From an optimization exercise on the open Yosys and OpenROAD flow, aimed at small area, a short achievable clock period and few clock cycles per item; shortcuts taken in it are not production practice. Function was checked by simulation only, so behaviour that the tests miss may differ from the original. The series may have gaps, and a smaller design here may also do less where the tests do not look.

==> flow/design.v <==
`timescale 1ns / 1ps
module adder_speck(ain1,
             ain2,
             add_out
    );
    input [63:0] ain1;
    input [63:0] ain2;
    output [63:0] add_out;
    assign add_out = ain1+ain2;
endmodule
`timescale 1ns / 1ps
module shift_right_speck(in,
                   out
    );
    input[63:0] in;
    output[63:0] out;
    assign out = (in>>7);
endmodule
`timescale 1ns / 1ps
module shift_left_speck(in,
                  out
    );
    input[63:0] in;
    output[63:0] out;
    assign out = (in<<2);
endmodule
`timescale 1ns / 1ps
module adder_rc4(input [3:0] in1,in2,
             output [4:0] out
    );
        assign out = in1+in2;
endmodule
`timescale 1ns / 1ps
module mod16_rc4(input  [4:0] in,
              output [3:0] out
    );
    assign out = (in % 16);
endmodule
`timescale 1ns / 1ps
module speck_rc4_keygen (
    input             clk,
    input             rst,
    input             start,
    input      [63:0] X,
    input      [63:0] Y1,
    input      [63:0] K1,
    input      [63:0] H1,
    input      [3:0]  add_to_read,
    output            ready,
    output     [3:0]  out,
    output     [31:0] final_out
);
    localparam ST_IDLE  = 3'd0,
               ST_SPECK = 3'd1,
               ST_HLOAD = 3'd2,
               ST_HASH  = 3'd3,
               ST_KSA   = 3'd4,
               ST_PRGA  = 3'd5;
    reg [2:0]  state;
    reg [3:0]  cnt;      
    reg [1:0]  ph;       
    reg [3:0]  j;
    reg [3:0]  n;        
    reg [63:0] xr, yr, kr, h1r, hr;
    reg [3:0]  S  [0:15];
    reg [3:0]  ks [0:15];
    wire [63:0] x_shr, x_add, x_new, y_shl, y_new;
    shift_right_speck sr  (.in(xr), .out(x_shr));              
    adder_speck       add (.ain1(x_shr), .ain2(yr), .add_out(x_add));
    assign x_new = x_add ^ kr;
    shift_left_speck  sl  (.in(yr), .out(y_shl));              
    assign y_new = x_new ^ y_shl;
    wire [63:0] h_shr, h_shl, h_add, h_new;
    shift_right_speck sr1  (.in(hr), .out(h_shr));
    shift_left_speck  sl1  (.in(hr), .out(h_shl));
    adder_speck       add1 (.ain1(h_shr), .ain2(kr), .add_out(h_add));
    assign h_new = h_add ^ h_shl;
    wire [3:0] key_i = hr[63 - 4*cnt -: 4];
    wire [3:0] s_i   = S[cnt];
    wire [4:0] a1, a2, a3, a4;
    wire [3:0] j_ksa, i_next, j_prga, t_idx;
    adder_rc4 ad1 (.in1(s_i), .in2(key_i), .out(a1));
    adder_rc4 ad2 (.in1(a1[3:0]), .in2(j), .out(a2));
    mod16_rc4 m1  (.in(a2), .out(j_ksa));
    assign i_next = cnt + 4'd1;
    adder_rc4 ad3 (.in1(j), .in2(S[i_next]), .out(a3));
    mod16_rc4 m2  (.in(a3), .out(j_prga));
    adder_rc4 ad4 (.in1(S[cnt]), .in2(S[j]), .out(a4));
    mod16_rc4 m3  (.in(a4), .out(t_idx));
    integer q;
    always @(posedge clk) begin
        if (rst) begin
            state <= ST_IDLE;
        end else begin
            case (state)
            ST_IDLE: begin
                if (start) begin
                    xr    <= X;
                    yr    <= Y1;
                    kr    <= K1;
                    h1r   <= H1;
                    cnt   <= 4'd0;
                    state <= ST_SPECK;
                end
            end
            ST_SPECK: begin
                xr  <= x_new;
                yr  <= y_new;
                cnt <= cnt + 4'd1;
                if (cnt == 4'd7)
                    state <= ST_HLOAD;
            end
            ST_HLOAD: begin
                hr    <= xr ^ yr ^ h1r;
                cnt   <= 4'd0;
                state <= ST_HASH;
            end
            ST_HASH: begin
                hr  <= h_new;
                cnt <= cnt + 4'd1;
                if (cnt == 4'd7) begin
                    cnt   <= 4'd0;
                    j     <= 4'd0;
                    ph    <= 2'd0;
                    for (q = 0; q < 16; q = q + 1)
                        S[q] <= q[3:0];
                    state <= ST_KSA;
                end
            end
            ST_KSA: begin
                if (ph == 2'd0) begin
                    j  <= j_ksa;
                    ph <= 2'd1;
                end else begin
                    S[cnt] <= S[j];
                    S[j]   <= S[cnt];
                    ph     <= 2'd0;
                    cnt    <= cnt + 4'd1;
                    if (cnt == 4'd15) begin
                        cnt   <= 4'd0;
                        j     <= 4'd0;
                        n     <= 4'd0;
                        state <= ST_PRGA;
                    end
                end
            end
            ST_PRGA: begin
                if (ph == 2'd0) begin
                    cnt <= i_next;
                    j   <= j_prga;
                    ph  <= 2'd1;
                end else if (ph == 2'd1) begin
                    S[cnt] <= S[j];
                    S[j]   <= S[cnt];
                    ph     <= 2'd2;
                end else begin
                    ks[n] <= S[t_idx];
                    n     <= n + 4'd1;
                    ph    <= 2'd0;
                    if (n == 4'd15)
                        state <= ST_IDLE;
                end
            end
            default: state <= ST_IDLE;
            endcase
        end
    end
    assign ready = (state == ST_IDLE);
    assign out   = ks[add_to_read];
    assign final_out = {ks[0] ^ ks[2],  ks[1] ^ ks[3],
                        ks[4] ^ ks[6],  ks[5] ^ ks[7],
                        ks[8] ^ ks[10], ks[9] ^ ks[11],
                        ks[12] ^ ks[14], ks[13] ^ ks[15]};
endmodule
==> flow/run.sh <==
#!/bin/bash
# synth_recipe.tcl (not shown) runs the flow's synth.tcl, then flattens the netlist and writes it again
# the make line also repeats each setting of config.mk as NAME=value (left out here)
make -C /OpenROAD-flow-scripts/flow DESIGN_CONFIG=/design/flow/config.mk WORK_HOME=/design/flow/orfs CLKGATE_MAP_FILE= SYNTH_SCRIPT=/design/flow/synth_recipe.tcl finish
==> flow/config.mk <==
export PLATFORM = sky130hd
export DESIGN_NAME = speck_rc4_keygen
export DESIGN_NICKNAME = speck_rc4_keygen
export VERILOG_FILES = /design/flow/design.v
export SDC_FILE = /design/flow/constraint.sdc
export NUM_CORES = 4
export LEC_CHECK = 0
export CAP_MARGIN = 20
export CORE_MARGIN = 2
export CORE_UTILIZATION = 40
export SLEW_MARGIN = 20
==> flow/constraint.sdc <==
create_clock -name core_clock -period 7.0 [get_ports {clk}]
set_input_delay 1.4000 -clock core_clock [delete_from_list [all_inputs] [get_ports {clk}]]
set_output_delay 1.4000 -clock core_clock [all_outputs]
set_load 0.01 [all_outputs]
Fig. 1: run 1, close-up of the layout
Window x 131 to 151, y 131 to 151 um. Cells in gray, sequential cells in the stronger gray; small squares are vias.
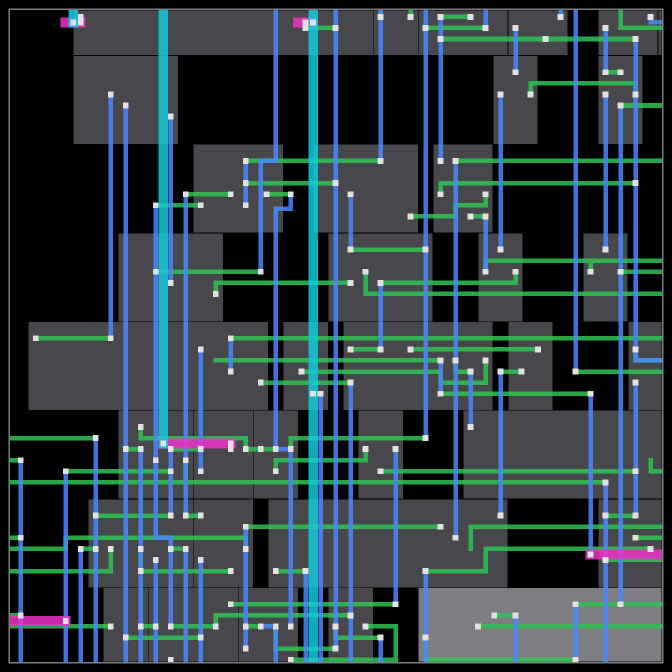
color	layer
green	M1
cyan	M4
blue	M2
magenta	M3
sequential cells in the window	1
cells with their middle in the window	34
most frequent	a21oi_1 (7), nand2_1 (6), xnor2_1 (4)
netlist names of flops here include	cnt (1)

Fig. 2: run 1, cells by drive strength
Bar = 100 um.
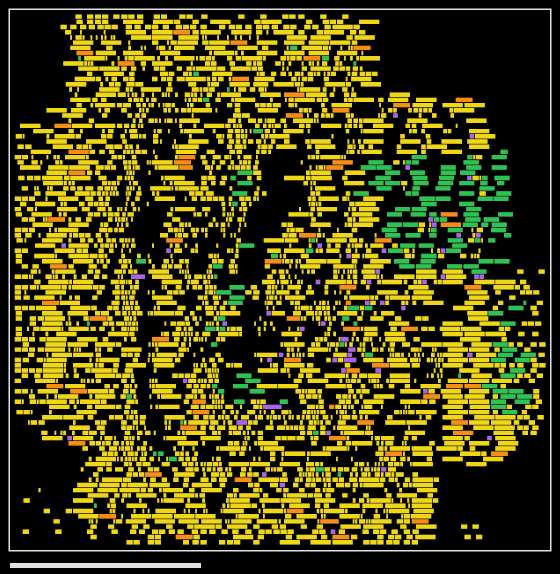
color	size	cells	share
orange	x6 and larger	64	2.1%
yellow	x1 and smaller	2819	91%
purple	x3 and x4	50	1.6%
green	x2	161	5.2%

Fig. 3: run 1, signal metal coverage by tile
28 x 28 tiles, from white (low) to dark blue (high), scaled to the fullest tile. Values are wire area over tile area, all layers added.
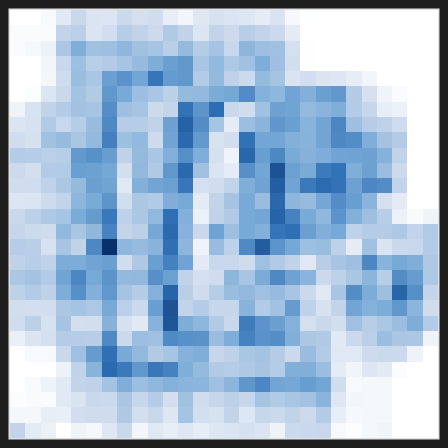
tiles over half the peak	20%
densest ninth of the die	center
emptiest ninth of the die	upper right
nearly empty tiles	11%

==> out/qor.yml, run 1 <==
drt_first_pass_iters: 6
netlist_instances: 2804
synth_most_common_cell: "edfxtp_1"
gp_congestion: 0.965
ant_nets: 0
drc_errors: 0
synth_mux_area_share_pct: 8.57
ios: 300
holdBufCountCts: 0
gr-usage-met2_pct: 39.4
whs_path_depth: 1
core_um2: 77100
rsz0062_at_grt: "false"
grt_max_degree: 232
synth_area_um2: 31000
cts.sinks: 473
synth_top_area_cell: "edfxtp_1"
avgSynthCellArea_um2: 11.0
top_layer: "met5"
syn_to_final_growth_pct: 18.8
drt-initial-drc-count: 2290
postCtsResizedCells: 0
fill_cells: 7098
cts_tree: "done"
required_ns: 5.60
die_width_um: 282
ys_warn_count: 1
arrival_ns: 3.74
synth_edf_count: 462
wl_met3_um: 6640
vias: 23700
busiest_layer: "met2"
dieArea_um2: 79700
status: "finished clean"
cts.clk_slew.worst_paths_ns: 0.06
antenna_found_initial: 5
cts_buffers: 52
place_hpwl_um: 73900
start_util_pct: 40.2
reg2reg_depth: 19
synth_top_area_share_pct: 44.8
worstMarginPinSlew_ns: 0.987
synth-main-ff-cell: "edfxtp_1"
ys_types: 84
synth_adder_area_share_pct: 5.73
fin_setup_tns_ns: 0
cts.path.max_buffers: 3
ys_async_sr_fraction_pct: 0
crit_fanout: 16
routed_wl_um: 96400
die_h_um: 282
crit_type: "in2out"
ys_ff_latch: 473
synth_common_cells: "462 x edfxtp_1, 322 x nand2_1, 322 x xnor2_1"
min_period_ns: 5.14
synth_area_leaders: "edfxtp_1 45%, xnor2_1 9.1%, mux4_2 7.3%"
grt_pass1_vias: 24300
yosys.area_share.simple_pct: 9.76
insertion_delay_ns: 0.64
post-route-period-util_pct: 73.4
grtUsageMet1_pct: 33.0
rows: 102
avgRoutedWirePerCell_um: 23.3
hp-class: "reg2reg"
wl_met1_um: 41600
cap_violations: 0
grt_pass1_wl_um: 147000
viasPerCell: 5.72
synth_top_family_by_area: "compound AO/OA/AOI/OAI gates"
synth_nets: 3204
relSlewSlack_pct: 34.0
wl_met2_um: 45200
nNetsFinal: 3453
cts_setup_buffers: 0
h-tree-depth: 2
hold_viol: 0
critPathCaptureType: "primary output"
grt_usage_pct: 24.0
finClkSkew_ns: 0.0317
synth_xor_area_share_pct: 13.8
grt.overflow.total: 0
critPathLaunchType: "input pin"
cts_root_buf: "clkbuf_16"
setup_violations: 0
ys_seq_area_share_pct: 45.5
drv_slew: 0
drive_above_1_share_pct: 8.89
fmax_ghz: 0.195
port_buffers: 299
synth_compound_area_share_pct: 14.3
grtUsageMet3_pct: 3.58
Testbench counts for the RTL of run 1, summed over its fixed seeds: cycles 31,360, items 320.
[run 1: cell type report]
cell class | instances | area (um^2) | area share, %
Antenna cell | 2 | 5.00 | 0.0136
Tap cell | 1040 | 1300 | 3.54
Timing Repair Buffer | 334 | 3300 | 8.95
Inverter | 55 | 206 | 0.561
Sequential cell | 473 | 14100 | 38.3
Multi-Input combinational cell | 2137 | 16200 | 44.0
Clock inverter | 34 | 360 | 0.979
Clock buffer | 61 | 1340 | 3.63
[run 1: worst paths after layout]
| kind | from | end | slack [ns] |
|---|---|---|---|
| worst max-delay path | add_to_read[1] | out[0] | 1.86 |
| worst min-delay path | n[0] | n[0] | 0.65 |
| worst max register to register | cnt[1] | flop | 2.07 |
| worst min register to register | n[0] | n[0] | 0.65 |
[run 1: placed cells by master (no fill, tap or decap), drive strengths merged, types with 14 or more instances in the layout]
cell type      instances
a21o                  82
a21oi                136
a22oi                 30
a31oi                 26
and2                  17
and3                  19
buf                   36
clkbuf                61
clkdlybuf4s50        298
clkinv                18
edfxtp               462
ha                   129
inv                   59
mux2                  18
mux2i                 20
mux4                 100
nand2                322
nand2b                14
nand3                 47
nand4                 27
nor2                 140
nor2b                 15
nor3                  36
o211ai                15
o21ai                255
o21bai                17
o22ai                 32
xnor2                322
xor2                 157
[run 1: stage by stage]
| stage | utilization, % | setup WS (ns) | cell area [um^2] | std cells | hold WS [ns] |
|---|---|---|---|---|---|
| floorplan | - | 1.34 | 31000 | 2804 | 0.608 |
| global placement | 45.5 | 1.41 | 35100 | 4038 | 0.635 |
| detailed placement | 45.5 | 1.41 | 35100 | 4038 | 0.656 |
| CTS | 47.7 | 1.41 | 36800 | 4133 | 0.664 |
| global route | 47.7 | 1.56 | 36800 | 4134 | 0.700 |
| finish | 47.7 | 1.86 | 36800 | 4136 | 0.655 |
[run 1: state kept, by name, summed over array words and instances (netlist names), 64 cells and up, named ones only]
register  count
h1r          64
hr           64
kr           64
yr           64
ks           64
xr           64
S            64
[run 1: logic make-up after synthesis]
kind of cell | count (synthesis)
buffers and inverters | 194
AND/OR/NAND/NOR | 678
multiplexers | 138
flip-flops | 473
XOR/XNOR | 482
adder cells (fa/ha/maj) | 137
AO/OA/AOI/OAI | 702
[run 1: critical path, cell delays in order]
cell	delay [ns]
clkdlybuf4s50_1	0.95
mux4_2	0.42
mux4_2	0.47
clkdlybuf4s50_1	0.49
==> run 2: changes to the inputs <==
==> flow/design.v (replaced) <==
`timescale 1ns / 1ps
module adder_speck(ain1,
             ain2,
             add_out
    );
    input [63:0] ain1;
    input [63:0] ain2;
    output [63:0] add_out;
    assign add_out = ain1+ain2;
endmodule
`timescale 1ns / 1ps
module shift_right_speck(in,
                   out
    );
    input[63:0] in;
    output[63:0] out;
    assign out = (in>>7);
endmodule
`timescale 1ns / 1ps
module shift_left_speck(in,
                  out
    );
    input[63:0] in;
    output[63:0] out;
    assign out = (in<<2);
endmodule
`timescale 1ns / 1ps
module adder_rc4(input [3:0] in1,in2,
             output [4:0] out
    );
        assign out = in1+in2;
endmodule
`timescale 1ns / 1ps
module mod16_rc4(input  [4:0] in,
              output [3:0] out
    );
    assign out = (in % 16);
endmodule
`timescale 1ns / 1ps
module speck_rc4_keygen (
    input             clk,
    input             rst,
    input             start,
    input      [63:0] X,
    input      [63:0] Y1,
    input      [63:0] K1,
    input      [63:0] H1,
    input      [3:0]  add_to_read,
    output            ready,
    output     [3:0]  out,
    output     [31:0] final_out
);
    localparam ST_IDLE  = 3'd0,
               ST_SPECK = 3'd1,
               ST_HASH  = 3'd2,
               ST_KSA   = 3'd3,
               ST_PRGA  = 3'd4;
    reg [2:0]  state;
    reg [3:0]  cnt;
    reg [3:0]  j;
    reg [63:0] A, B, K, C;
    wire        is_hash = (state == ST_HASH);
    wire [63:0] sum     = (A >> 7) + (is_hash ? K : B);
    wire [63:0] r_new   = sum ^ (is_hash ? (A << 2) : K);   
    wire [63:0] y_new   = r_new ^ (B << 2);
    wire [63:0] h0      = (y_new << 2) ^ C;                 
    wire [3:0] S [0:15];
    genvar gi;
    generate
        for (gi = 0; gi < 16; gi = gi + 1) begin : g_s
            assign S[gi] = B[4*gi +: 4];
        end
    endgenerate
    wire [3:0] key = A[63:60];
    wire [3:0] si  = S[cnt];
    wire [3:0] jn  = j + si + ((state == ST_KSA) ? key : 4'd0);
    wire [3:0] sj  = S[jn];
    wire [3:0] t   = si + sj;
    wire [3:0] ks  = (t == cnt) ? sj : (t == jn) ? si : S[t];
    reg [63:0] B_swap;
    integer p;
    always @* begin
        for (p = 0; p < 16; p = p + 1)
            B_swap[4*p +: 4] = (p[3:0] == jn) ? si :
                               (p[3:0] == cnt) ? sj : S[p];
    end
    reg [63:0] S_init;
    always @* begin
        for (p = 0; p < 16; p = p + 1)
            S_init[4*p +: 4] = p[3:0];
    end
    always @(posedge clk) begin
        if (rst) begin
            state <= ST_IDLE;
        end else begin
            case (state)
            ST_IDLE: begin
                if (start) begin
                    cnt   <= 4'd0;
                    state <= ST_SPECK;
                end
            end
            ST_SPECK: begin
                cnt <= cnt + 4'd1;
                if (cnt == 4'd6) begin
                    cnt   <= 4'd0;
                    state <= ST_HASH;
                end
            end
            ST_HASH: begin
                cnt <= cnt + 4'd1;
                j   <= 4'd0;
                if (cnt == 4'd7) begin
                    cnt   <= 4'd0;
                    state <= ST_KSA;
                end
            end
            ST_KSA: begin
                cnt <= cnt + 4'd1;
                j   <= jn;
                if (cnt == 4'd15) begin
                    cnt   <= 4'd1;
                    j     <= 4'd0;
                    state <= ST_PRGA;
                end
            end
            ST_PRGA: begin
                cnt <= cnt + 4'd1;
                j   <= jn;
                if (cnt == 4'd0)
                    state <= ST_IDLE;
            end
            default: state <= ST_IDLE;
            endcase
        end
    end
    always @(posedge clk) begin
        case (state)
        ST_IDLE: begin
            if (start)
                A <= X;
            B <= Y1;
            K <= K1;
            C <= H1;
        end
        ST_SPECK: begin
            A <= (cnt == 4'd6) ? h0 : r_new;
            B <= y_new;
        end
        ST_HASH: begin
            A <= r_new;
            B <= S_init;
        end
        default: begin    
            A <= {A[59:0], ks};
            B <= B_swap;
        end
        endcase
    end
    assign ready = (state == ST_IDLE);
    wire [3:0] KS [0:15];
    generate
        for (gi = 0; gi < 16; gi = gi + 1) begin : g_ks
            assign KS[gi] = A[63 - 4*gi -: 4];
        end
    endgenerate
    assign out       = KS[add_to_read];
    assign final_out = {KS[0] ^ KS[2],  KS[1] ^ KS[3],
                        KS[4] ^ KS[6],  KS[5] ^ KS[7],
                        KS[8] ^ KS[10], KS[9] ^ KS[11],
                        KS[12] ^ KS[14], KS[13] ^ KS[15]};
endmodule
==> out/qor.yml, run 2 <==
status: "finished with violations"
failed_checks: "negative setup slack"
fin_ws_ns: -0.114  # -1.98 ns
avgRoutedWirePerCell_um: 32.5  # +40%
gp_congestion: 1.05  # +8.5%
drt_first_pass_iters: 6  # unchanged
synth_most_common_cell: "nand2_1"
hp-class: "reg2reg"
post-route-period-util_pct: 102  # +28 points
ant_nets: 0  # unchanged
synth_common_cells: "372 x nand2_1, 264 x edfxtp_1, 202 x xnor2_1"
grt_pass1_vias: 22200  # -8.4%
synth_top_area_cell: "edfxtp_1"
synth_compound_area_share_pct: 21.8  # +7.5 points
routed_wl_um: 118000  # +22%
worstMarginPinSlew_ns: 1.22  # +0.234 ns
rows: 86  # -16%
synth_area_um2: 22200  # -28%
whs_ns: 0.599  # -0.0561 ns
antenna_found_initial: 7  # +2
syn_to_final_growth_pct: 28.2
final_common_cell: "nand2_1"
dieArea_um2: 57400  # -28%
port_buffers: 299  # unchanged
synth_mux_area_share_pct: 7.20  # -1.4 points
arrival_ns: 7.35  # +3.61 ns
ys_warn_count: 1  # unchanged
crit_type: "reg2reg"
grt.overflow.total: 0  # unchanged
ys_async_sr_fraction_pct: 0  # unchanged
fill_cells: 5188  # -27%
avgSynthCellArea_um2: 9.01  # -18%
pre_cts_ws_ns: -0.106  # -1.52 ns
grt_usage_pct: 40.2  # +16 points
finClkSkew_ns: 0.0246  # -0.00705 ns
die_width_um: 240  # -15%
cap_violations: 0  # unchanged
placed_cells: 3544  # -12%
ys_ff_latch: 267  # -44%
cts_root_buf: "clkbuf_16"
synth-main-ff-cell: "edfxtp_1"
drc_errors: 0  # unchanged
ys_seq_area_share_pct: 36.0  # -9.5 points
ys_types: 83  # -1.2%
critPathLaunchType: "flop"
synth_edf_count: 264  # -43%
place_hpwl_um: 90300  # +22%
required_ns: 7.24  # +1.64 ns
synth_nets: 2798  # -13%
fmax_ghz: 0.141  # -28%
fin_area_um2: 28400  # -23%
cts.sinks: 267  # -44%
drv_slew: 0  # unchanged
rsz0062_at_grt: "true"
synth_xor_area_share_pct: 13.3  # -0.44 points
synth_area_leaders: "edfxtp_1 36%, xnor2_1 8.0%, nand2_1 6.3%"
slowest_stage: "mux4_2"
layout_common_cells: "368 x nand2_1, 299 x clkdlybuf4s50_1, 264 x edfxtp_1, 200 x xnor2_1, 193 x buf_4"
cts.path.max_buffers: 3  # unchanged
drive_above_1_share_pct: 11.6  # +2.7 points
critPathCaptureType: "flop"
seq_area_um2: 7990  # -43%
netlist_instances: 2464  # -12%
vias: 23200  # -2.2%
core_um2: 55000  # -29%
nNetsFinal: 3175  # -8.1%
synth_top_family_by_area: "compound AO/OA/AOI/OAI gates"
holdBufCountCts: 0  # unchanged
hold_viol: 0  # unchanged
start_util_pct: 40.4  # +0.19 points
synth_top_area_share_pct: 35.7  # -9.1 points
diodes: 0  # -2
setup_violations: 4  # +4
grt_max_degree: 125  # -46%
placed_area_um2: 27200  # -23%
multiInputGateArea_um2: 13600  # -16%
drt-initial-drc-count: 2836  # +24%
yosys.area_share.simple_pct: 13.8  # +4.0 points
relSlewSlack_pct: 18.4  # -16 points
h-tree-depth: 2  # unchanged
cts_tree: "done"
ios: 300  # unchanged
synth_adder_area_share_pct: 4.20  # -1.5 points
grt_pass1_wl_um: 164000  # +12%
cts.clk_slew.worst_paths_ns: 0.06  # about the same
viasPerCell: 6.41  # +12%
crit_fanout: 19  # +3
cts_buffers: 36  # -31%
insertion_delay_ns: 0.57  # -0.07 ns
die_h_um: 240  # -15%
slowest_delay_ns: 0.54  # -0.41 ns
Testbench counts for the RTL of run 2, summed over its fixed seeds: cycles 15,360, items 320.
[run 2: cell count changes after synthesis, moves of 21 or more]
| cell | before | now |
|---|---|---|
| edfxtp_1 | 462 | 264 |
| xnor2_1 | 322 | 202 |
| mux2i_1 | 20 | 126 |
| mux4_2 | 100 | 7 |
| o21ai_0 | 235 | 151 |
| ha_1 | 129 | 65 |
| nand2_1 | 322 | 372 |
| a21o_1 | 82 | 38 |
| a21oi_1 | 134 | 178 |
| xor2_1 | 157 | 121 |
| a221oi_1 | 9 | 36 |
| a222oi_1 | 0 | 22 |
| a22oi_1 | 30 | 51 |
| nor2_1 | 140 | 161 |
[run 2: cells by family after synthesis]
logic type	Yosys count
AO/OA/AOI/OAI	730
AND/OR/NAND/NOR	710
XOR/XNOR	329
flip-flops	267
buffers and inverters	208
multiplexers	149
adder cells (fa/ha/maj)	71
[run 2: worst paths after layout]
kind / depth (start not counted) / end / start / slack, ns
max reg2reg: 30 / A[0] / cnt[0] / -0.11
min: 1 / A[48] / C[48] / 0.60
min reg2reg: 1 / A[48] / C[48] / 0.60
max: 30 / A[0] / cnt[0] / -0.11
[run 2: critical path, delay by kind of cell (launching register included)]
kind | cells | cell delay (ns)
compound gates | 8 | 1.55
fa+ha+maj | 5 | 1.50
mux | 3 | 1.33
xor+xnor | 4 | 0.76
buf+inv | 6 | 0.68
flops | 1 | 0.48
simple gates | 4 | 0.46
[run 2: layout make-up]
class	count	area share (%)
Multi-Input combinational cell	1989	47.8
Sequential cell	267	28.1
Timing Repair Buffer	501	16.2
Clock buffer	41	3.31
Tap cell	748	3.29
Clock inverter	20	0.717
Inverter	46	0.629
[run 2: per-layer routing]
layer,global-route usage [%],share of wire [%],vias to the layer above
met5,0,0.059,-
met4,21.9,6.3,10
met2,61.3,43,1687
met3,8.59,11,343
met1,53.1,40,11300
li1,-,-,9865
[run 2: repair_timing]
item,in CTS,in global routing
resized for setup,6,15
setup endpoints to repair,4,4
buffers inserted,5,2
pin swaps,5,10
Fig. 4: run 2, gate families picked out
Bar = 50 um.
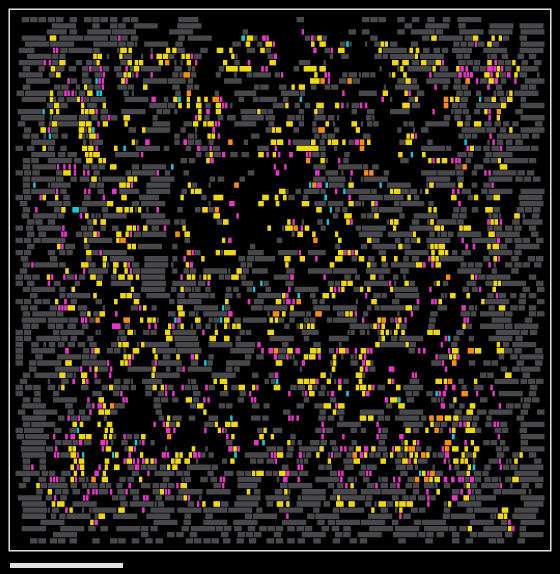
color	family	cells
yellow	aoi and oai cells	628
cyan	inv cells	46
magenta	nand cells	443
orange	and/or cells	52

Fig. 5: run 2, worst path highlighted
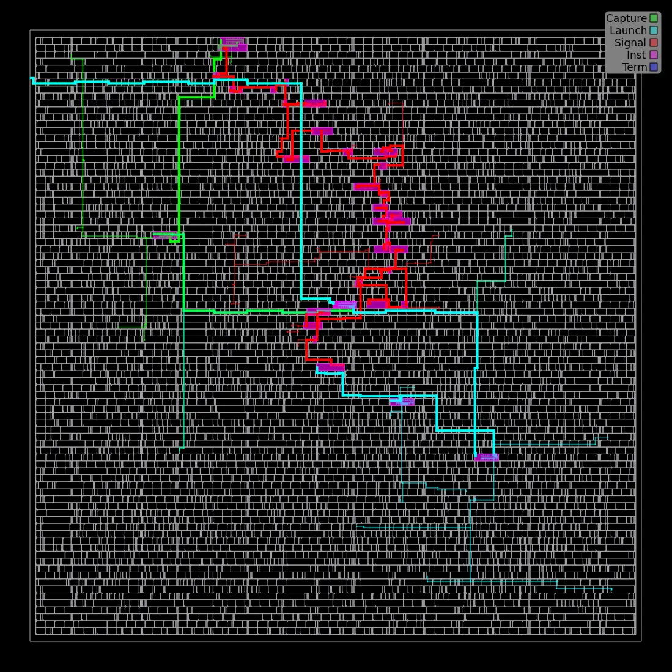
final setup margin: -0.114 ns
setup tns final: -0.155 ns
non-filler cells, final: 3612
Final Core Density: 51.7%
min Tclk post-route: 7.11 ns

==> run 3: a larger rewrite; changed files in full <==
==> flow/design.v <==
`timescale 1ns / 1ps
module adder_speck(ain1,
             ain2,
             add_out
    );
    input [63:0] ain1;
    input [63:0] ain2;
    output [63:0] add_out;
    assign add_out = ain1+ain2;
endmodule
`timescale 1ns / 1ps
module shift_right_speck(in,
                   out
    );
    input[63:0] in;
    output[63:0] out;
    assign out = (in>>7);
endmodule
`timescale 1ns / 1ps
module shift_left_speck(in,
                  out
    );
    input[63:0] in;
    output[63:0] out;
    assign out = (in<<2);
endmodule
`timescale 1ns / 1ps
module adder_rc4(input [3:0] in1,in2,
             output [4:0] out
    );
        assign out = in1+in2;
endmodule
`timescale 1ns / 1ps
module mod16_rc4(input  [4:0] in,
              output [3:0] out
    );
    assign out = (in % 16);
endmodule
`timescale 1ns / 1ps
module speck_rc4_keygen (
    input             clk,
    input             rst,
    input             start,
    input      [63:0] X,
    input      [63:0] Y1,
    input      [63:0] K1,
    input      [63:0] H1,
    input      [3:0]  add_to_read,
    output            ready,
    output     [3:0]  out,
    output     [31:0] final_out
);
    reg        idle, speck, hash, ksa, prga, flush;
    reg [3:0]  cnt;
    reg [3:0]  jsa;
    reg [3:0]  sa, sb;
    reg [3:0]  tAr, tBr, aval;
    reg        asel;
    reg [63:0] A, B, K, C;
    wire [63:0] sum   = (A >> 7) + B;
    wire [63:0] r_new = sum ^ (hash ? (A << 2) : K);    
    wire [63:0] y_new = r_new ^ (B << 2);
    wire [63:0] h0    = (y_new << 2) ^ C;               
    function [3:0] rd(input [63:0] s, input [3:0] idx);
        rd = s[4*idx +: 4];
    endfunction
    wire [3:0] i0 = cnt;
    wire [3:0] i1 = cnt + 4'd1;
    wire [3:0] ka = A[63:60];         
    wire [3:0] kb = A[59:56];         
    wire [3:0] jA  = jsa + ka;
    wire [3:0] sjA = rd(B, jA);
    wire       c1  = (jA == i1);
    wire [3:0] sbA = c1 ? sa : sb;
    wire [3:0] jkk = jsa + ka + kb;
    wire [3:0] jB  = c1 ? jkk + sa : jkk + sb;
    wire [3:0] sjB = (jB == jA) ? sa : (jB == i0) ? sjA : rd(B, jB);
    wire [3:0] tA  = sa + sjA;
    wire [3:0] tB  = sbA + sjB;
    reg [63:0] B_rc4;
    integer p;
    always @* begin
        for (p = 0; p < 16; p = p + 1)
            B_rc4[4*p +: 4] = (p[3:0] == jB) ? sbA :
                              (p[3:0] == i1) ? sjB :
                              (p[3:0] == jA) ? sa  :
                              (p[3:0] == i0) ? sjA : B[4*p +: 4];
    end
    wire       ksa_last = ksa && (cnt == 4'd14);
    wire [3:0] n0 = ksa_last ? 4'd1 : cnt + 4'd2;
    wire [3:0] n1 = ksa_last ? 4'd2 : cnt + 4'd3;
    wire [3:0] sa_nx = (n0 == jB) ? sbA : (n0 == jA) ? sa : rd(B, n0);
    wire [3:0] sb_nx = (n1 == jB) ? sbA : (n1 == jA) ? sa : rd(B, n1);
    wire [3:0] ksA = asel ? aval : rd(B, tAr);
    wire [3:0] ksB = rd(B, tBr);
    reg [63:0] S_init;
    always @* begin
        for (p = 0; p < 16; p = p + 1)
            S_init[4*p +: 4] = p[3:0];
    end
    always @(posedge clk) begin
        if (rst) begin
            idle  <= 1'b1;
            speck <= 1'b0;
            hash  <= 1'b0;
            ksa   <= 1'b0;
            prga  <= 1'b0;
            flush <= 1'b0;
        end else begin
            if (idle && start) begin
                idle  <= 1'b0;
                speck <= 1'b1;
            end
            if (speck && cnt == 4'd6) begin
                speck <= 1'b0;
                hash  <= 1'b1;
            end
            if (hash && cnt == 4'd7) begin
                hash <= 1'b0;
                ksa  <= 1'b1;
            end
            if (ksa_last) begin
                ksa  <= 1'b0;
                prga <= 1'b1;
            end
            if (prga && cnt == 4'd15) begin
                prga  <= 1'b0;
                flush <= 1'b1;
            end
            if (flush) begin
                flush <= 1'b0;
                idle  <= 1'b1;
            end
        end
    end
    always @(posedge clk) begin
        if (idle || flush) begin
            cnt <= 4'd0;
        end else if (speck) begin
            cnt <= (cnt == 4'd6) ? 4'd0 : cnt + 4'd1;
        end else if (hash) begin
            cnt <= (cnt == 4'd7) ? 4'd0 : cnt + 4'd1;
            jsa <= 4'd0;
            sa  <= 4'd0;
            sb  <= 4'd1;
        end else begin
            cnt  <= n0;
            jsa  <= (ksa_last ? 4'd0 : jB) + sa_nx;
            sa   <= sa_nx;
            sb   <= sb_nx;
            tAr  <= tA;
            tBr  <= tB;
            asel <= (tA == i1) || (tA == jB);
            aval <= (tA == i1) ? sbA : sjB;
        end
    end
    always @(posedge clk) begin
        if (idle) begin
            if (start)
                A <= X;
            B <= Y1;
            K <= K1;
            C <= H1;
        end else if (speck) begin
            A <= (cnt == 4'd6) ? h0 : r_new;
            B <= (cnt == 4'd6) ? K : y_new;
        end else if (hash) begin
            A <= r_new;
            if (cnt == 4'd7)
                B <= S_init;
        end else begin    
            A <= {A[55:0], (ksa ? 8'd0 : {ksA, ksB})};
            B <= B_rc4;
        end
    end
    assign ready = idle;
    wire [3:0] KS [0:15];
    genvar gi;
    generate
        for (gi = 0; gi < 16; gi = gi + 1) begin : g_ks
            assign KS[gi] = A[63 - 4*gi -: 4];
        end
    endgenerate
    assign out       = KS[add_to_read];
    assign final_out = {KS[0] ^ KS[2],  KS[1] ^ KS[3],
                        KS[4] ^ KS[6],  KS[5] ^ KS[7],
                        KS[8] ^ KS[10], KS[9] ^ KS[11],
                        KS[12] ^ KS[14], KS[13] ^ KS[15]};
endmodule
==> flow/config.mk <==
export PLATFORM = sky130hd
export DESIGN_NAME = speck_rc4_keygen
export DESIGN_NICKNAME = speck_rc4_keygen
export VERILOG_FILES = /design/flow/design.v
export SDC_FILE = /design/flow/constraint.sdc
export NUM_CORES = 4
export LEC_CHECK = 0
export ABC_CLOCK_PERIOD_IN_PS = 4000
export CAP_MARGIN = 20
export CORE_MARGIN = 2
export CORE_UTILIZATION = 40
export SETUP_SLACK_MARGIN = 2.5
export SLEW_MARGIN = 20
==> out/qor.yml, run 3 <==
layout_common_cells: "291 x clkdlybuf4s50_1, 290 x nand2_1, 281 x edfxtp_1, 213 x buf_4, 169 x a21oi_1"
grt_pass1_vias: 28500  # +28%
syn_to_final_growth_pct: 31.9
start_util_pct: 40.5  # +0.18 points
reg2reg_depth: 24  # -20%
drc_errors: 0  # unchanged
r2r_setup_slack_ns: 1.59  # +1.71 ns
slowest_delay_ns: 0.62  # +0.08 ns
cts.sinks: 291  # +9.0%
synth-main-ff-cell: "edfxtp_1"
whs_path_depth: 1  # unchanged
cts.path.max_buffers: 3  # unchanged
ys_async_sr_fraction_pct: 0  # unchanged
place_hpwl_um: 114000  # +26%
rows: 95  # +10%
ios: 300  # unchanged
nNetsFinal: 3710  # +17%
fill_cells: 6130  # +18%
rsz0062_at_grt: "true"
synth_common_cells: "299 x nand2_1, 281 x edfxtp_1, 197 x nor2_1"
h-tree-depth: 2  # unchanged
dieArea_um2: 70500  # +23%
status: "finished clean"
ys_seq_area_share_pct: 31.6  # -4.4 points
die_h_um: 266  # +11%
critical_path_buf_inv_count: 2  # -4
die_width_um: 266  # +11%
worstMarginPinSlew_ns: 1.27  # +0.0509 ns
arrival_ns: 5.72  # -1.63 ns
ys_types: 98  # +18%
fin_setup_tns_ns: 0  # +0.155 ns
synth_nets: 3324  # +19%
critPathLaunchType: "flop"
slowest_stage: "fa_2"
cap_violations: 0  # unchanged
avgRoutedWirePerCell_um: 36.5  # +12%
ant_nets: 0  # unchanged
fin_ws_ns: 1.59  # +1.71 ns
critPathTopFamily: "adder cells"
drt-initial-drc-count: 4261  # +50%
grt_pass1_wl_um: 215000  # +32%
synth_most_common_cell: "nand2_1"
synth_edf_count: 281  # +6.4%
r2r-end: "jsa[3]"
final_common_cell: "clkdlybuf4s50_1"
fmax_ghz: 0.185  # +32%
synth_area_um2: 27400  # +23%
drv_slew: 0  # unchanged
min_period_ns: 5.41  # -1.71 ns
setup_violations: 0  # -4
grt.overflow.total: 0  # unchanged
post-route-period-util_pct: 77.3  # -24 points
synth_top_area_share_pct: 30.8  # -4.9 points
avgSynthCellArea_um2: 9.20  # +2.1%
synth_area_leaders: "edfxtp_1 31%, xnor2_1 5.8%, mux2i_1 5.1%"
port_buffers: 299  # unchanged
core_um2: 67500  # +23%
drt_first_pass_iters: 7  # +1
cts_tree: "done"
hold_path_startpoint: "prga"
ys_ff_latch: 291  # +9.0%
viasPerCell: 6.87  # +7.1%
path_cells: "ha_4, fa_2, xor2_2, nor3_4, and2_4, mux2_4, ha_4, nand2_4, a221oi_4, a21oi_4, and2_4, xnor3_2, xnor2_2, nand4_1, buf_6, nor2_4, a21oi_4, inv_2, ha_4, a21o_1, a21oi_2, xnor2_2, xnor2_1, nor2_1"
required_ns: 7.32  # +0.08 ns
cts.clk_slew.worst_paths_ns: 0.06  # about the same
crit_type: "reg2reg"
grt_max_degree: 72  # -42%
netlist_instances: 2975  # +21%
insertion_delay_ns: 0.59  # +0.02 ns
hold_viol: 0  # unchanged
vias: 29300  # +26%
ys_warn_count: 1  # unchanged
r2r-start: "A[60]"
critPathCaptureType: "flop"
cts_buffers: 38  # +5.6%
crit_top_cell: "ha_4"
holdPathEnd: "prga"
crit_fanout: 6  # -13
cts_root_buf: "clkbuf_16"
gp_congestion: 1.05  # +0.32%
Testbench counts for the RTL of run 3, summed over its fixed seeds: cycles 10,560, items 320.
run 3: cell types whose count changed after synthesis, moves of 22 or more:
cell,delta
nand2_1,-73
o211ai_1,+39
a21o_1,+39
mux2_2,+26
mux4_2,+53
a211oi_1,+49
nor3_1,+28
a22oi_1,-22
a2bb2oi_1,+22
clkbuf_1,+66
nor2_1,+36
run 3: routing by layer:
layer / GRT usage, % / vias up / wire length (um)
met1: 56.1 / 14300 / 59100
met4: 24.1 / 2 / 11000
met2: 63.3 / 2337 / 65600
li1: - / 12100 / -
met3: 12.3 / 524 / 19800
met5: 0 / - / 13
run 3: repair_timing:
item,CTS,global route
hold buffers,0,0
setup endpoints to repair,180,171
pin swaps,74,68
cloned,6,0
gates resized for setup,230,151
buffers inserted,83,61
run 3: kinds of logic (layout without fill, tap and decap cells):
group                      Yosys count  in the layout  share of synthesized area (%)
AOI/OAI and AO/OA                  941            941                           23.5
xor gates and xnor gates           338            338                           11.8
adders and majority gates           86             86                           4.07
buffers and inverters              289            700                           4.08
DFF                                291            291                           31.6
muxes                              242            242                           11.8
other                                0              2                              0
and+or+nand+nor                    788            788                           13.2
run 3: how the worst max path moves through the flow:
stage	from	to	slack [ns]	cells after the start
floorplan	A[60]	jsa[3]	1.59	24
global placement	A[60]	jsa[3]	1.12	21
detailed placement	A[60]	jsa[3]	1.08	23
CTS	A[60]	tBr[3]	1.73	19
global route	A[60]	jsa[3]	1.54	24
finish	A[60]	jsa[3]	1.59	24
run 3: through the flow:
step / cell area, um^2 / std cells / util (%) / hold slack, ns
6_report: 36100 / 4261 / 53.5 / 0.473
5_1_grt: 36100 / 4259 / 53.5 / 0.492
4_1_cts: 34900 / 4198 / 51.7 / 0.467
3_5_place_dp: 32000 / 4044 / 47.4 / 0.455
3_3_place_gp: 32000 / 4044 / 47.4 / 0.445
2_1_floorplan: 27900 / 2975 / - / 0.423
run 3: final cells by class:
class / instances / area (um^2) / area share (%)
clock inverters: 21 / 174 / 0.482
inverters: 54 / 208 / 0.575
diodes: 2 / 5.00 / 0.0139
flip-flops and latches: 291 / 8650 / 24.0
well taps: 873 / 1090 / 3.03
multi-input cells: 2395 / 19300 / 53.6
clock buffers: 44 / 973 / 2.70
repair buffers: 581 / 5650 / 15.7
Fig. 6: run 3, close-up of the layout
Window x 123 to 143, y 123 to 143 um. Cells in gray, sequential cells in the stronger gray; small squares are vias.
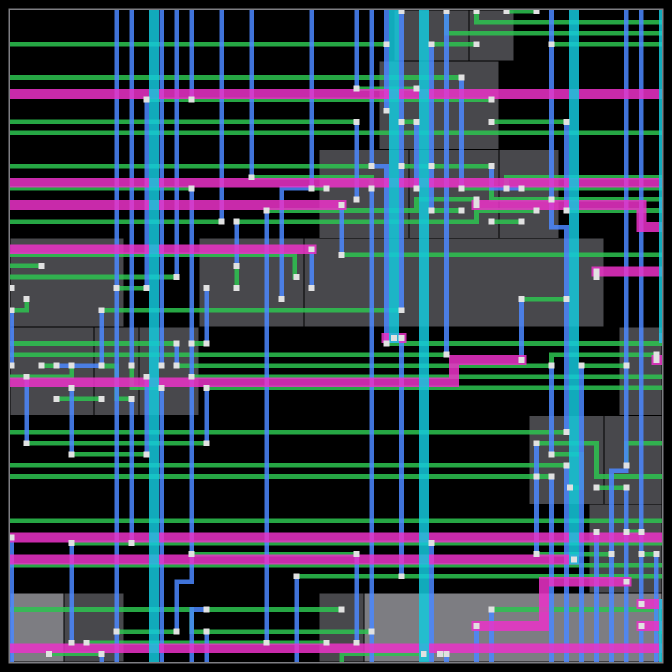
color	layer
magenta	M3
green	M1
blue	M2
cyan	M4
most frequent	mux2i_1 (2), nor2_1 (2), a211oi_1 (2)
netlist names of flops here include	B (1)
sequential cells in the window	1
cells with their middle in the window	17

Fig. 7: run 3, gate families picked out
Bar = 100 um.
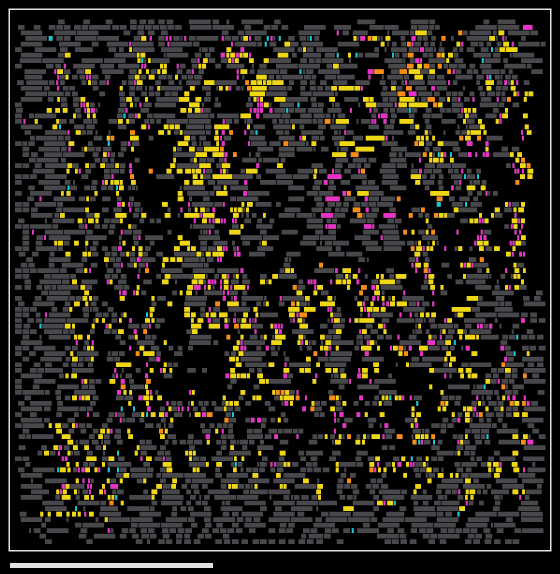
color	family	cells	where
magenta	nand cells	407	widely spread
yellow	aoi and oai cells	775	widely spread
orange	and/or cells	90	widely spread
cyan	inv cells	54	widely spread

==> run 4: a larger rewrite; changed files in full <==
==> flow/design.v <==
`timescale 1ns / 1ps
module adder_speck(ain1,
             ain2,
             add_out
    );
    input [63:0] ain1;
    input [63:0] ain2;
    output [63:0] add_out;
    assign add_out = ain1+ain2;
endmodule
`timescale 1ns / 1ps
module shift_right_speck(in,
                   out
    );
    input[63:0] in;
    output[63:0] out;
    assign out = (in>>7);
endmodule
`timescale 1ns / 1ps
module shift_left_speck(in,
                  out
    );
    input[63:0] in;
    output[63:0] out;
    assign out = (in<<2);
endmodule
`timescale 1ns / 1ps
module adder_rc4(input [3:0] in1,in2,
             output [4:0] out
    );
        assign out = in1+in2;
endmodule
`timescale 1ns / 1ps
module mod16_rc4(input  [4:0] in,
              output [3:0] out
    );
    assign out = (in % 16);
endmodule
`timescale 1ns / 1ps
module speck_rc4_keygen (
    input             clk,
    input             rst,
    input             start,
    input      [63:0] X,
    input      [63:0] Y1,
    input      [63:0] K1,
    input      [63:0] H1,
    input      [3:0]  add_to_read,
    output            ready,
    output     [3:0]  out,
    output     [31:0] final_out
);
    reg        idle, speck, hash, ksa, prga, flush;
    reg        first;           
    reg [3:0]  cnt;             
    reg [3:0]  jAq, r2, r3;     
    reg [3:0]  tAr, tBr, aval;  
    reg        asel;
    reg [63:0] A, B, K, C;
    wire [63:0] sum   = (A >> 7) + B;
    wire [63:0] r_new = sum ^ (hash ? (A << 2) : K);    
    wire [63:0] y_new = r_new ^ (B << 2);
    wire [63:0] h0    = (y_new << 2) ^ C;               
    function [3:0] rd(input [63:0] s, input [3:0] idx);
        rd = s[4*idx +: 4];
    endfunction
    wire [3:0] o0 = {3'd0, prga};           
    wire [3:0] o1 = {2'd0, prga, ~prga};    
    wire [3:0] ka = A[63:60];               
    wire [3:0] kb = A[59:56];               
    wire [3:0] sa = prga ? B[7:4]  : B[3:0];
    wire [3:0] sb = prga ? B[11:8] : B[7:4];
    wire [3:0] jAr = first ? ka : jAq;
    wire [3:0] sjA = rd(B, jAr);
    wire       c1  = (jAr == o1);
    wire [3:0] sbA = c1 ? sa : sb;
    wire [3:0] kab = ka + kb;
    wire [3:0] jBr = first ? (c1 ? kab : kab + 4'd1) : (c1 ? r3 : r2);
    wire [3:0] sjB = (jBr == jAr) ? sa : (jBr == o0) ? sjA : rd(B, jBr);
    reg [63:0] Bn;
    integer p;
    always @* begin
        for (p = 0; p < 16; p = p + 1)
            Bn[4*p +: 4] = (p[3:0] == jBr) ? sbA :
                           (p[3:0] == o1)  ? sjB :
                           (p[3:0] == jAr) ? sa  :
                           (p[3:0] == o0)  ? sjA : B[4*p +: 4];
    end
    wire [3:0] nb2 = 4'd14 - cnt;                   
    wire [3:0] tA  = sa + sjA;
    wire [3:0] tB  = sbA + sjB;
    wire [3:0] tAs = tA - cnt;                      
    wire [3:0] tAn = tA + nb2;                      
    wire [3:0] tBn = tB + nb2;
    wire       ksa_last = ksa && (cnt == 4'd14);
    wire       prga_nx  = prga || ksa_last;
    wire [3:0] sa_nx = prga_nx ? Bn[15:12] : Bn[11:8];
    wire [3:0] sb_nx = prga_nx ? Bn[19:16] : Bn[15:12];
    wire [3:0] j_nx  = ksa_last ? 4'd0 : jBr - 4'd2;
    wire [3:0] kab_nx = A[55:52] + A[51:48];
    wire [3:0] jA_nx = j_nx + sa_nx + A[55:52];
    wire [3:0] r2_nx = j_nx + sa_nx + sb_nx + kab_nx;
    wire [3:0] r3_nx = j_nx + {sa_nx[2:0], 1'b0} + kab_nx;
    wire [3:0] ksA = asel ? aval : rd(B, tAr);
    wire [3:0] ksB = rd(B, tBr);
    reg [63:0] S_init;
    always @* begin
        for (p = 0; p < 16; p = p + 1)
            S_init[4*p +: 4] = p[3:0];
    end
    always @(posedge clk) begin
        if (rst) begin
            idle  <= 1'b1;
            speck <= 1'b0;
            hash  <= 1'b0;
            ksa   <= 1'b0;
            prga  <= 1'b0;
            flush <= 1'b0;
        end else begin
            if (idle && start) begin
                idle  <= 1'b0;
                speck <= 1'b1;
            end
            if (speck && cnt == 4'd6) begin
                speck <= 1'b0;
                hash  <= 1'b1;
            end
            if (hash && cnt == 4'd7) begin
                hash <= 1'b0;
                ksa  <= 1'b1;
            end
            if (ksa_last) begin
                ksa  <= 1'b0;
                prga <= 1'b1;
            end
            if (prga && cnt == 4'd14) begin
                prga  <= 1'b0;
                flush <= 1'b1;
            end
            if (flush) begin
                flush <= 1'b0;
                idle  <= 1'b1;
            end
        end
    end
    always @(posedge clk) begin
        if (idle || flush) begin
            cnt <= 4'd0;
        end else if (speck) begin
            cnt <= (cnt == 4'd6) ? 4'd0 : cnt + 4'd1;
        end else if (hash) begin
            cnt   <= (cnt == 4'd7) ? 4'd0 : cnt + 4'd1;
            first <= (cnt == 4'd7);
        end else begin
            cnt   <= cnt + 4'd2;
            first <= 1'b0;
            jAq   <= jA_nx;
            r2    <= r2_nx;
            r3    <= r3_nx;
            tAr   <= tAn;
            tBr   <= tBn;
            asel  <= (tAs == o1) || (tAs == jBr);
            aval  <= (tAs == o1) ? sbA : sjB;
        end
    end
    always @(posedge clk) begin
        if (idle) begin
            if (start)
                A <= X;
            B <= Y1;
            K <= K1;
            C <= H1;
        end else if (speck) begin
            A <= (cnt == 4'd6) ? h0 : r_new;
            B <= (cnt == 4'd6) ? K : y_new;
        end else if (hash) begin
            A <= r_new;
            if (cnt == 4'd7)
                B <= S_init;
        end else begin    
            A <= {A[55:0], (ksa ? 8'd0 : {ksA, ksB})};
            B <= {Bn[7:0], Bn[63:8]};
        end
    end
    assign ready = idle;
    wire [3:0] KS [0:15];
    genvar gi;
    generate
        for (gi = 0; gi < 16; gi = gi + 1) begin : g_ks
            assign KS[gi] = A[63 - 4*gi -: 4];
        end
    endgenerate
    assign out       = KS[add_to_read];
    assign final_out = {KS[0] ^ KS[2],  KS[1] ^ KS[3],
                        KS[4] ^ KS[6],  KS[5] ^ KS[7],
                        KS[8] ^ KS[10], KS[9] ^ KS[11],
                        KS[12] ^ KS[14], KS[13] ^ KS[15]};
endmodule
==> flow/config.mk <==
export PLATFORM = sky130hd
export DESIGN_NAME = speck_rc4_keygen
export DESIGN_NICKNAME = speck_rc4_keygen
export VERILOG_FILES = /design/flow/design.v
export SDC_FILE = /design/flow/constraint.sdc
export NUM_CORES = 4
export LEC_CHECK = 0
export ABC_CLOCK_PERIOD_IN_PS = 4000
export CAP_MARGIN = 20
export CORE_MARGIN = 2
export CORE_UTILIZATION = 40
export SETUP_SLACK_MARGIN = 1.5
export SLEW_MARGIN = 20
==> out/qor.yml, run 4 <==
ios: 300  # unchanged
holdBufCountCts: 0  # unchanged
wl_met3_um: 14800  # -25%
hold_viol: 0  # unchanged
antenna_found_initial: 10
multi_input_cells: 2220  # -7.3%
clock_area_share_pct: 3.61  # +0.43 points
buffers: 429  # -26%
synth_top_area_cell: "edfxtp_1"
fill_cells: 5992  # -2.3%
cts.path.max_buffers: 3  # unchanged
ant_nets: 0  # unchanged
netlist_instances: 2784  # -6.4%
fmax_ghz: 0.184  # -0.51%
inv_count: 83  # +54%
layout_common_cells: "297 x nand2_1, 296 x clkdlybuf4s50_1, 282 x edfxtp_1, 211 x a21oi_1, 200 x nor2_1"
grt_pass1_wl_um: 187000  # -13%
status: "finished clean"
gr-usage-met2_pct: 59.4  # -3.9 points
relSlewSlack_pct: 19.3
nClkBuffers: 50  # +14%
min_period_ns: 5.44  # +0.0276 ns
place_hpwl_um: 101000  # -12%
critPathLaunchType: "flop"
die_width_um: 259  # -2.6%
crit_fanout: 8  # +2
cts_root_buf: "clkbuf_16"
gp_congestion: 1.04  # -1.1%
wl_met1_um: 53900  # -8.8%
rows: 93  # -2.1%
start_util_pct: 40.4  # -0.18 points
routed_wl_um: 134000
nNetsFinal: 3431  # -7.5%
synth_common_cells: "303 x nand2_1, 282 x edfxtp_1, 219 x a21oi_1"
avgSynthCellArea_um2: 9.33  # +1.4%
finClkSkew_ns: 0.0277
grt.overflow.total: 0  # unchanged
wl_met2_um: 58300  # -11%
vias: 25800  # -12%
placed_area_um2: 30000  # -6.4%
drive_above_1_share_pct: 11.8
grtUsageMet3_pct: 7.99  # -4.3 points
ys_types: 106  # +8.2%
fin_setup_tns_ns: 0  # unchanged
ys_warn_count: 1  # unchanged
syn_to_final_growth_pct: 22.4
setup_violations: 0  # unchanged
synth_area_um2: 26000  # -5.1%
synth_edf_count: 282  # +0.36%
drt_first_pass_iters: 7  # unchanged
grt_pass1_vias: 25100  # -12%
rsz0062_at_grt: "true"
worstMarginPinSlew_ns: 1.21  # -0.0657 ns
cap_violations: 0  # unchanged
port_buffers: 299  # unchanged
grt_usage_pct: 38.9
synth_top_area_share_pct: 32.6  # +1.8 points
seq_cells: 292  # +0.34%
insertion_delay_ns: 0.58  # about the same
post-route-period-util_pct: 77.7  # +0.39 points
cts.clk_slew.worst_paths_ns: 0.06  # about the same
die_h_um: 259  # -2.6%
grtUsageMet1_pct: 52.9  # -3.2 points
dieArea_um2: 67000  # -5.0%
h-tree-depth: 2  # unchanged
synth-main-ff-cell: "edfxtp_1"
crit_type: "reg2reg"
busiest_layer: "met2"
biggestCellCategory: "multi-input gates"
top_layer: "met5"
core_um2: 64300  # -4.7%
ys_seq_area_share_pct: 33.4  # +1.8 points
seq_area_um2: 8680  # +0.35%
seq_share_pct: 27.3  # +3.3 points
hp-class: "reg2reg"
final_common_cell: "nand2_1"
viasPerCell: 6.54  # -4.7%
ys_async_sr_fraction_pct: 0  # unchanged
required_ns: 7.30  # -0.02 ns
drc_errors: 0  # unchanged
cts.sinks: 292  # +0.34%
synth_area_leaders: "edfxtp_1 33%, xnor2_1 6.3%, mux2i_1 5.4%"
cts_tree: "done"
critPathCaptureType: "flop"
synth_nets: 3153  # -5.1%
synth_most_common_cell: "nand2_1"
diodes: 3  # +1
fin_area_um2: 31800  # -12%
final_util_pct: 49.4  # -4.0 points
ys_ff_latch: 292  # +0.34%
arrival_ns: 5.74  # +0.02 ns
drv_slew: 0  # unchanged
tap_cells: 855  # -2.1%
grt_max_degree: 77  # +6.9%
cts_buffers: 36  # -5.3%
multi_input_area_share_pct: 52.0  # -1.5 points
drt-initial-drc-count: 3640  # -15%
avgRoutedWirePerCell_um: 34.1  # -6.6%
multiInputGateArea_um2: 16600  # -14%
whs_ns: 0.611  # +0.138 ns
buffer_area_share_pct: 12.7  # -3.0 points
Testbench counts for the RTL of run 4, summed over its fixed seeds: cycles 10,560, items 320.
## run 4: changes by cell type after synthesis, sizes merged, moves of 16 or more
cell    previous run  this run
nor3              60        32
o211ai            60        44
a21o              77        40
a211oi            63        33
nor2             198       214
buf               43        66
xor2             138       122
inv               54        81
a21oi            188       220
clkbuf           192       124
## run 4: logic make-up (layout without fill, tap and decap cells)
logic type / count (synthesis) / after routing / share of synthesized area [%]
buf+inv: 273 / 575 / 4.35
xor+xnor: 325 / 325 / 11.8
simple gates: 742 / 742 / 12.8
compound gates: 830 / 831 / 21.3
flops: 292 / 292 / 33.4
other cells: 0 / 3 / 0
fa+ha+maj: 106 / 106 / 5.63
mux: 216 / 216 / 10.7
## run 4: path summary, 6_finish.rpt
kind           end  slack, ns  cells after the start  start
min           idle       0.61                      2  flush
min reg2reg   idle       0.61                      2  flush
max reg2reg  r2[3]       1.56                     22  A[61]
max          r2[3]       1.56                     22  A[61]
## run 4: worst max-delay path, stage by stage (launching register included)
cell and delay [ns]:
edfxtp_1 0.52, buf_4 0.20, fa_2 0.55, ha_1 0.17, o21ai_2 0.07, xor2_2 0.24
a21oi_4 0.14, inv_2 0.10, o21ai_4 0.09, nor2_4 0.23, mux2i_4 0.28, nor2_1 0.08
a21oi_2 0.34, ha_4 0.28, xor2_2 0.20, fa_1 0.49, ha_1 0.13, inv_1 0.05
fa_1 0.43, xor2_1 0.16, xnor2_1 0.13, xnor2_1 0.15, xnor2_1 0.13
## run 4: metrics by stage
stage / instances / setup slack [ns]
3_5_place_dp: 3835 / 0.897
5_1_grt: 3942 / 1.43
6_report: 3945 / 1.56
3_3_place_gp: 3835 / 0.865
2_1_floorplan: 2784 / 1.69
4_1_cts: 3912 / 1.46
## run 4: repair_timing
| item | 4_1_cts | 5_1_grt |
|---|---|---|
| pin swaps | 2 | 13 |
| gates resized for setup | 22 | 52 |
| setup endpoints to repair | 8 | 10 |
| buffers inserted | 14 | 29 |
| gates cloned | 0 | 1 |
Fig. 8: run 4, cells by drive strength
Bar = 100 um.
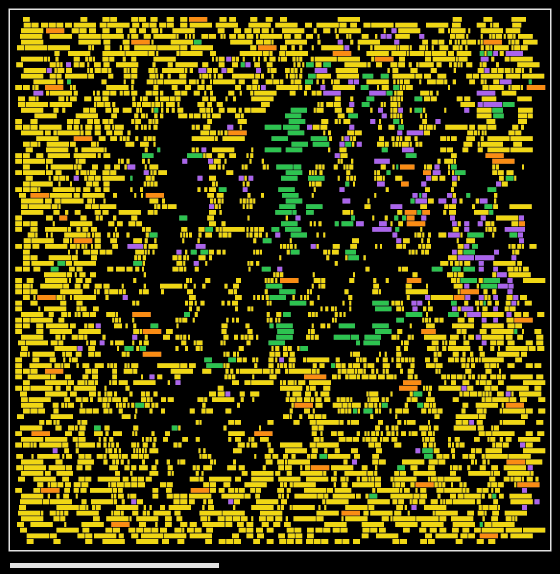
color	size	cells	share
purple	x3 and x4	157	5.1%
orange	x6 and larger	52	1.7%
green	x2	155	5.0%
yellow	x1 and smaller	2723	88%

Fig. 9: run 4, signal metal coverage by tile
26 x 26 tiles, from white (low) to dark blue (high), scaled to the fullest tile. Values are wire area over tile area, all layers added.
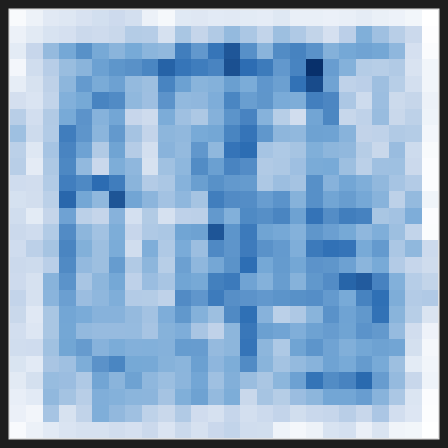
tiles over half the peak	33%
nearly empty tiles	1.2%
mean over tiles	0.35
fullest tile	0.86

==> run 5: changes to the inputs <==
==> flow/flow/run.sh (new file) <==
#!/bin/bash
# Standard ORFS flow (standard.sh, standard synthesis unchanged);
# the only change is the cell used to buffer the ports: buf_1 instead of
# the default clkdlybuf4s50_1 (every port still gets its own buffer).
set -o pipefail
bash standard.sh BUFFER_PORTS_ARGS="-buffer_cell sky130_fd_sc_hd__buf_1" finish > flow_make.log 2>&1
==> flow/standard.sh (new file) <==
#!/bin/bash
# synth_recipe.tcl (not shown) runs the flow's synth.tcl, then flattens the netlist and writes it again
# the make line also repeats each setting of config.mk as NAME=value (left out here)
make -C /OpenROAD-flow-scripts/flow DESIGN_CONFIG=/design/flow/config.mk WORK_HOME=/design/flow/orfs CLKGATE_MAP_FILE= SYNTH_SCRIPT=/design/flow/synth_recipe.tcl "${@:-finish}"
removed: flow/run.sh
==> out/qor.yml, run 5 <==
status: "finished clean"
final_common_cell: "buf_1"
nNetsFinal: 3418  # -0.38%
post-route-period-util_pct: 76.6  # -1.0 points
crit_fanout: 32  # +24
dieArea_um2: 67000  # unchanged
place_hpwl_um: 96400  # -4.2%
fmax_ghz: 0.186  # +1.3%
arrival_ns: 5.69  # -0.05 ns
grt.overflow.total: 0  # unchanged
synth_area_leaders: "edfxtp_1 33%, xnor2_1 6.3%, mux2i_1 5.4%"
ys_seq_area_share_pct: 33.4  # unchanged
path_depth: 16  # -27%
drv_slew: 0  # unchanged
viasPerCell: 6.48  # -0.95%
grt_pass1_wl_um: 180000  # -3.6%
synth-main-ff-cell: "edfxtp_1"
ys_async_sr_fraction_pct: 0  # unchanged
die_width_um: 259  # unchanged
placed_cells: 3825  # -0.26%
vias: 25500  # -1.2%
r2r-start: "first"
r2r-end: "aval[1]"
core_um2: 64300  # unchanged
synth_top_area_cell: "edfxtp_1"
gp_congestion: 1.03  # -0.60%
grt_pass1_vias: 24600  # -2.0%
rsz0062_at_grt: "true"
path_cells: "buf_6, nor2b_1, a21o_1, nand3_1, a21oi_1, nor4_2, buf_4, ha_1, fa_1, ha_1, a21o_1, a21oi_1, xor2_1, xnor2_1, nand3_1, mux2_2"
critical_path_buf_inv_count: 2  # -1
grt_usage_pct: 37.2  # -1.8 points
crit_type: "reg2reg"
critPathCapture: "aval[1]"
cts.path.max_buffers: 3  # unchanged
rows: 93  # unchanged
cts_tree: "done"
slowest_stage: "a21o_1"
ios: 300  # unchanged
avgRoutedWirePerCell_um: 32.6  # -4.5%
placed_area_um2: 28000  # -6.5%
ys_types: 106  # unchanged
avgSynthCellArea_um2: 9.33  # unchanged
cts_buffers: 37  # +2.8%
finClkSkew_ns: 0.0360  # +0.00830 ns
cap_violations: 0  # unchanged
syn_to_final_growth_pct: 14.8
fill_cells: 6161  # +2.8%
antenna_found_initial: 6  # -4
hp-class: "reg2reg"
relSlewSlack_pct: 18.4  # -0.83 points
cts.sinks: 292  # unchanged
ys_ff_latch: 292  # unchanged
ant_nets: 0  # unchanged
synth_nets: 3153  # unchanged
grt_max_degree: 132  # +71%
critPathCaptureType: "flop"
fin_setup_tns_ns: 0  # unchanged
netlist_instances: 2784  # unchanged
synth_most_common_cell: "nand2_1"
==> run 5: cell type report <==
| cell class | count | area share, % |
|---|---|---|
| antenna | 4 | 0.0336 |
| inverter | 83 | 1.07 |
| tap | 855 | 3.59 |
| clock buffer | 47 | 3.34 |
| sequential | 292 | 29.1 |
| timing repair buffer | 416 | 6.91 |
| clock inverter | 21 | 0.550 |
| multi-input combinational | 2219 | 55.4 |
==> run 5: cell families (layout without fill, tap and decap cells) <==
kind of cell,count (synthesis),after routing,synth area share [%]
multiplexers,216,216,10.7
AO/OA/AOI/OAI,830,830,21.3
flip-flops,292,292,33.4
buffers and inverters,273,567,4.35
adder cells (fa/ha/maj),106,106,5.63
AND/OR/NAND/NOR,742,742,12.8
XOR/XNOR,325,325,11.8
other,0,4,0
==> run 5: worst min path at each step <==
stage | start | end | slack (ns) | cells past startpoint
2_1_floorplan | flush | idle | 0.46 | 2
3_3_place_gp | cnt[0] | cnt[0] | 0.59 | 2
3_5_place_dp | cnt[0] | cnt[0] | 0.59 | 2
4_1_cts | flush | idle | 0.59 | 2
5_1_grt | K[53] | B[53] | 0.63 | 2
6_report | flush | idle | 0.60 | 2
==> run 5: per-stage QoR <==
| step | worst slack (ns) | utilization [%] |
|---|---|---|
| 2_1_floorplan | 1.69 | - |
| 3_3_place_gp | 1.06 | 43.5 |
| 3_5_place_dp | 0.889 | 43.5 |
| 4_1_cts | 1.49 | 45.6 |
| 5_1_grt | 1.46 | 46.3 |
| 6_report | 1.63 | 46.3 |
==> run 5: what timing repair did <==
item,CTS,global route
resized for setup,22,47
pin swaps,2,14
setup endpoints to repair,4,2
hold buffers,0,0
setup buffers,10,30
==> run 5: layer usage <==
layer,up-vias,global-route usage [%],share of wire [%]
li1,10900,-,-
met1,12500,50.4,40
met2,1748,58.1,45
met3,330,7.23,10
met4,10,15.2,4.5
met5,-,0,0.059
Fig. 10: run 5, close-up of the layout
Window x 119 to 139, y 119 to 139 um. Cells in gray, sequential cells in the stronger gray; small squares are vias.
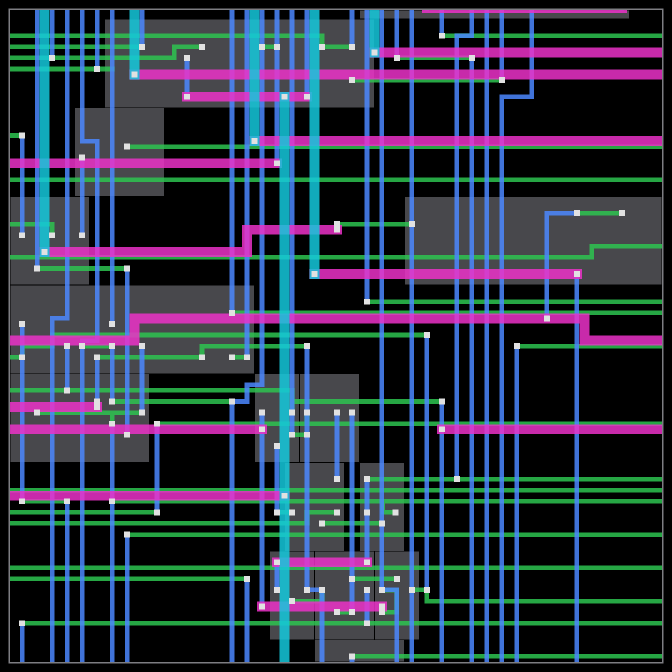
color	layer
magenta	M3
blue	M2
green	M1
cyan	M4
sequential cells in the window	0
most frequent	nand2_1 (4), mux4_2 (3), nand3_1 (2)
cells with their middle in the window	13

Fig. 11: run 5, worst path highlighted
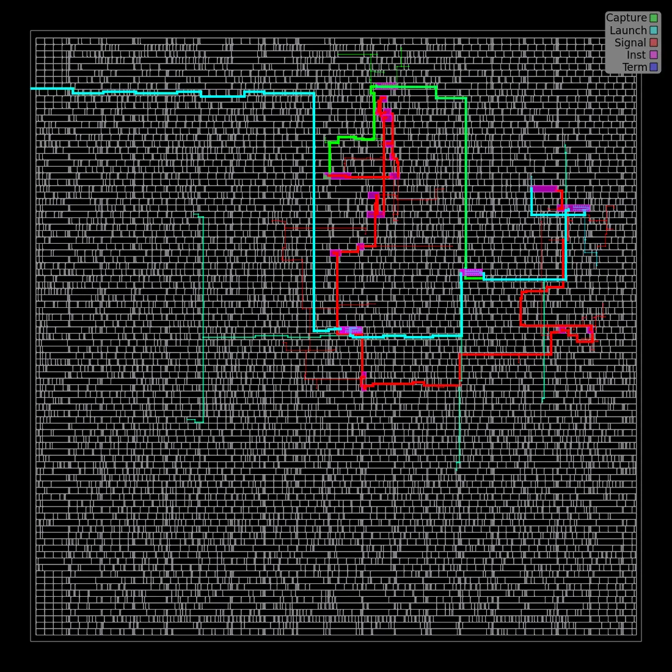
min Tclk post-route: 5.37 ns
Final Core Density: 46.3%

==> run 6: changes to the inputs <==
--- a/flow/design.v
+++ b/flow/design.v
@@ -52,3 +52,3 @@
 );
-    reg        idle, speck, hash, ksa, prga, flush;
+    reg        idle, speck, hash, ksa, prga;
     reg        first;           
@@ -76,4 +76,5 @@
     wire [3:0] sbA = c1 ? sa : sb;
-    wire [3:0] kab = ka + kb;
-    wire [3:0] jBr = first ? (c1 ? kab : kab + 4'd1) : (c1 ? r3 : r2);
+    wire [3:0] kab  = ka + kb;
+    wire [3:0] kab1 = ka + kb + 4'd1;
+    wire [3:0] jBr  = first ? (c1 ? kab : kab1) : (c1 ? r3 : r2);
     wire [3:0] sjB = (jBr == jAr) ? sa : (jBr == o0) ? sjA : rd(B, jBr);
@@ -88,8 +89,8 @@
     end
-    wire [3:0] nb2 = 4'd14 - cnt;                   
-    wire [3:0] tA  = sa + sjA;
-    wire [3:0] tB  = sbA + sjB;
-    wire [3:0] tAs = tA - cnt;                      
-    wire [3:0] tAn = tA + nb2;                      
-    wire [3:0] tBn = tB + nb2;
+    wire [3:0] nb2  = 4'd14 - cnt;                  
+    wire [3:0] sa_n = sa + nb2;
+    wire [3:0] sb_n = sb + nb2;
+    wire [3:0] tAs  = (sa - cnt) + sjA;             
+    wire [3:0] tAn  = sa_n + sjA;                   
+    wire [3:0] tBn  = (c1 ? sa_n : sb_n) + sjB;     
     wire       ksa_last = ksa && (cnt == 4'd14);
@@ -98,7 +99,13 @@
     wire [3:0] sb_nx = prga_nx ? Bn[19:16] : Bn[15:12];
-    wire [3:0] j_nx  = ksa_last ? 4'd0 : jBr - 4'd2;
-    wire [3:0] kab_nx = A[55:52] + A[51:48];
-    wire [3:0] jA_nx = j_nx + sa_nx + A[55:52];
-    wire [3:0] r2_nx = j_nx + sa_nx + sb_nx + kab_nx;
-    wire [3:0] r3_nx = j_nx + {sa_nx[2:0], 1'b0} + kab_nx;
+    wire [3:0] kn2  = A[55:52] - 4'd2;
+    wire [3:0] kkn2 = A[55:52] + A[51:48] - 4'd2;
+    wire [3:0] qa   = first ? (c1 ? kab + kn2  : kab1 + kn2)
+                            : (c1 ? r3 + kn2   : r2 + kn2);
+    wire [3:0] qk   = first ? (c1 ? kab + kkn2 : kab1 + kkn2)
+                            : (c1 ? r3 + kkn2  : r2 + kkn2);
+    wire [3:0] qam  = ksa_last ? 4'd0 : qa;       
+    wire [3:0] qkm  = ksa_last ? 4'd0 : qk;       
+    wire [3:0] jA_nx = qam + sa_nx;
+    wire [3:0] r2_nx = qkm + sa_nx + sb_nx;
+    wire [3:0] r3_nx = qkm + {sa_nx[2:0], 1'b0};
     wire [3:0] ksA = asel ? aval : rd(B, tAr);
@@ -117,3 +124,2 @@
             prga  <= 1'b0;
-            flush <= 1'b0;
         end else begin
@@ -136,8 +142,4 @@
             if (prga && cnt == 4'd14) begin
-                prga  <= 1'b0;
-                flush <= 1'b1;
-            end
-            if (flush) begin
-                flush <= 1'b0;
-                idle  <= 1'b1;
+                prga <= 1'b0;
+                idle <= 1'b1;
             end
@@ -146,3 +148,3 @@
     always @(posedge clk) begin
-        if (idle || flush) begin
+        if (idle) begin
             cnt <= 4'd0;
@@ -167,5 +169,6 @@
         if (idle) begin
-            if (start)
+            if (start) begin
                 A <= X;
-            B <= Y1;
+                B <= Y1;
+            end
             K <= K1;
@@ -189,5 +192,9 @@
         for (gi = 0; gi < 16; gi = gi + 1) begin : g_ks
-            assign KS[gi] = A[63 - 4*gi -: 4];
+            if (gi < 14) begin : g_a
+                assign KS[gi] = A[55 - 4*gi -: 4];
+            end
         end
     endgenerate
+    assign KS[14] = ksA;
+    assign KS[15] = ksB;
     assign out       = KS[add_to_read];
--- a/flow/config.mk
+++ b/flow/config.mk
@@ -11,3 +11,3 @@
 export CORE_UTILIZATION = 40
-export SETUP_SLACK_MARGIN = 1.5
+export SETUP_SLACK_MARGIN = 2.2
 export SLEW_MARGIN = 20
==> out/qor.yml, run 6 <==
critPathCaptureType: "flop"
ys_types: 90  # -15%
grt_pass1_wl_um: 179000  # -0.44%
netlist_instances: 2777  # -0.25%
ys_seq_area_share_pct: 33.7  # +0.28 points
insertion_delay_ns: 0.57
h-tree-depth: 2
synth_nets: 3152  # -0.032%
arrival_ns: 5.89  # +0.20 ns
ys_async_sr_fraction_pct: 0  # unchanged
cts_tree: "done"
synth_edf_count: 282
synth_top_area_cell: "edfxtp_1"
crit_top_cell: "xnor2_1"
cts.sinks: 291  # -0.34%
synth_area_leaders: "edfxtp_1 33%, xnor2_1 6.9%, ha_1 4.7%"
fmax_ghz: 0.179  # -3.9%
grt_max_degree: 174  # +32%
nNetsFinal: 3442  # +0.70%
synth_top_area_share_pct: 33.0
synth_area_um2: 25700
r2r_setup_slack_ns: 1.41
viasPerCell: 6.52  # +0.61%
synth-main-ff-cell: "edfxtp_1"
path_cells: "buf_4, nor2b_4, mux4_2, nand2_1, mux2i_4, o22ai_1, buf_4, nand2_2, o22ai_1, nor4_4, o22ai_2, a31oi_2, nor2_1, or2_1, fa_1, inv_1, ha_1, inv_1, fa_2, xnor2_2, xnor2_1, xnor2_1, xnor2_1"
syn_to_final_growth_pct: 16.5
cts.clk_slew.worst_paths_ns: 0.06
status: "finished clean"
avgRoutedWirePerCell_um: 32.2  # -1.1%
grtUsageMet3_pct: 7.67  # +0.45 points
grt_usage_pct: 37.2  # about the same
cap_violations: 0  # unchanged
hold_viol: 0
synth_most_common_cell: "nand2_1"
synth_common_cells: "294 x nand2_1, 282 x edfxtp_1, 216 x o21ai_0"
gr-usage-met2_pct: 58.3  # +0.19 points
holdBufCountCts: 0  # unchanged
setup_violations: 0
drc_errors: 0
ios: 300  # unchanged
die_width_um: 257  # -0.52%
slowest_delay_ns: 0.59
avgSynthCellArea_um2: 9.25  # -0.81%
cts_buffers: 36  # -2.7%
layout_common_cells: "295 x buf_1, 290 x nand2_1, 282 x edfxtp_1, 207 x o21ai_0, 203 x a21oi_1"
busiest_layer: "met2"
final_common_cell: "buf_1"
critical_path_buf_inv_count: 4  # +2
grt.overflow.total: 0  # unchanged
worstMarginPinSlew_ns: 1.29
slowest_stage: "mux4_2"
gp_congestion: 1.04  # +0.25%
cts_root_buf: "clkbuf_16"
critPathLaunchType: "flop"
ys_ff_latch: 291  # -0.34%
antenna_found_initial: 4  # -2
cts.path.max_buffers: 3  # unchanged
fin_setup_tns_ns: 0  # unchanged
post-route-period-util_pct: 79.8  # +3.1 points
core_um2: 63300  # -1.6%
crit_type: "reg2reg"
place_hpwl_um: 95400  # -1.0%
drv_slew: 0  # unchanged
ant_nets: 0  # unchanged
grtUsageMet1_pct: 49.2  # -1.2 points
whs_ns: 0.595
required_ns: 7.31
ys_warn_count: 1
port_buffers: 299
crit_fanout: 9  # -72%
drt_first_pass_iters: 6
routed_wl_um: 127000
relSlewSlack_pct: 13.9  # -4.5 points
grt_pass1_vias: 24800  # +0.56%
critPathTopFamily: "simple AND/OR/NAND/NOR gates"
fill_cells: 6215  # +0.88%
vias: 25700  # +0.68%
drive_above_1_share_pct: 11.6
rows: 92  # -1.1%
drt-initial-drc-count: 3737
hp-class: "reg2reg"
finClkSkew_ns: 0.0204  # -0.0156 ns
dieArea_um2: 66300  # -1.0%
die_h_um: 257
start_util_pct: 40.6
min_period_ns: 5.59  # +0.220 ns
rsz0062_at_grt: "true"
Testbench counts for the RTL of run 6, summed over its fixed seeds: cycles 10,240, items 320.
run 6: changes by cell type after synthesis, sizes merged, moves of 12 or more:
cell    before  now
a21o        40   71
a21oi      220  208
buf         66   33
clkbuf     124  154
mux2i      140  116
nand2      306  294
nor2       214  172
o21a        28   42
o21ai      178  221
o31ai       22    9
xnor2      188  201
run 6: worst paths after layout:
kind / start / endpoint / depth (start not counted)
worst min-delay path: ksa / ksa / 2
worst max-delay path: A[60] / r2[3] / 23
worst max register to register: A[60] / r2[3] / 23
worst min register to register: ksa / ksa / 2
run 6: metrics by stage:
step | worst slack (ns) | cells | instance area, um^2 | util, %
final | 1.41 | 3940 | 29900 | 47.3
after global routing | 1.23 | 3939 | 29900 | 47.3
after CTS | 1.51 | 3921 | 29600 | 46.8
after detailed placement | 0.734 | 3810 | 27900 | 44.0
after global placement | 0.820 | 3810 | 27800 | 44.0
after floorplan | 1.83 | 2777 | 25800 | -
run 6: logic make-up (layout without fill, tap and decap cells):
kind of cell | Yosys count | count (layout) | synth area share, %
AOI/OAI and AO/OA | 902 | 902 | 23.0
and+or+nand+nor | 685 | 685 | 11.9
xor gates and xnor gates | 330 | 330 | 12.0
DFF | 291 | 291 | 33.7
buffers and inverters | 274 | 590 | 4.11
muxes | 182 | 182 | 9.40
adders and majority gates | 113 | 113 | 5.96
other | 0 | 1 | 0
run 6: cell type report:
class | instances | area [um^2] | area share (%)
Timing Repair Buffer | 439 | 2240 | 7.49
Tap cell | 846 | 1060 | 3.53
Sequential cell | 291 | 8660 | 28.9
Multi-Input combinational cell | 2212 | 16500 | 55.0
Clock inverter | 21 | 211 | 0.706
Inverter | 87 | 342 | 1.14
Clock buffer | 43 | 948 | 3.17
Antenna cell | 1 | 2.50 | 0.00836
run 6: what timing repair did:
item / in CTS / in global routing
buffers inserted: 47 / 18
hold endpoints to repair: 0 / 0
resized for setup: 60 / 46
setup endpoints to repair: 50 / 50
pin swaps: 16 / 5
run 6: layer usage:
layer / share of wire (%) / up-vias
li1: - / 11000
met1: 39 / 12500
met2: 45 / 1783
met3: 11 / 358
met4: 5.3 / 8
met5: 0.039 / -
run 6: worst min-delay path: stages (launching register included):
cell     delay, ns
dfxtp_1       0.36
a21oi_1       0.15
nor2_1        0.04
Fig. 12: run 6, close-up of the layout
Window x 119 to 139, y 119 to 139 um. Cells in gray, sequential cells in the stronger gray; small squares are vias.
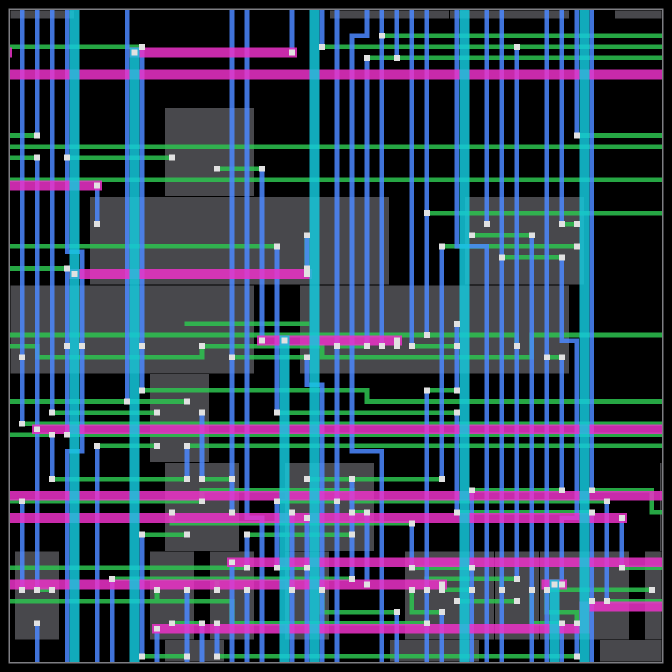
color	layer
blue	M2
green	M1
cyan	M4
magenta	M3
most frequent	nand2_1 (4)
cells with their middle in the window	15
sequential cells in the window	0

Fig. 13: run 6, cells by drive strength
Bar = 100 um.
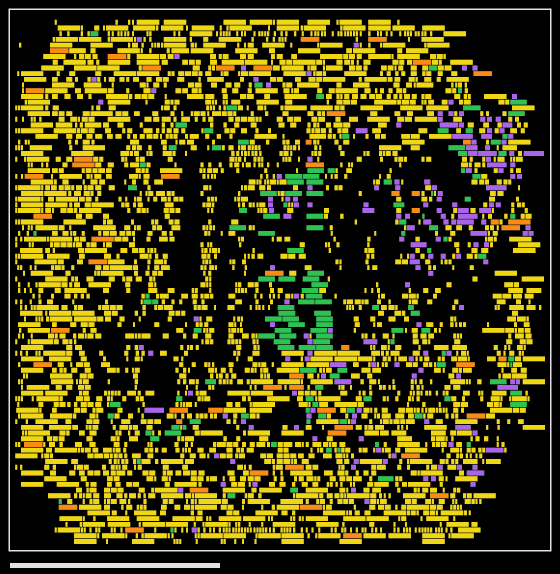
color	size	cells	share
purple	x3 and x4	171	5.5%
green	x2	136	4.4%
orange	x6 and larger	53	1.7%
yellow	x1 and smaller	2733	88%

==> run 7: changes to the inputs <==
--- a/flow/design.v
+++ b/flow/design.v
@@ -3,3 +3,4 @@
              ain2,
-             add_out
+             add_out,
+             c56
     );
@@ -8,3 +9,24 @@
     output [63:0] add_out;
-    assign add_out = ain1+ain2;
+    output c56;                  
+    wire [63:0] G [0:6];
+    wire [63:0] P [0:6];
+    assign G[0] = ain1 & ain2;
+    assign P[0] = ain1 ^ ain2;
+    genvar l, i;
+    generate
+        for (l = 0; l < 6; l = l + 1) begin : lv
+            for (i = 0; i < 64; i = i + 1) begin : bt
+                if (i & (1 << l)) begin : c
+                    localparam integer J = ((i >> l) << l) - 1;
+                    assign G[l+1][i] = G[l][i] | (P[l][i] & G[l][J]);
+                    assign P[l+1][i] = P[l][i] & P[l][J];
+                end else begin : p
+                    assign G[l+1][i] = G[l][i];
+                    assign P[l+1][i] = P[l][i];
+                end
+            end
+        end
+    endgenerate
+    assign add_out = P[0] ^ {G[6][62:0], 1'b0};
+    assign c56 = G[6][55];
 endmodule
@@ -53,3 +75,2 @@
     reg        idle, speck, hash, ksa, prga;
-    reg        first;           
     reg [3:0]  cnt;             
@@ -59,6 +80,17 @@
     reg [63:0] A, B, K, C;
-    wire [63:0] sum   = (A >> 7) + B;
-    wire [63:0] r_new = sum ^ (hash ? (A << 2) : K);    
-    wire [63:0] y_new = r_new ^ (B << 2);
-    wire [63:0] h0    = (y_new << 2) ^ C;               
+    wire [63:0] sum;
+    wire        c56;
+    adder_speck add (.ain1(A >> 7), .ain2(B), .add_out(sum), .c56(c56));
+    wire [63:0] r_new = sum ^ (hash ? (A << 2) : K);           
+    wire [63:0] ky    = K ^ (B << 2);
+    wire [63:0] y_new = sum ^ ky;
+    wire [63:0] h0    = (sum << 2) ^ ((ky << 2) ^ C);          
+    wire [7:0] htop0 = ({7'd0, A[63]} + B[63:56])        ^ A[61:54];
+    wire [7:0] htop1 = ({7'd0, A[63]} + B[63:56] + 8'd1) ^ A[61:54];
+    wire [7:0] htop  = c56 ? htop1 : htop0;
+    wire [3:0] k0_0  = htop0[7:4];
+    wire [3:0] k0_1  = htop1[7:4];
+    wire [3:0] kk_0  = htop0[7:4] + htop0[3:0];
+    wire [3:0] kk_1  = htop1[7:4] + htop1[3:0];
+    wire [3:0] kk    = c56 ? kk_1 : kk_0;
     function [3:0] rd(input [63:0] s, input [3:0] idx);
@@ -72,3 +104,3 @@
     wire [3:0] sb = prga ? B[11:8] : B[7:4];
-    wire [3:0] jAr = first ? ka : jAq;
+    wire [3:0] jAr = jAq;
     wire [3:0] sjA = rd(B, jAr);
@@ -76,5 +108,3 @@
     wire [3:0] sbA = c1 ? sa : sb;
-    wire [3:0] kab  = ka + kb;
-    wire [3:0] kab1 = ka + kb + 4'd1;
-    wire [3:0] jBr  = first ? (c1 ? kab : kab1) : (c1 ? r3 : r2);
+    wire [3:0] jBr = c1 ? r3 : r2;
     wire [3:0] sjB = (jBr == jAr) ? sa : (jBr == o0) ? sjA : rd(B, jBr);
@@ -101,6 +131,4 @@
     wire [3:0] kkn2 = A[55:52] + A[51:48] - 4'd2;
-    wire [3:0] qa   = first ? (c1 ? kab + kn2  : kab1 + kn2)
-                            : (c1 ? r3 + kn2   : r2 + kn2);
-    wire [3:0] qk   = first ? (c1 ? kab + kkn2 : kab1 + kkn2)
-                            : (c1 ? r3 + kkn2  : r2 + kkn2);
+    wire [3:0] qa   = c1 ? r3 + kn2  : r2 + kn2;
+    wire [3:0] qk   = c1 ? r3 + kkn2 : r2 + kkn2;
     wire [3:0] qam  = ksa_last ? 4'd0 : qa;       
@@ -154,6 +182,7 @@
             cnt   <= (cnt == 4'd7) ? 4'd0 : cnt + 4'd1;
-            first <= (cnt == 4'd7);
+            jAq <= c56 ? k0_1 : k0_0;      
+            r2  <= kk + 4'd1;              
+            r3  <= kk;                     
         end else begin
             cnt   <= cnt + 4'd2;
-            first <= 1'b0;
             jAq   <= jA_nx;
==> out/qor.yml, run 7 <==
rsz0062_at_grt: "true"
synth_adder_area_share_pct: 6.76  # +0.79 points
finClkSkew_ns: 0.0244  # +0.00403 ns
antenna_found_initial: 2  # -2
avgRoutedWirePerCell_um: 30.8  # -4.3%
fin_area_um2: 30100  # +0.53%
layout_common_cells: "297 x buf_1, 281 x edfxtp_1, 260 x xnor2_1, 253 x nand2_1, 200 x nor2_1"
synth_compound_area_share_pct: 17.8  # -5.2 points
pre_cts_ws_ns: 1.30  # +0.562 ns
slowest_delay_ns: 0.65  # +0.06 ns
cap_violations: 0  # unchanged
placed_cells: 3735  # -2.0%
drv_slew: 0  # unchanged
synth_area_leaders: "edfxtp_1 32%, xnor2_1 8.8%, xor2_1 5.4%"
synth_most_common_cell: "edfxtp_1"
routed_wl_um: 118000  # -6.7%
arrival_ns: 5.33  # -0.56 ns
fin_ws_ns: 1.98  # +0.563 ns
cts_buffers: 39  # +8.3%
dieArea_um2: 67100  # +1.2%
synth_top_family_by_area: "compound AO/OA/AOI/OAI gates"
synth_nets: 3052  # -3.2%
drt-initial-drc-count: 3292  # -12%
die_h_um: 259  # +0.58%
syn_to_final_growth_pct: 15.8
synth_edf_count: 281  # -0.35%
start_util_pct: 40.4  # -0.19 points
h-tree-depth: 2  # unchanged
drc_errors: 0  # unchanged
ys_ff_latch: 290  # -0.34%
cts.sinks: 290  # -0.34%
rows: 93  # +1.1%
nNetsFinal: 3342  # -2.9%
critPathLaunchType: "flop"
synth_top_area_cell: "edfxtp_1"
setup_violations: 0  # unchanged
drive_above_1_share_pct: 10.9  # -0.77 points
grt_usage_pct: 34.4  # -2.8 points
fmax_ghz: 0.199  # +11%
cts_tree: "done"
grt_pass1_wl_um: 167000  # -6.4%
r2r_setup_slack_ns: 1.98  # +0.56 ns
critPathTopFamily: "multiplexers"
slowest_stage: "mux4_2"
core_um2: 64300  # +1.6%
placed_area_um2: 28200  # +1.3%
synth_area_um2: 26000  # +1.2%
hp-class: "reg2reg"
grt_pass1_vias: 23700  # -4.5%
port_buffers: 299  # unchanged
hold_viol: 0  # unchanged
ys_types: 86  # -4.4%
drt_first_pass_iters: 6  # unchanged
fin_setup_tns_ns: 0  # unchanged
insertion_delay_ns: 0.58  # about the same
ios: 300  # unchanged
synth_mux_area_share_pct: 11.0  # +1.6 points
ys_warn_count: 2  # +1
synth_common_cells: "281 x edfxtp_1, 260 x xnor2_1, 253 x nand2_1"
ys_async_sr_fraction_pct: 0  # unchanged
crit_type: "reg2reg"
ys_seq_area_share_pct: 33.1  # -0.51 points
min_period_ns: 5.02  # -0.563 ns
synth-main-ff-cell: "edfxtp_1"
vias: 24300  # -5.6%
worstMarginPinSlew_ns: 1.21  # -0.0815 ns
grt.overflow.total: 0  # unchanged
gp_congestion: 1.01  # -2.8%
die_width_um: 259  # +0.58%
critical_path_buf_inv_count: 3  # -1
ant_nets: 0  # unchanged
grt_max_degree: 72  # -59%
status: "finished clean"
required_ns: 7.31  # about the same
netlist_instances: 2663  # -4.1%
synth_top_area_share_pct: 32.5  # -0.50 points
place_hpwl_um: 88600  # -7.1%
path_cells: "buf_4, buf_4, mux4_2, mux4_2, o21ai_1, o22ai_4, o211a_1, or3_4, o21ai_4, fa_1, inv_1, ha_2, fa_2, xor2_1, xnor2_1, xnor2_1, xnor2_1, nor2_1, a21oi_1"
cts.clk_slew.worst_paths_ns: 0.06  # about the same
relSlewSlack_pct: 19.4  # +5.6 points
whs_ns: 0.565  # -0.0297 ns
final-instance-count-excl-fill: 3838  # -2.6%
yosys.area_share.simple_pct: 11.5  # -0.41 points
critPathCaptureType: "flop"
cts.path.max_buffers: 3  # unchanged
synth_xor_area_share_pct: 16.2  # +4.2 points
avgSynthCellArea_um2: 9.76  # +5.5%
post-route-period-util_pct: 71.8  # -8.0 points
final_common_cell: "buf_1"
cts_root_buf: "clkbuf_16"
viasPerCell: 6.32  # -3.1%
crit_fanout: 24  # +15
crit_top_cell: "xnor2_1"
Testbench counts for the RTL of run 7, summed over its fixed seeds: cycles 10,240, items 320.
-- run 7: per-layer routing --
layer  track usage (%)  wire [um]  vias up  part of all wire [%]
li1                  -          -    10500                     -
met1              45.4      46400    11800                    39
met2              54.3      53600     1648                    45
met3              6.76      12200      302                    10
met4              15.8       6170        0                   5.2
met5                 0          0        -                     0
-- run 7: what timing repair did --
item                                    in CTS  in global routing
pin swaps                                   14                 10
resized for setup                           47                 18
endpoints found under the setup margin      30                 30
setup buffers                               25                  7
hold buffers                                 0                  0
-- run 7: logic make-up after synthesis --
group,after synthesis
flops,290
simple gates,666
mux,209
buf+inv,243
xor+xnor,444
compound gates,685
fa+ha+maj,126
-- run 7: path summary, 6_finish.rpt --
path                            cells after the start   start     end
worst max-delay path                               19  jAq[1]   r2[3]
worst min-delay path                                1  cnt[1]  cnt[1]
worst max register to register                     19  jAq[1]   r2[3]
worst min register to register                      1  cnt[1]  cnt[1]
-- run 7: through the flow --
| stage | util [%] |
|---|---|
| finish | 46.8 |
| global route | 46.8 |
| CTS | 46.6 |
| detailed placement | 43.9 |
| global placement | 43.8 |
| floorplan | - |
-- run 7: cell type report --
| cell class | instances | area (um^2) |
|---|---|---|
| diodes | 1 | 2.50 |
| clock buffers | 44 | 1040 |
| clock inverters | 26 | 297 |
| fillers | 6101 | 34200 |
| inverters | 85 | 323 |
| multi-input cells | 2130 | 16700 |
| flip-flops and latches | 290 | 8630 |
| well taps | 855 | 1070 |
| repair buffers | 407 | 2030 |
Fig. 14: run 7, cells by drive strength
Bar = 100 um.
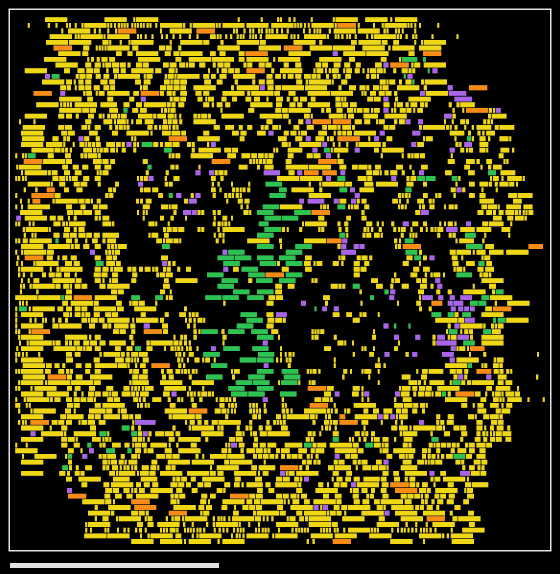
color	size	cells	share
purple	x3 and x4	133	4.5%
orange	x6 and larger	57	1.9%
yellow	x1 and smaller	2658	89%
green	x2	134	4.5%

Fig. 15: run 7, signal metal coverage by tile
26 x 26 tiles, from white (low) to dark blue (high), scaled to the fullest tile. Values are wire area over tile area, all layers added.
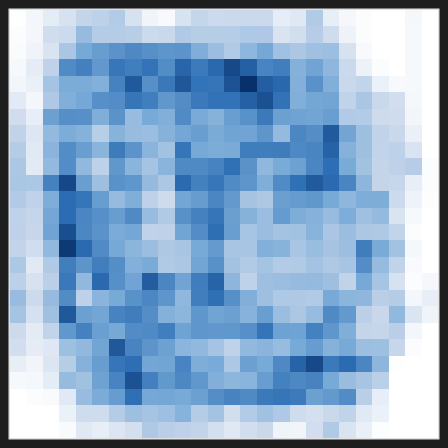
tiles over half the peak	36%
fullest tile	0.75
nearly empty tiles	8.3%
mean over tiles	0.30
emptiest ninth of the die	upper right

==> run 8: changes to the inputs <==
--- a/flow/config.mk
+++ b/flow/config.mk
@@ -10,3 +10,4 @@
 export CORE_MARGIN = 2
-export CORE_UTILIZATION = 40
+export CORE_UTILIZATION = 52
+export CTS_BUF_LIST = sky130_fd_sc_hd__clkbuf_4 sky130_fd_sc_hd__clkbuf_8
 export SETUP_SLACK_MARGIN = 2.2
==> out/qor.yml, run 8 <==
grt_pass1_wl_um: 158000  # -5.4%
synth_edf_count: 281  # unchanged
path_cells: "buf_4, buf_4, nor3b_2, o21ai_4, buf_4, buf_4, mux2_2, a222oi_1, buf_4, o22ai_4, o211a_1, or3_4, o21ai_4, fa_1, inv_1, ha_2, fa_2, xor2_1, xnor2_1, xnor2_1, xnor2_1, nor2_1, a21oi_1"
reg2reg_depth: 23  # +4
syn_to_final_growth_pct: 14.6
synth_area_leaders: "edfxtp_1 32%, xnor2_1 8.8%, xor2_1 5.4%"
ios: 300  # unchanged
synth_area_um2: 26000  # unchanged
grt_pass1_vias: 23800  # +0.73%
netlist_instances: 2663  # unchanged
routed_wl_um: 111000  # -5.9%
drt-initial-drc-count: 3794  # +15%
dieArea_um2: 51800  # -23%
relSlewSlack_pct: 17.6  # -1.9 points
ys_types: 86  # unchanged
ys_async_sr_fraction_pct: 0  # unchanged
r2r-start: "jAq[0]"
place_hpwl_um: 80900  # -8.6%
multiInputGateArea_um2: 16700  # about the same
hold_viol: 0  # unchanged
crit_type: "reg2reg"
ys_ff_latch: 290  # unchanged
cts_tree: "done"
synth_most_common_cell: "edfxtp_1"
synth-main-ff-cell: "edfxtp_1"
arrival_ns: 5.43  # +0.10 ns
synth_adder_area_share_pct: 6.76  # unchanged
critPathLaunchType: "flop"
crit_fanout: 17  # -29%
seq_area_um2: 8630  # about the same
drive_above_1_share_pct: 11.5  # +0.62 points
cts.sinks: 290  # unchanged
antenna_found_initial: 5  # +3
ant_nets: 0  # unchanged
r2r-end: "r2[3]"
cts.clk_slew.worst_paths_ns: 0.07  # about the same
cts.path.max_buffers: 3  # unchanged
rsz0062_at_grt: "true"
critPathTopFamily: "buffers and inverters"
nNetsFinal: 3359  # +0.51%
start_util_pct: 52.9  # +12 points
synth_top_area_share_pct: 32.5  # unchanged
grt_usage_pct: 42.5  # +8.2 points
synth_top_family_by_area: "compound AO/OA/AOI/OAI gates"
slowest_delay_ns: 0.44  # -0.21 ns
holdBufCountCts: 0  # unchanged
synth_common_cells: "281 x edfxtp_1, 260 x xnor2_1, 253 x nand2_1"
slowest_stage: "edfxtp_1"
avgSynthCellArea_um2: 9.76  # unchanged
worstMarginPinSlew_ns: 1.23  # +0.0266 ns
avgRoutedWirePerCell_um: 30.3  # -1.8%
drc_errors: 0  # unchanged
post-route-period-util_pct: 72.1  # +0.33 points
finClkSkew_ns: 0.0459  # +0.0215 ns
layout_common_cells: "296 x buf_1, 281 x edfxtp_1, 260 x xnor2_1, 253 x nand2_1, 204 x nor2_1"
yosys.area_share.simple_pct: 11.5  # unchanged
cts_root_buf: "clkbuf_8"
core_um2: 49200  # -24%
hp-class: "reg2reg"
synth_top_area_cell: "edfxtp_1"
fin_area_um2: 29800  # -1.0%
synth_mux_area_share_pct: 11.0  # unchanged
critPathCapture: "r2[3]"
port_buffers: 299  # unchanged
fin_setup_tns_ns: 0  # unchanged
synth_xor_area_share_pct: 16.2  # unchanged
fmax_ghz: 0.198  # -0.45%
critical_path_buf_inv_count: 6  # +3
cts_buffers: 55  # +41%
setup_violations: 0  # unchanged
vias: 24700  # +1.9%
fill_cells: 4271  # -30%
viasPerCell: 6.72  # +6.3%
status: "finished clean"
insertion_delay_ns: 0.71  # +0.13 ns
r2r_setup_slack_ns: 1.95  # -0.02 ns
ys_seq_area_share_pct: 33.1  # unchanged
path_depth: 23  # +4
rows: 81  # -13%
h-tree-depth: 2  # unchanged
cap_violations: 0  # unchanged
die_h_um: 228  # -12%
drv_slew: 0  # unchanged
ys_warn_count: 2  # unchanged
grt.overflow.total: 0  # unchanged
gp_congestion: 1.05  # +4.0%
critPathCaptureType: "flop"
drt_first_pass_iters: 6  # unchanged
required_ns: 7.39  # +0.08 ns
min_period_ns: 5.05  # +0.0228 ns
placed_area_um2: 27900  # -1.3%
grt_max_degree: 164  # +130%
final_common_cell: "buf_1"
critPathLaunch: "jAq[0]"
die_width_um: 228  # -12%
synth_compound_area_share_pct: 17.8  # unchanged
crit_top_cell: "buf_4"
synth_nets: 3052  # unchanged
run 8: changes by cell type in the layout (fill, tap and decap cells not counted), sizes merged:
cell,change
buf,-2
bufbuf,+2
bufinv,-1
clkbuf,+29
clkinv,+7
clkinvlp,-5
inv,+1
run 8: routing by layer:
layer / track usage [%] / wire length [um] / share of wire (%) / up-vias
met4: 24.0 / 6930 / 6.2 / 6
met1: 57.2 / 42600 / 38 / 11900
met2: 63.4 / 48200 / 43 / 1884
met5: 0 / 42 / 0.038 / -
li1: - / - / - / 10500
met3: 9.46 / 13700 / 12 / 370
run 8: through the flow:
stage | worst slack (ns) | hold slack [ns] | util [%] | instances
after floorplan | 2.21 | 0.513 | - | 2663
after global placement | 1.03 | 0.536 | 56.7 | 3529
after detailed placement | 0.971 | 0.551 | 56.7 | 3529
after CTS | 1.95 | 0.563 | 60.4 | 3675
after global routing | 1.75 | 0.573 | 60.6 | 3677
final | 1.95 | 0.558 | 60.6 | 3678
run 8: area by class of cell:
class                      count  share of cell area [%]
antenna                        1                 0.00840
clock buffer                  72                    3.05
inverter                      85                    1.08
multi-input combinational   2130                    56.1
tap                          664                    2.79
clock inverter                28                   0.907
timing repair buffer         408                    7.13
sequential                   290                    29.0
run 8: worst min path at each step:
stage,startpoint,cells past startpoint,to
after CTS,cnt[1],1,cnt[1]
after floorplan,cnt[1],1,cnt[1]
final,cnt[1],1,cnt[1]
after global placement,cnt[1],1,cnt[1]
after detailed placement,cnt[1],1,cnt[1]
after global routing,cnt[1],1,cnt[1]
run 8: logic make-up after synthesis:
logic type | after synthesis
AOI/OAI and AO/OA | 685
xor gates and xnor gates | 444
adders and majority gates | 126
buffers and inverters | 243
DFF | 290
muxes | 209
and+or+nand+nor | 666
run 8: timing repair:
item,in CTS,in global routing
gates cloned,2,0
hold endpoints to repair,0,0
setup endpoints to repair,35,18
setup buffers,44,2
pin swaps,15,7
resized for setup,48,22
Fig. 16: run 8, cells by drive strength
Bar = 50 um.
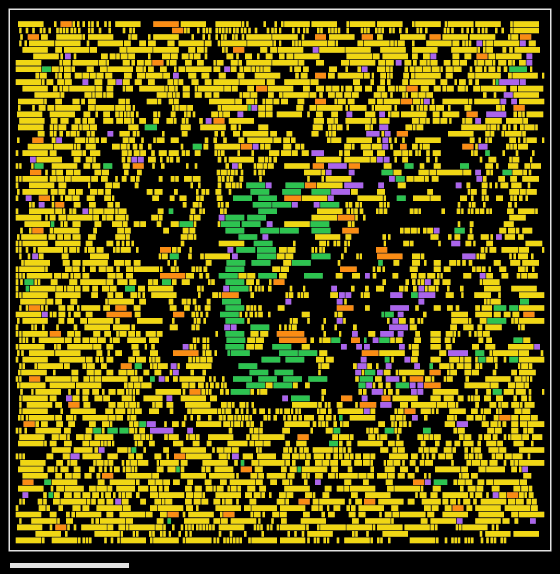
color	size	cells	share
purple	x3 and x4	140	4.6%
yellow	x1 and smaller	2667	89%
orange	x6 and larger	80	2.7%
green	x2	126	4.2%

Fig. 17: run 8, gate families picked out
Bar = 50 um.
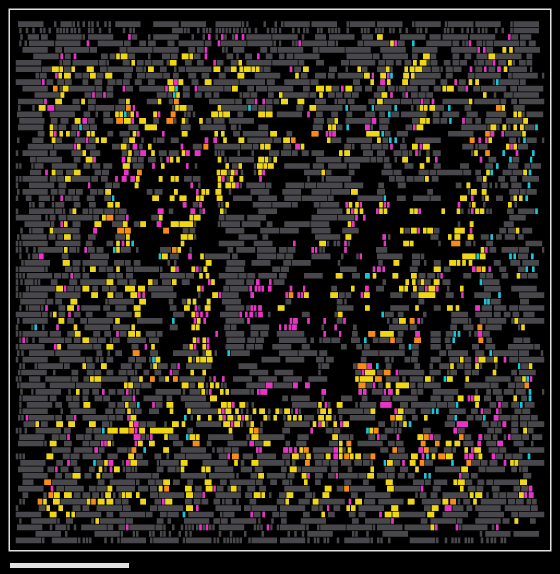
color	family	cells	where
yellow	aoi and oai cells	583	widely spread
orange	and/or cells	64	widely spread
cyan	inv cells	85	widely spread
magenta	nand cells	330	widely spread

==> run 9: changes to the inputs <==
--- a/flow/design.v
+++ b/flow/design.v
@@ -127,4 +127,7 @@
     wire       prga_nx  = prga || ksa_last;
-    wire [3:0] sa_nx = prga_nx ? Bn[15:12] : Bn[11:8];
-    wire [3:0] sb_nx = prga_nx ? Bn[19:16] : Bn[15:12];
+    wire [3:0] s2_nx = (jBr == 4'd2) ? sbA : (jAr == 4'd2) ? sa : B[11:8];
+    wire [3:0] s3_nx = (jBr == 4'd3) ? sbA : (jAr == 4'd3) ? sa : B[15:12];
+    wire [3:0] s4_nx = (jBr == 4'd4) ? sbA : (jAr == 4'd4) ? sa : B[19:16];
+    wire [3:0] sa_nx = prga_nx ? s3_nx : s2_nx;
+    wire [3:0] sb_nx = prga_nx ? s4_nx : s3_nx;
     wire [3:0] kn2  = A[55:52] - 4'd2;
--- a/flow/config.mk
+++ b/flow/config.mk
@@ -10,5 +10,4 @@
 export CORE_MARGIN = 2
-export CORE_UTILIZATION = 52
-export CTS_BUF_LIST = sky130_fd_sc_hd__clkbuf_4 sky130_fd_sc_hd__clkbuf_8
-export SETUP_SLACK_MARGIN = 2.2
+export CORE_UTILIZATION = 40
+export SETUP_SLACK_MARGIN = 2.6
 export SLEW_MARGIN = 20
==> out/qor.yml, run 9 <==
status: "finished clean"
cts_tree: "done"
fmax_ghz: 0.197  # -0.59%
synth_common_cells: "281 x edfxtp_1, 258 x xnor2_1, 234 x nand2_1"
dieArea_um2: 66900  # +29%
whs_ns: 0.644  # +0.0863 ns
pre_cts_ws_ns: 1.59  # +0.614 ns
hp-class: "reg2reg"
setup_violations: 0  # unchanged
syn_to_final_growth_pct: 19.7
placed_cells: 3663  # +3.8%
critPathTopFamily: "multiplexers"
required_ns: 5.60  # -1.79 ns
ant_nets: 0  # unchanged
vias: 24900  # +0.66%
layout_common_cells: "288 x buf_1, 281 x edfxtp_1, 251 x xnor2_1, 231 x nand2_1, 188 x nor2_1"
die_h_um: 259  # +14%
avgRoutedWirePerCell_um: 32.1  # +5.9%
place_hpwl_um: 89200  # +10%
synth_most_common_cell: "edfxtp_1"
crit_top_cell: "mux4_2"
post-route-period-util_pct: 72.5  # +0.42 points
synth_area_leaders: "edfxtp_1 33%, xnor2_1 8.7%, xor2_1 5.9%"
cts.path.max_buffers: 3  # unchanged
drt_first_pass_iters: 6  # unchanged
critPathCaptureType: "primary output"
synth_nets: 2985  # -2.2%
nNetsFinal: 3369  # +0.30%
slowest_stage: "mux4_2"
hold_viol: 0  # unchanged
cap_violations: 0  # unchanged
ys_async_sr_fraction_pct: 0  # unchanged
ys_warn_count: 2  # unchanged
final-instance-count-excl-fill: 3867  # +5.1%
netlist_instances: 2597  # -2.5%
final_common_cell: "buf_1"
ys_types: 95  # +10%
avgSynthCellArea_um2: 9.98  # +2.2%
start_util_pct: 40.4  # -13 points
synth_top_area_share_pct: 32.5  # +0.094 points
cts.clk_slew.worst_paths_ns: 0.06  # about the same
worstMarginPinSlew_ns: 1.17  # -0.0663 ns
synth_edf_count: 281  # unchanged
min_period_ns: 5.08  # +0.0297 ns
ys_seq_area_share_pct: 33.2  # +0.096 points
core_um2: 64200  # +31%
grt.overflow.total: 0  # unchanged
path_cells: "mux4_2, mux4_2, mux2_4, mux4_2, mux4_2, buf_6"
crit_type: "reg2out"
relSlewSlack_pct: 22.1  # +4.5 points
port_buffers: 299  # unchanged
antenna_found_initial: 5  # unchanged
drc_errors: 0  # unchanged
synth_top_area_cell: "edfxtp_1"
fin_ws_ns: 1.92  # -0.0297 ns
drive_above_1_share_pct: 15.7  # +4.2 points
routed_wl_um: 124000  # +11%
fin_setup_tns_ns: 0  # unchanged
critPathLaunchType: "flop"
rsz0062_at_grt: "true"
drt-initial-drc-count: 3682  # -3.0%
cts_root_buf: "clkbuf_16"
ios: 300  # unchanged
slowest_delay_ns: 0.56  # +0.12 ns
rows: 93  # +15%
viasPerCell: 6.43  # -4.3%
synth-main-ff-cell: "edfxtp_1"
cts_buffers: 38  # -31%
cts.sinks: 290  # unchanged
h-tree-depth: 2  # unchanged
gp_congestion: 1.02  # -3.0%
synth_area_um2: 25900  # -0.29%
ys_ff_latch: 290  # unchanged
die_width_um: 259  # +14%
drv_slew: 0  # unchanged
grt_pass1_wl_um: 173000  # +8.9%
grt_max_degree: 94  # -43%
insertion_delay_ns: 0.59  # -0.12 ns
grt_usage_pct: 36.0  # -6.5 points
arrival_ns: 3.68  # -1.75 ns
finClkSkew_ns: 0.0347  # -0.0112 ns
crit_fanout: 3  # -14
critical_path_buf_inv_count: 1  # -5
grt_pass1_vias: 23700  # -0.63%
Testbench counts for the RTL of run 9, summed over its fixed seeds: cycles 10,240, items 320.
run 9: area by class of cell:
| cell class | instances | area [um^2] |
|---|---|---|
| inverters | 86 | 353 |
| flip-flops and latches | 290 | 8630 |
| repair inverters | 2 | 12.5 |
| diodes | 3 | 7.51 |
| clock inverters | 25 | 253 |
| repair buffers | 504 | 2900 |
| fillers | 6106 | 33200 |
| multi-input cells | 2059 | 16800 |
| well taps | 855 | 1070 |
| clock buffers | 43 | 970 |
run 9: final timing paths:
check,start,endpoint,slack (ns),cells after the start
hold / removal,cnt[0],cnt[0],0.64,2
hold reg to reg,cnt[0],cnt[0],0.64,2
setup / recovery,B[16],out[0],1.92,6
setup reg to reg,prga,r2[3],2.39,16
run 9: metal layers:
layer  up-vias  global-route usage [%]  wire length [um]
li1      10400                       -                 -
met1     12200                    49.7             48800
met4         4                    14.4              5790
met5         -                       0                27
met2      1874                    52.8             52500
met3       333                    10.8             17000
run 9: cell families (layout without fill, tap and decap cells):
group | Yosys count | count (layout) | synth area share, %
mux | 209 | 209 | 12.1
flops | 290 | 290 | 33.2
xor+xnor | 453 | 453 | 16.4
compound gates | 659 | 660 | 17.3
simple gates | 612 | 612 | 10.4
buf+inv | 249 | 660 | 3.86
fa+ha+maj | 125 | 125 | 6.73
other cells | 0 | 3 | 0
run 9: timing repair:
item	CTS	global route
gates resized for setup	87	36
pin swaps	12	14
endpoints found under the setup margin	47	51
cloned	5	0
hold buffers	0	0
setup buffers	112	16
run 9: worst reg2reg max path, cell delays in order (launching register included):
cell and delay, ns:
dfxtp_1 0.42, buf_6 0.36, o21a_1 0.28, inv_1 0.12, o21ai_1 0.61, buf_6 0.24, nor2_1 0.07, o21bai_1 0.16
mux2_4 0.31, fa_1 0.47, ha_2 0.20, fa_2 0.35, xnor2_2 0.14, xnor2_1 0.20, xnor2_1 0.17, xnor2_1 0.15
mux2i_1 0.09
run 9: metrics by stage:
stage                     utilization (%)  cell area [um^2]
final                                48.3             31000
after global routing                 48.3             31000
after CTS                            47.8             30700
after detailed placement             43.8             28100
after global placement               43.7             28100
after floorplan                         -             26000
Fig. 18: run 9, close-up of the layout
Window x 119 to 139, y 119 to 139 um. Cells in gray, sequential cells in the stronger gray; small squares are vias.
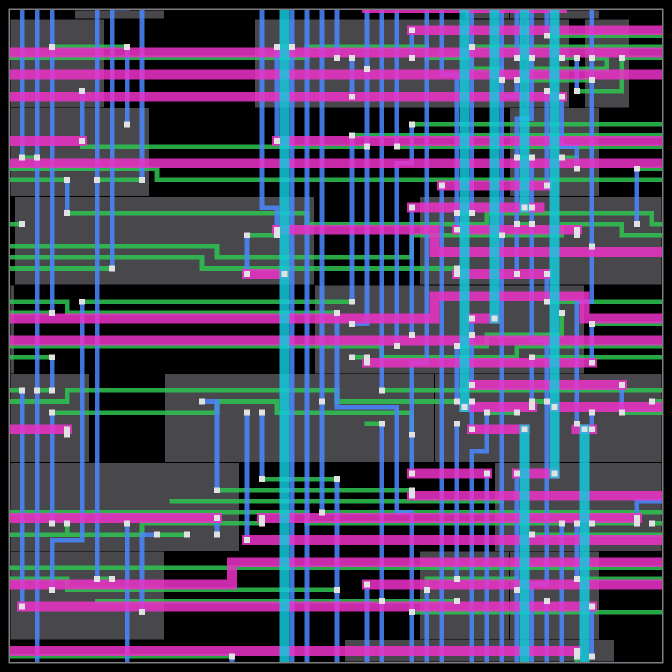
color	layer
green	M1
cyan	M4
magenta	M3
blue	M2
most frequent	mux4_2 (9), buf_4 (3)
sequential cells in the window	0
cells with their middle in the window	15

Fig. 19: run 9, gate families picked out
Bar = 100 um.
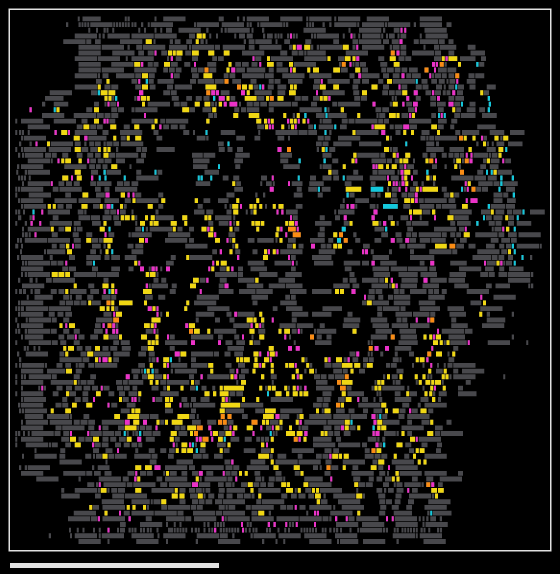
color	family	cells
yellow	aoi and oai cells	561
orange	and/or cells	46
cyan	inv cells	88
magenta	nand cells	318

==> run 10: changes to the inputs <==
--- a/flow/design.v
+++ b/flow/design.v
@@ -74,3 +74,3 @@
 );
-    reg        idle, speck, hash, ksa, prga;
+    reg        idle, speck, hash, ksa, prga, flush;
     reg [3:0]  cnt;             
@@ -155,2 +155,3 @@
             prga  <= 1'b0;
+            flush <= 1'b0;
         end else begin
@@ -173,4 +174,8 @@
             if (prga && cnt == 4'd14) begin
-                prga <= 1'b0;
-                idle <= 1'b1;
+                prga  <= 1'b0;
+                flush <= 1'b1;
+            end
+            if (flush) begin
+                flush <= 1'b0;
+                idle  <= 1'b1;
             end
@@ -179,3 +184,3 @@
     always @(posedge clk) begin
-        if (idle) begin
+        if (idle || flush) begin
             cnt <= 4'd0;
@@ -201,6 +206,5 @@
         if (idle) begin
-            if (start) begin
+            if (start)
                 A <= X;
-                B <= Y1;
-            end
+            B <= Y1;
             K <= K1;
@@ -224,9 +228,5 @@
         for (gi = 0; gi < 16; gi = gi + 1) begin : g_ks
-            if (gi < 14) begin : g_a
-                assign KS[gi] = A[55 - 4*gi -: 4];
-            end
+            assign KS[gi] = A[63 - 4*gi -: 4];
         end
     endgenerate
-    assign KS[14] = ksA;
-    assign KS[15] = ksB;
     assign out       = KS[add_to_read];
==> out/qor.yml, run 10 <==
status: "finished clean"
hold_path_startpoint: "cnt[0]"
slowest_delay_ns: 0.64  # +0.08 ns
holdPathEnd: "cnt[0]"
start_util_pct: 40.5  # +0.12 points
drv_slew: 0  # unchanged
hold_viol: 0  # unchanged
ys_seq_area_share_pct: 33.1  # -0.14 points
cap_violations: 0  # unchanged
path_cells: "ha_1, nand4_1, or4_4, nor3_4, a41oi_4, a2111o_4, a31oi_4, nor2_2, xnor3_1, and3_1, o41a_1"
dieArea_um2: 67300  # +0.66%
avgRoutedWirePerCell_um: 29.8  # -7.2%
holdBufCountCts: 0  # unchanged
cts_tree: "done"
required_ns: 7.32  # +1.72 ns
rsz0062_at_grt: "true"
h-tree-depth: 2  # unchanged
r2r-end: "A[59]"
nNetsFinal: 3363  # -0.18%
drive_above_1_share_pct: 13.3  # -2.4 points
die_h_um: 259  # +0.33%
critPathLaunchType: "flop"
drt-initial-drc-count: 3246  # -12%
grt_usage_pct: 33.1  # -2.9 points
synth_common_cells: "281 x edfxtp_1, 250 x xnor2_1, 228 x nand2_1"
slowest_stage: "a2111o_4"
avgSynthCellArea_um2: 9.89  # -0.89%
fin_area_um2: 30700  # -1.1%
gp_congestion: 1.03  # +1.1%
whs_ns: 0.633  # -0.0113 ns
final_common_cell: "buf_1"
port_buffers: 299  # unchanged
grt.overflow.total: 0  # unchanged
core_um2: 64500  # +0.36%
drt_first_pass_iters: 6  # unchanged
cts_root_buf: "clkbuf_16"
setup_violations: 0  # unchanged
r2r-start: "B[34]"
synth_area_um2: 26100  # +0.67%
synth_most_common_cell: "edfxtp_1"
vias: 24300  # -2.2%
worstMarginPinSlew_ns: 1.11  # -0.0542 ns
finClkSkew_ns: 0.0367  # +0.00203 ns
cts_buffers: 38  # unchanged
ys_ff_latch: 291  # +0.34%
synth_top_area_share_pct: 32.3  # -0.22 points
synth_nets: 3026  # +1.4%
synth_top_area_cell: "edfxtp_1"
critPathCaptureType: "flop"
drc_errors: 0  # unchanged
crit_fanout: 8  # +5
grt_pass1_wl_um: 163000  # -5.8%
r2r_setup_slack_ns: 2.63  # +0.24 ns
syn_to_final_growth_pct: 17.5
placed_area_um2: 28200  # +0.16%
insertion_delay_ns: 0.60  # about the same
ant_nets: 0  # unchanged
synth_edf_count: 281  # unchanged
netlist_instances: 2638  # +1.6%
antenna_found_initial: 6  # +1
ios: 300  # unchanged
post-route-period-util_pct: 62.5  # -10 points
reg2reg_depth: 11  # -5
placed_cells: 3687  # +0.66%
relSlewSlack_pct: 25.8  # +3.7 points
whs_path_depth: 2  # unchanged
ys_types: 97  # +2.1%
synth-main-ff-cell: "edfxtp_1"
cts.sinks: 291  # +0.34%
hp-class: "reg2reg"
synth_area_leaders: "edfxtp_1 32%, xnor2_1 8.4%, mux4_2 5.7%"
fmax_ghz: 0.229  # +16%
grt_pass1_vias: 23400  # -1.3%
die_width_um: 259  # +0.33%
routed_wl_um: 115000  # -7.3%
rows: 93  # unchanged
pre_cts_ws_ns: 1.64  # +0.0526 ns
grt_max_degree: 83  # -12%
ys_async_sr_fraction_pct: 0  # unchanged
cts.path.max_buffers: 3  # unchanged
Testbench counts for the RTL of run 10, summed over its fixed seeds: cycles 10,560, items 320.
[run 10: cell types whose count changed after synthesis, moves of 10 or more]
cell and delta:
a211oi_1 +33, o21ai_1 -16, nor2_1 +13, mux2i_1 +12
o21ai_0 +12, xor2_1 -12, nand3_1 -11, inv_1 +10
mux4_1 -10
[run 10: area by class of cell]
cell class	count	area, um^2
fill	6120	33800
clock inverter	27	327
multi-input combinational	2090	16800
timing repair buffer	457	2510
clock buffer	42	966
tap	855	1070
sequential	291	8650
inverter	97	370
antenna	3	7.51
[run 10: kinds of logic after synthesis]
logic type | count (synthesis) | share of synthesized area [%]
buffers and inverters | 257 | 3.75
muxes | 212 | 11.5
xor gates and xnor gates | 442 | 16.4
AOI/OAI and AO/OA | 682 | 17.7
DFF | 291 | 33.1
and+or+nand+nor | 629 | 10.9
adders and majority gates | 125 | 6.68
[run 10: layer usage]
layer	GRT usage, %	part of all wire, %
met1	43.1	38
met2	52.6	46
met3	5.95	10
met4	17.1	5.5
met5	0	0.054
[run 10: what timing repair did]
item | CTS | global route
gates cloned | 1 | 3
endpoints found under the hold margin | 0 | 0
pin swaps | 5 | 20
endpoints found under the setup margin | 52 | 44
buffers inserted | 25 | 72
resized for setup | 49 | 52
[run 10: worst max path at each step]
stage,endpoint,depth (start not counted),slack (ns),from
2_1_floorplan,r2[3],19,2.64,jAq[1]
3_3_place_gp,r2[3],15,1.77,jAq[2]
3_5_place_dp,r2[3],15,1.64,jAq[2]
4_1_cts,aval[2],14,2.52,jAq[0]
5_1_grt,r2[3],18,2.55,jAq[1]
6_report,A[59],11,2.63,B[34]
[run 10: critical path, delay by kind of cell, from the launching register on]
family	cells	cell delay, ns
compound gates	4	1.55
xor+xnor	1	0.20
fa+ha+maj	1	0.44
flops	1	0.59
simple gates	5	1.33
Fig. 20: run 10, worst path highlighted
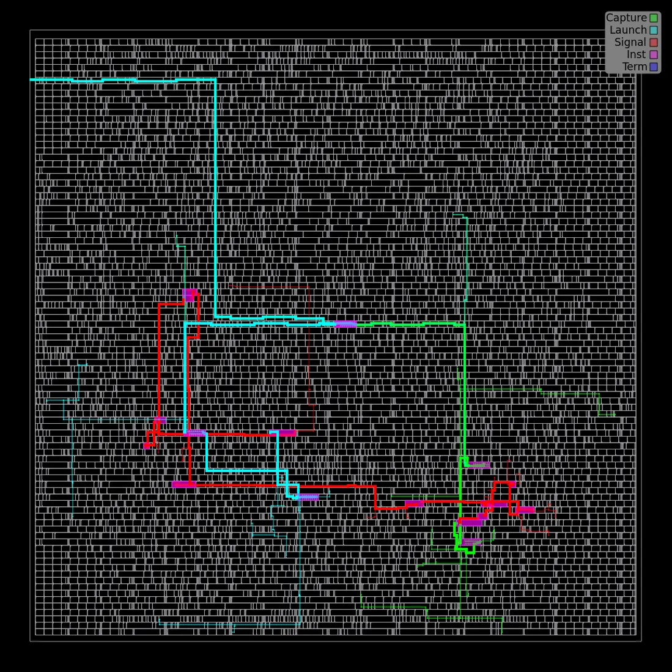
non-filler cells, final: 3862
min Tclk post-route: 4.37 ns
Final Core Density: 47.6%
setup tns final: 0 ns
final setup margin: 2.63 ns

Fig. 21: run 10, close-up of the layout
Window x 120 to 140, y 120 to 140 um. Cells in gray, sequential cells in the stronger gray; small squares are vias.
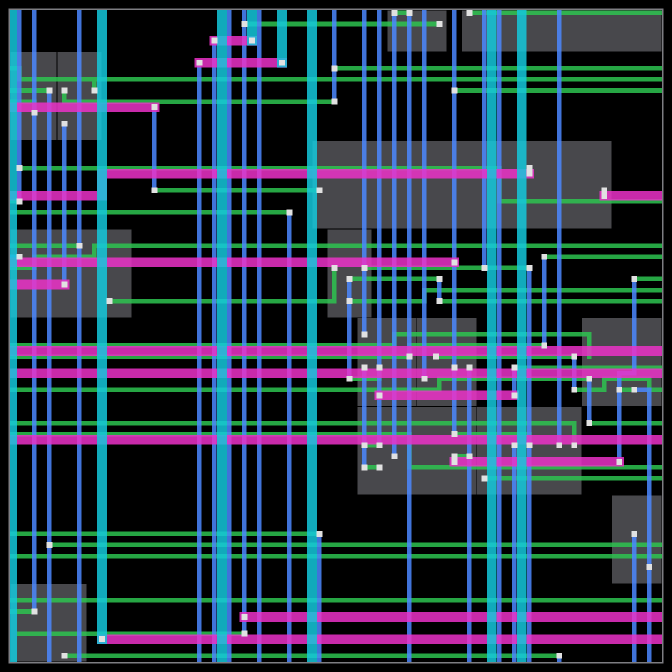
color	layer
green	M1
blue	M2
cyan	M4
magenta	M3
sequential cells in the window	0
cells with their middle in the window	7


==> notes/layouts.md <==
Pictures saved along the way, in no particular order.

Close-up of the layout.
shot_01.png
Window x 119 to 139, y 119 to 139 um. Cells in gray, sequential cells in the stronger gray; small squares are vias.
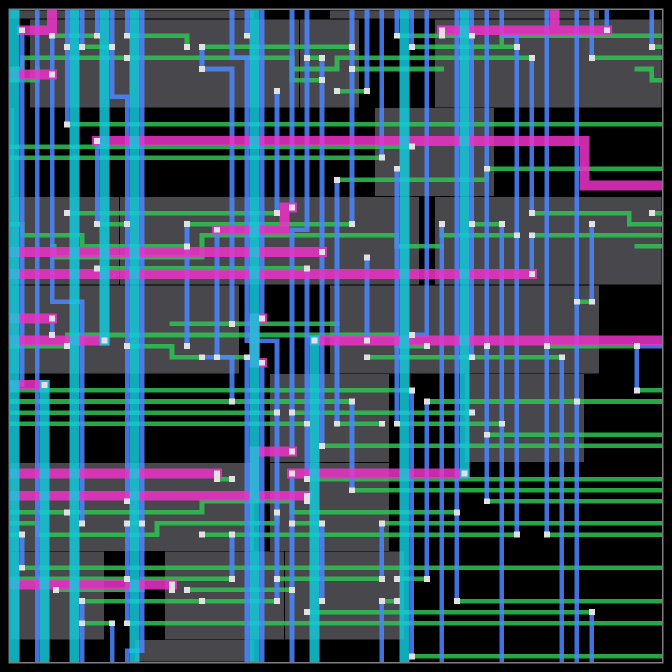
shot_02.png
Window x 110 to 130, y 110 to 130 um. Cells in gray, sequential cells in the stronger gray; small squares are vias.
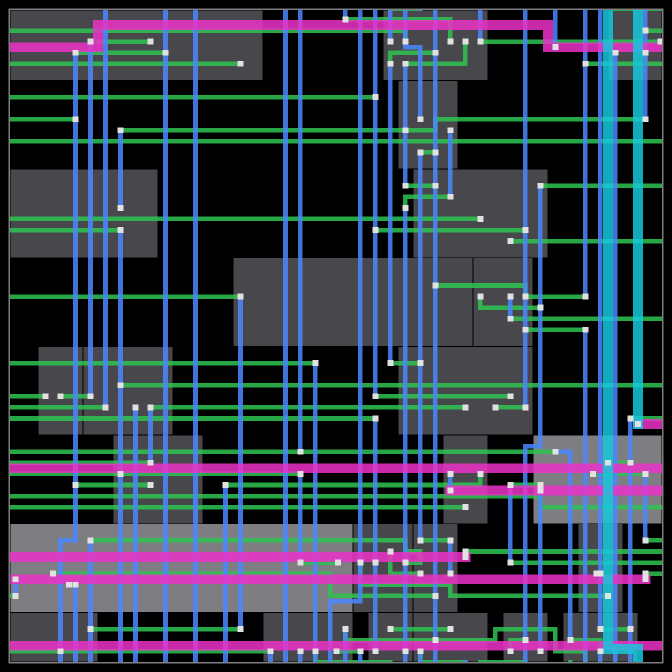
shot_03.png
Window x 119 to 139, y 119 to 139 um. Cells in gray, sequential cells in the stronger gray; small squares are vias.
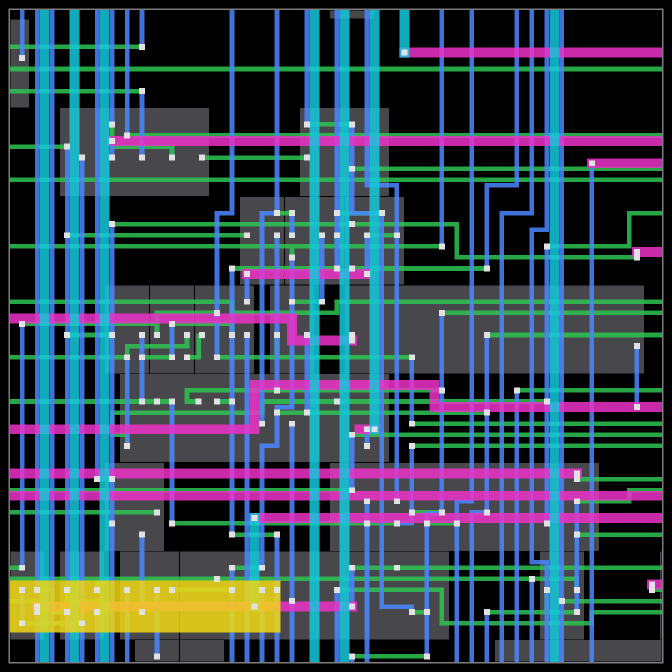
shot_04.png
Window x 104 to 124, y 104 to 124 um. Cells in gray, sequential cells in the stronger gray; small squares are vias.
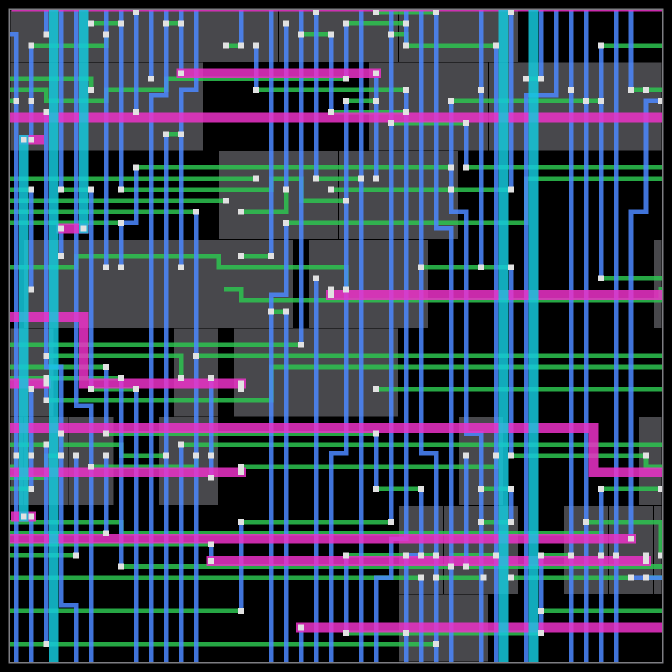
- run 8 = shot_04.png
- run 7 = shot_01.png
- run 2 = shot_02.png
- run 4 = shot_03.png

Key to shot_01.png:
color	layer
magenta	M3
green	M1
cyan	M4
blue	M2
most frequent	mux4_2 (6), mux2i_1 (6)
sequential cells in the window	0
cells with their middle in the window	14


==> layout pictures side by side <==
Signal metal coverage by tile.
panel A
26 x 26 tiles, from white (low) to dark blue (high), scaled to the fullest tile. Values are wire area over tile area, all layers added.
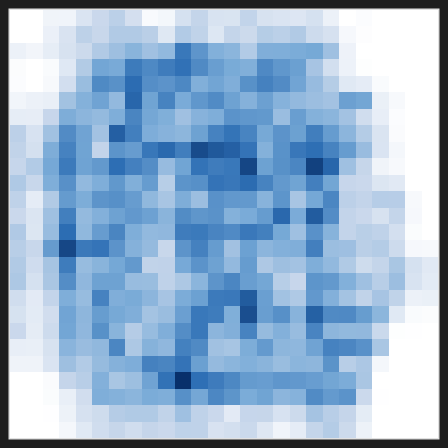
panel B
26 x 26 tiles, from white (low) to dark blue (high), scaled to the fullest tile. Values are wire area over tile area, all layers added.
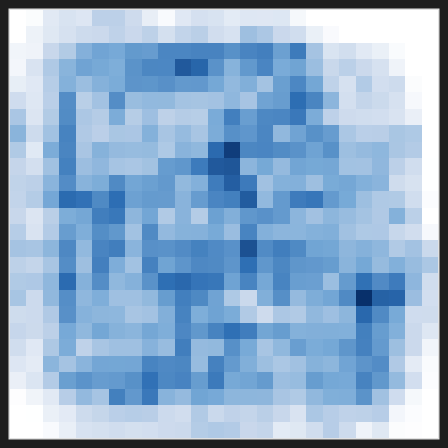
panel C
27 x 27 tiles, from white (low) to dark blue (high), scaled to the fullest tile. Values are wire area over tile area, all layers added.
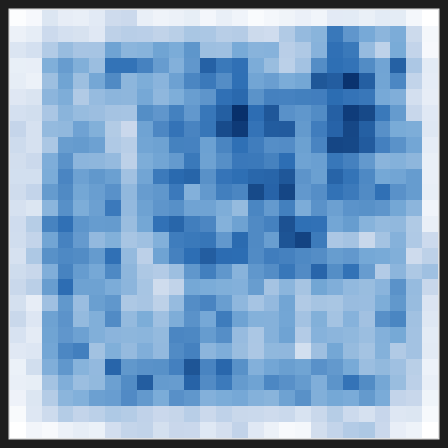
panel D
26 x 26 tiles, from white (low) to dark blue (high), scaled to the fullest tile. Values are wire area over tile area, all layers added.
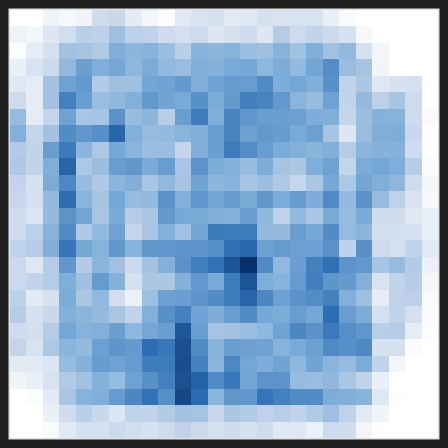
panel E
26 x 26 tiles, from white (low) to dark blue (high), scaled to the fullest tile. Values are wire area over tile area, all layers added.
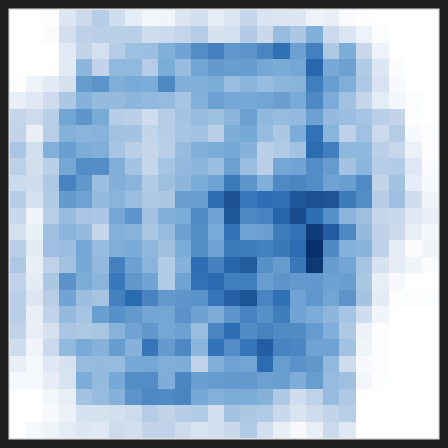
panel F
24 x 24 tiles, from white (low) to dark blue (high), scaled to the fullest tile. Values are wire area over tile area, all layers added.
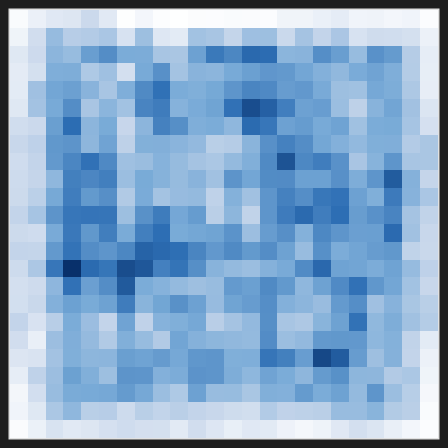
run 5: panel B
run 2: panel F
run 10: panel A
run 6: panel D
run 9: panel E
run 3: panel C

[port drivers added, routing unchanged]
In the flow no input, the clock included, has a driving cell. The finished layouts below were timed again as built, in two steps.
Step 1 (the two cells are an assumption about what drives the block):
set clk [get_ports {clk}]
set_driving_cell -lib_cell sky130_fd_sc_hd__clkbuf_16 $clk
set_driving_cell -lib_cell sky130_fd_sc_hd__buf_2 [delete_from_list [all_inputs] $clk]
Step 2 adds t to the input delays and takes it off the output delays; t is the mean of the earliest and latest rising clock arrival at the registers after step 1. Input paths then give back, and output paths get back, about the clock's delay inside the block.
a / b / c = no drivers / after step 1 / after step 2; a / b = the first two.
| run | t, ns | slack for setup (ns) | worst setup path after step 2 | pins driven straight from the clock port |
|---|---|---|---|---|
| run 1 | 0.688 | 1.863 / 1.835 / 1.835 | input to output | 1 |
| run 2 | 0.618 | -0.114 / -0.114 / -0.114 | register to register | 1 |
| run 3 | 0.648 | 1.591 / 1.591 / 1.591 | register to register | 1 |
| run 4 | 0.636 | 1.564 / 1.484 / 1.484 | input to output | 1 |
| run 5 | 0.644 | 1.635 / 1.635 / 1.635 | register to register | 1 |
| run 6 | 0.631 | 1.414 / 1.414 / 1.414 | register to register | 1 |
| run 7 | 0.629 | 1.977 / 1.977 / 1.977 | register to register | 1 |
| run 8 | 0.750 | 1.954 / 1.954 / 1.954 | register to register | 1 |
| run 9 | 0.637 | 1.924 / 1.861 / 2.389 | register to register | 1 |
| run 10 | 0.643 | 2.626 / 2.619 / 2.619 | input to output | 1 |
The setup slack of run 4, which loses most, moves by -0.080 ns with the drivers and by -0.080 ns with both steps.
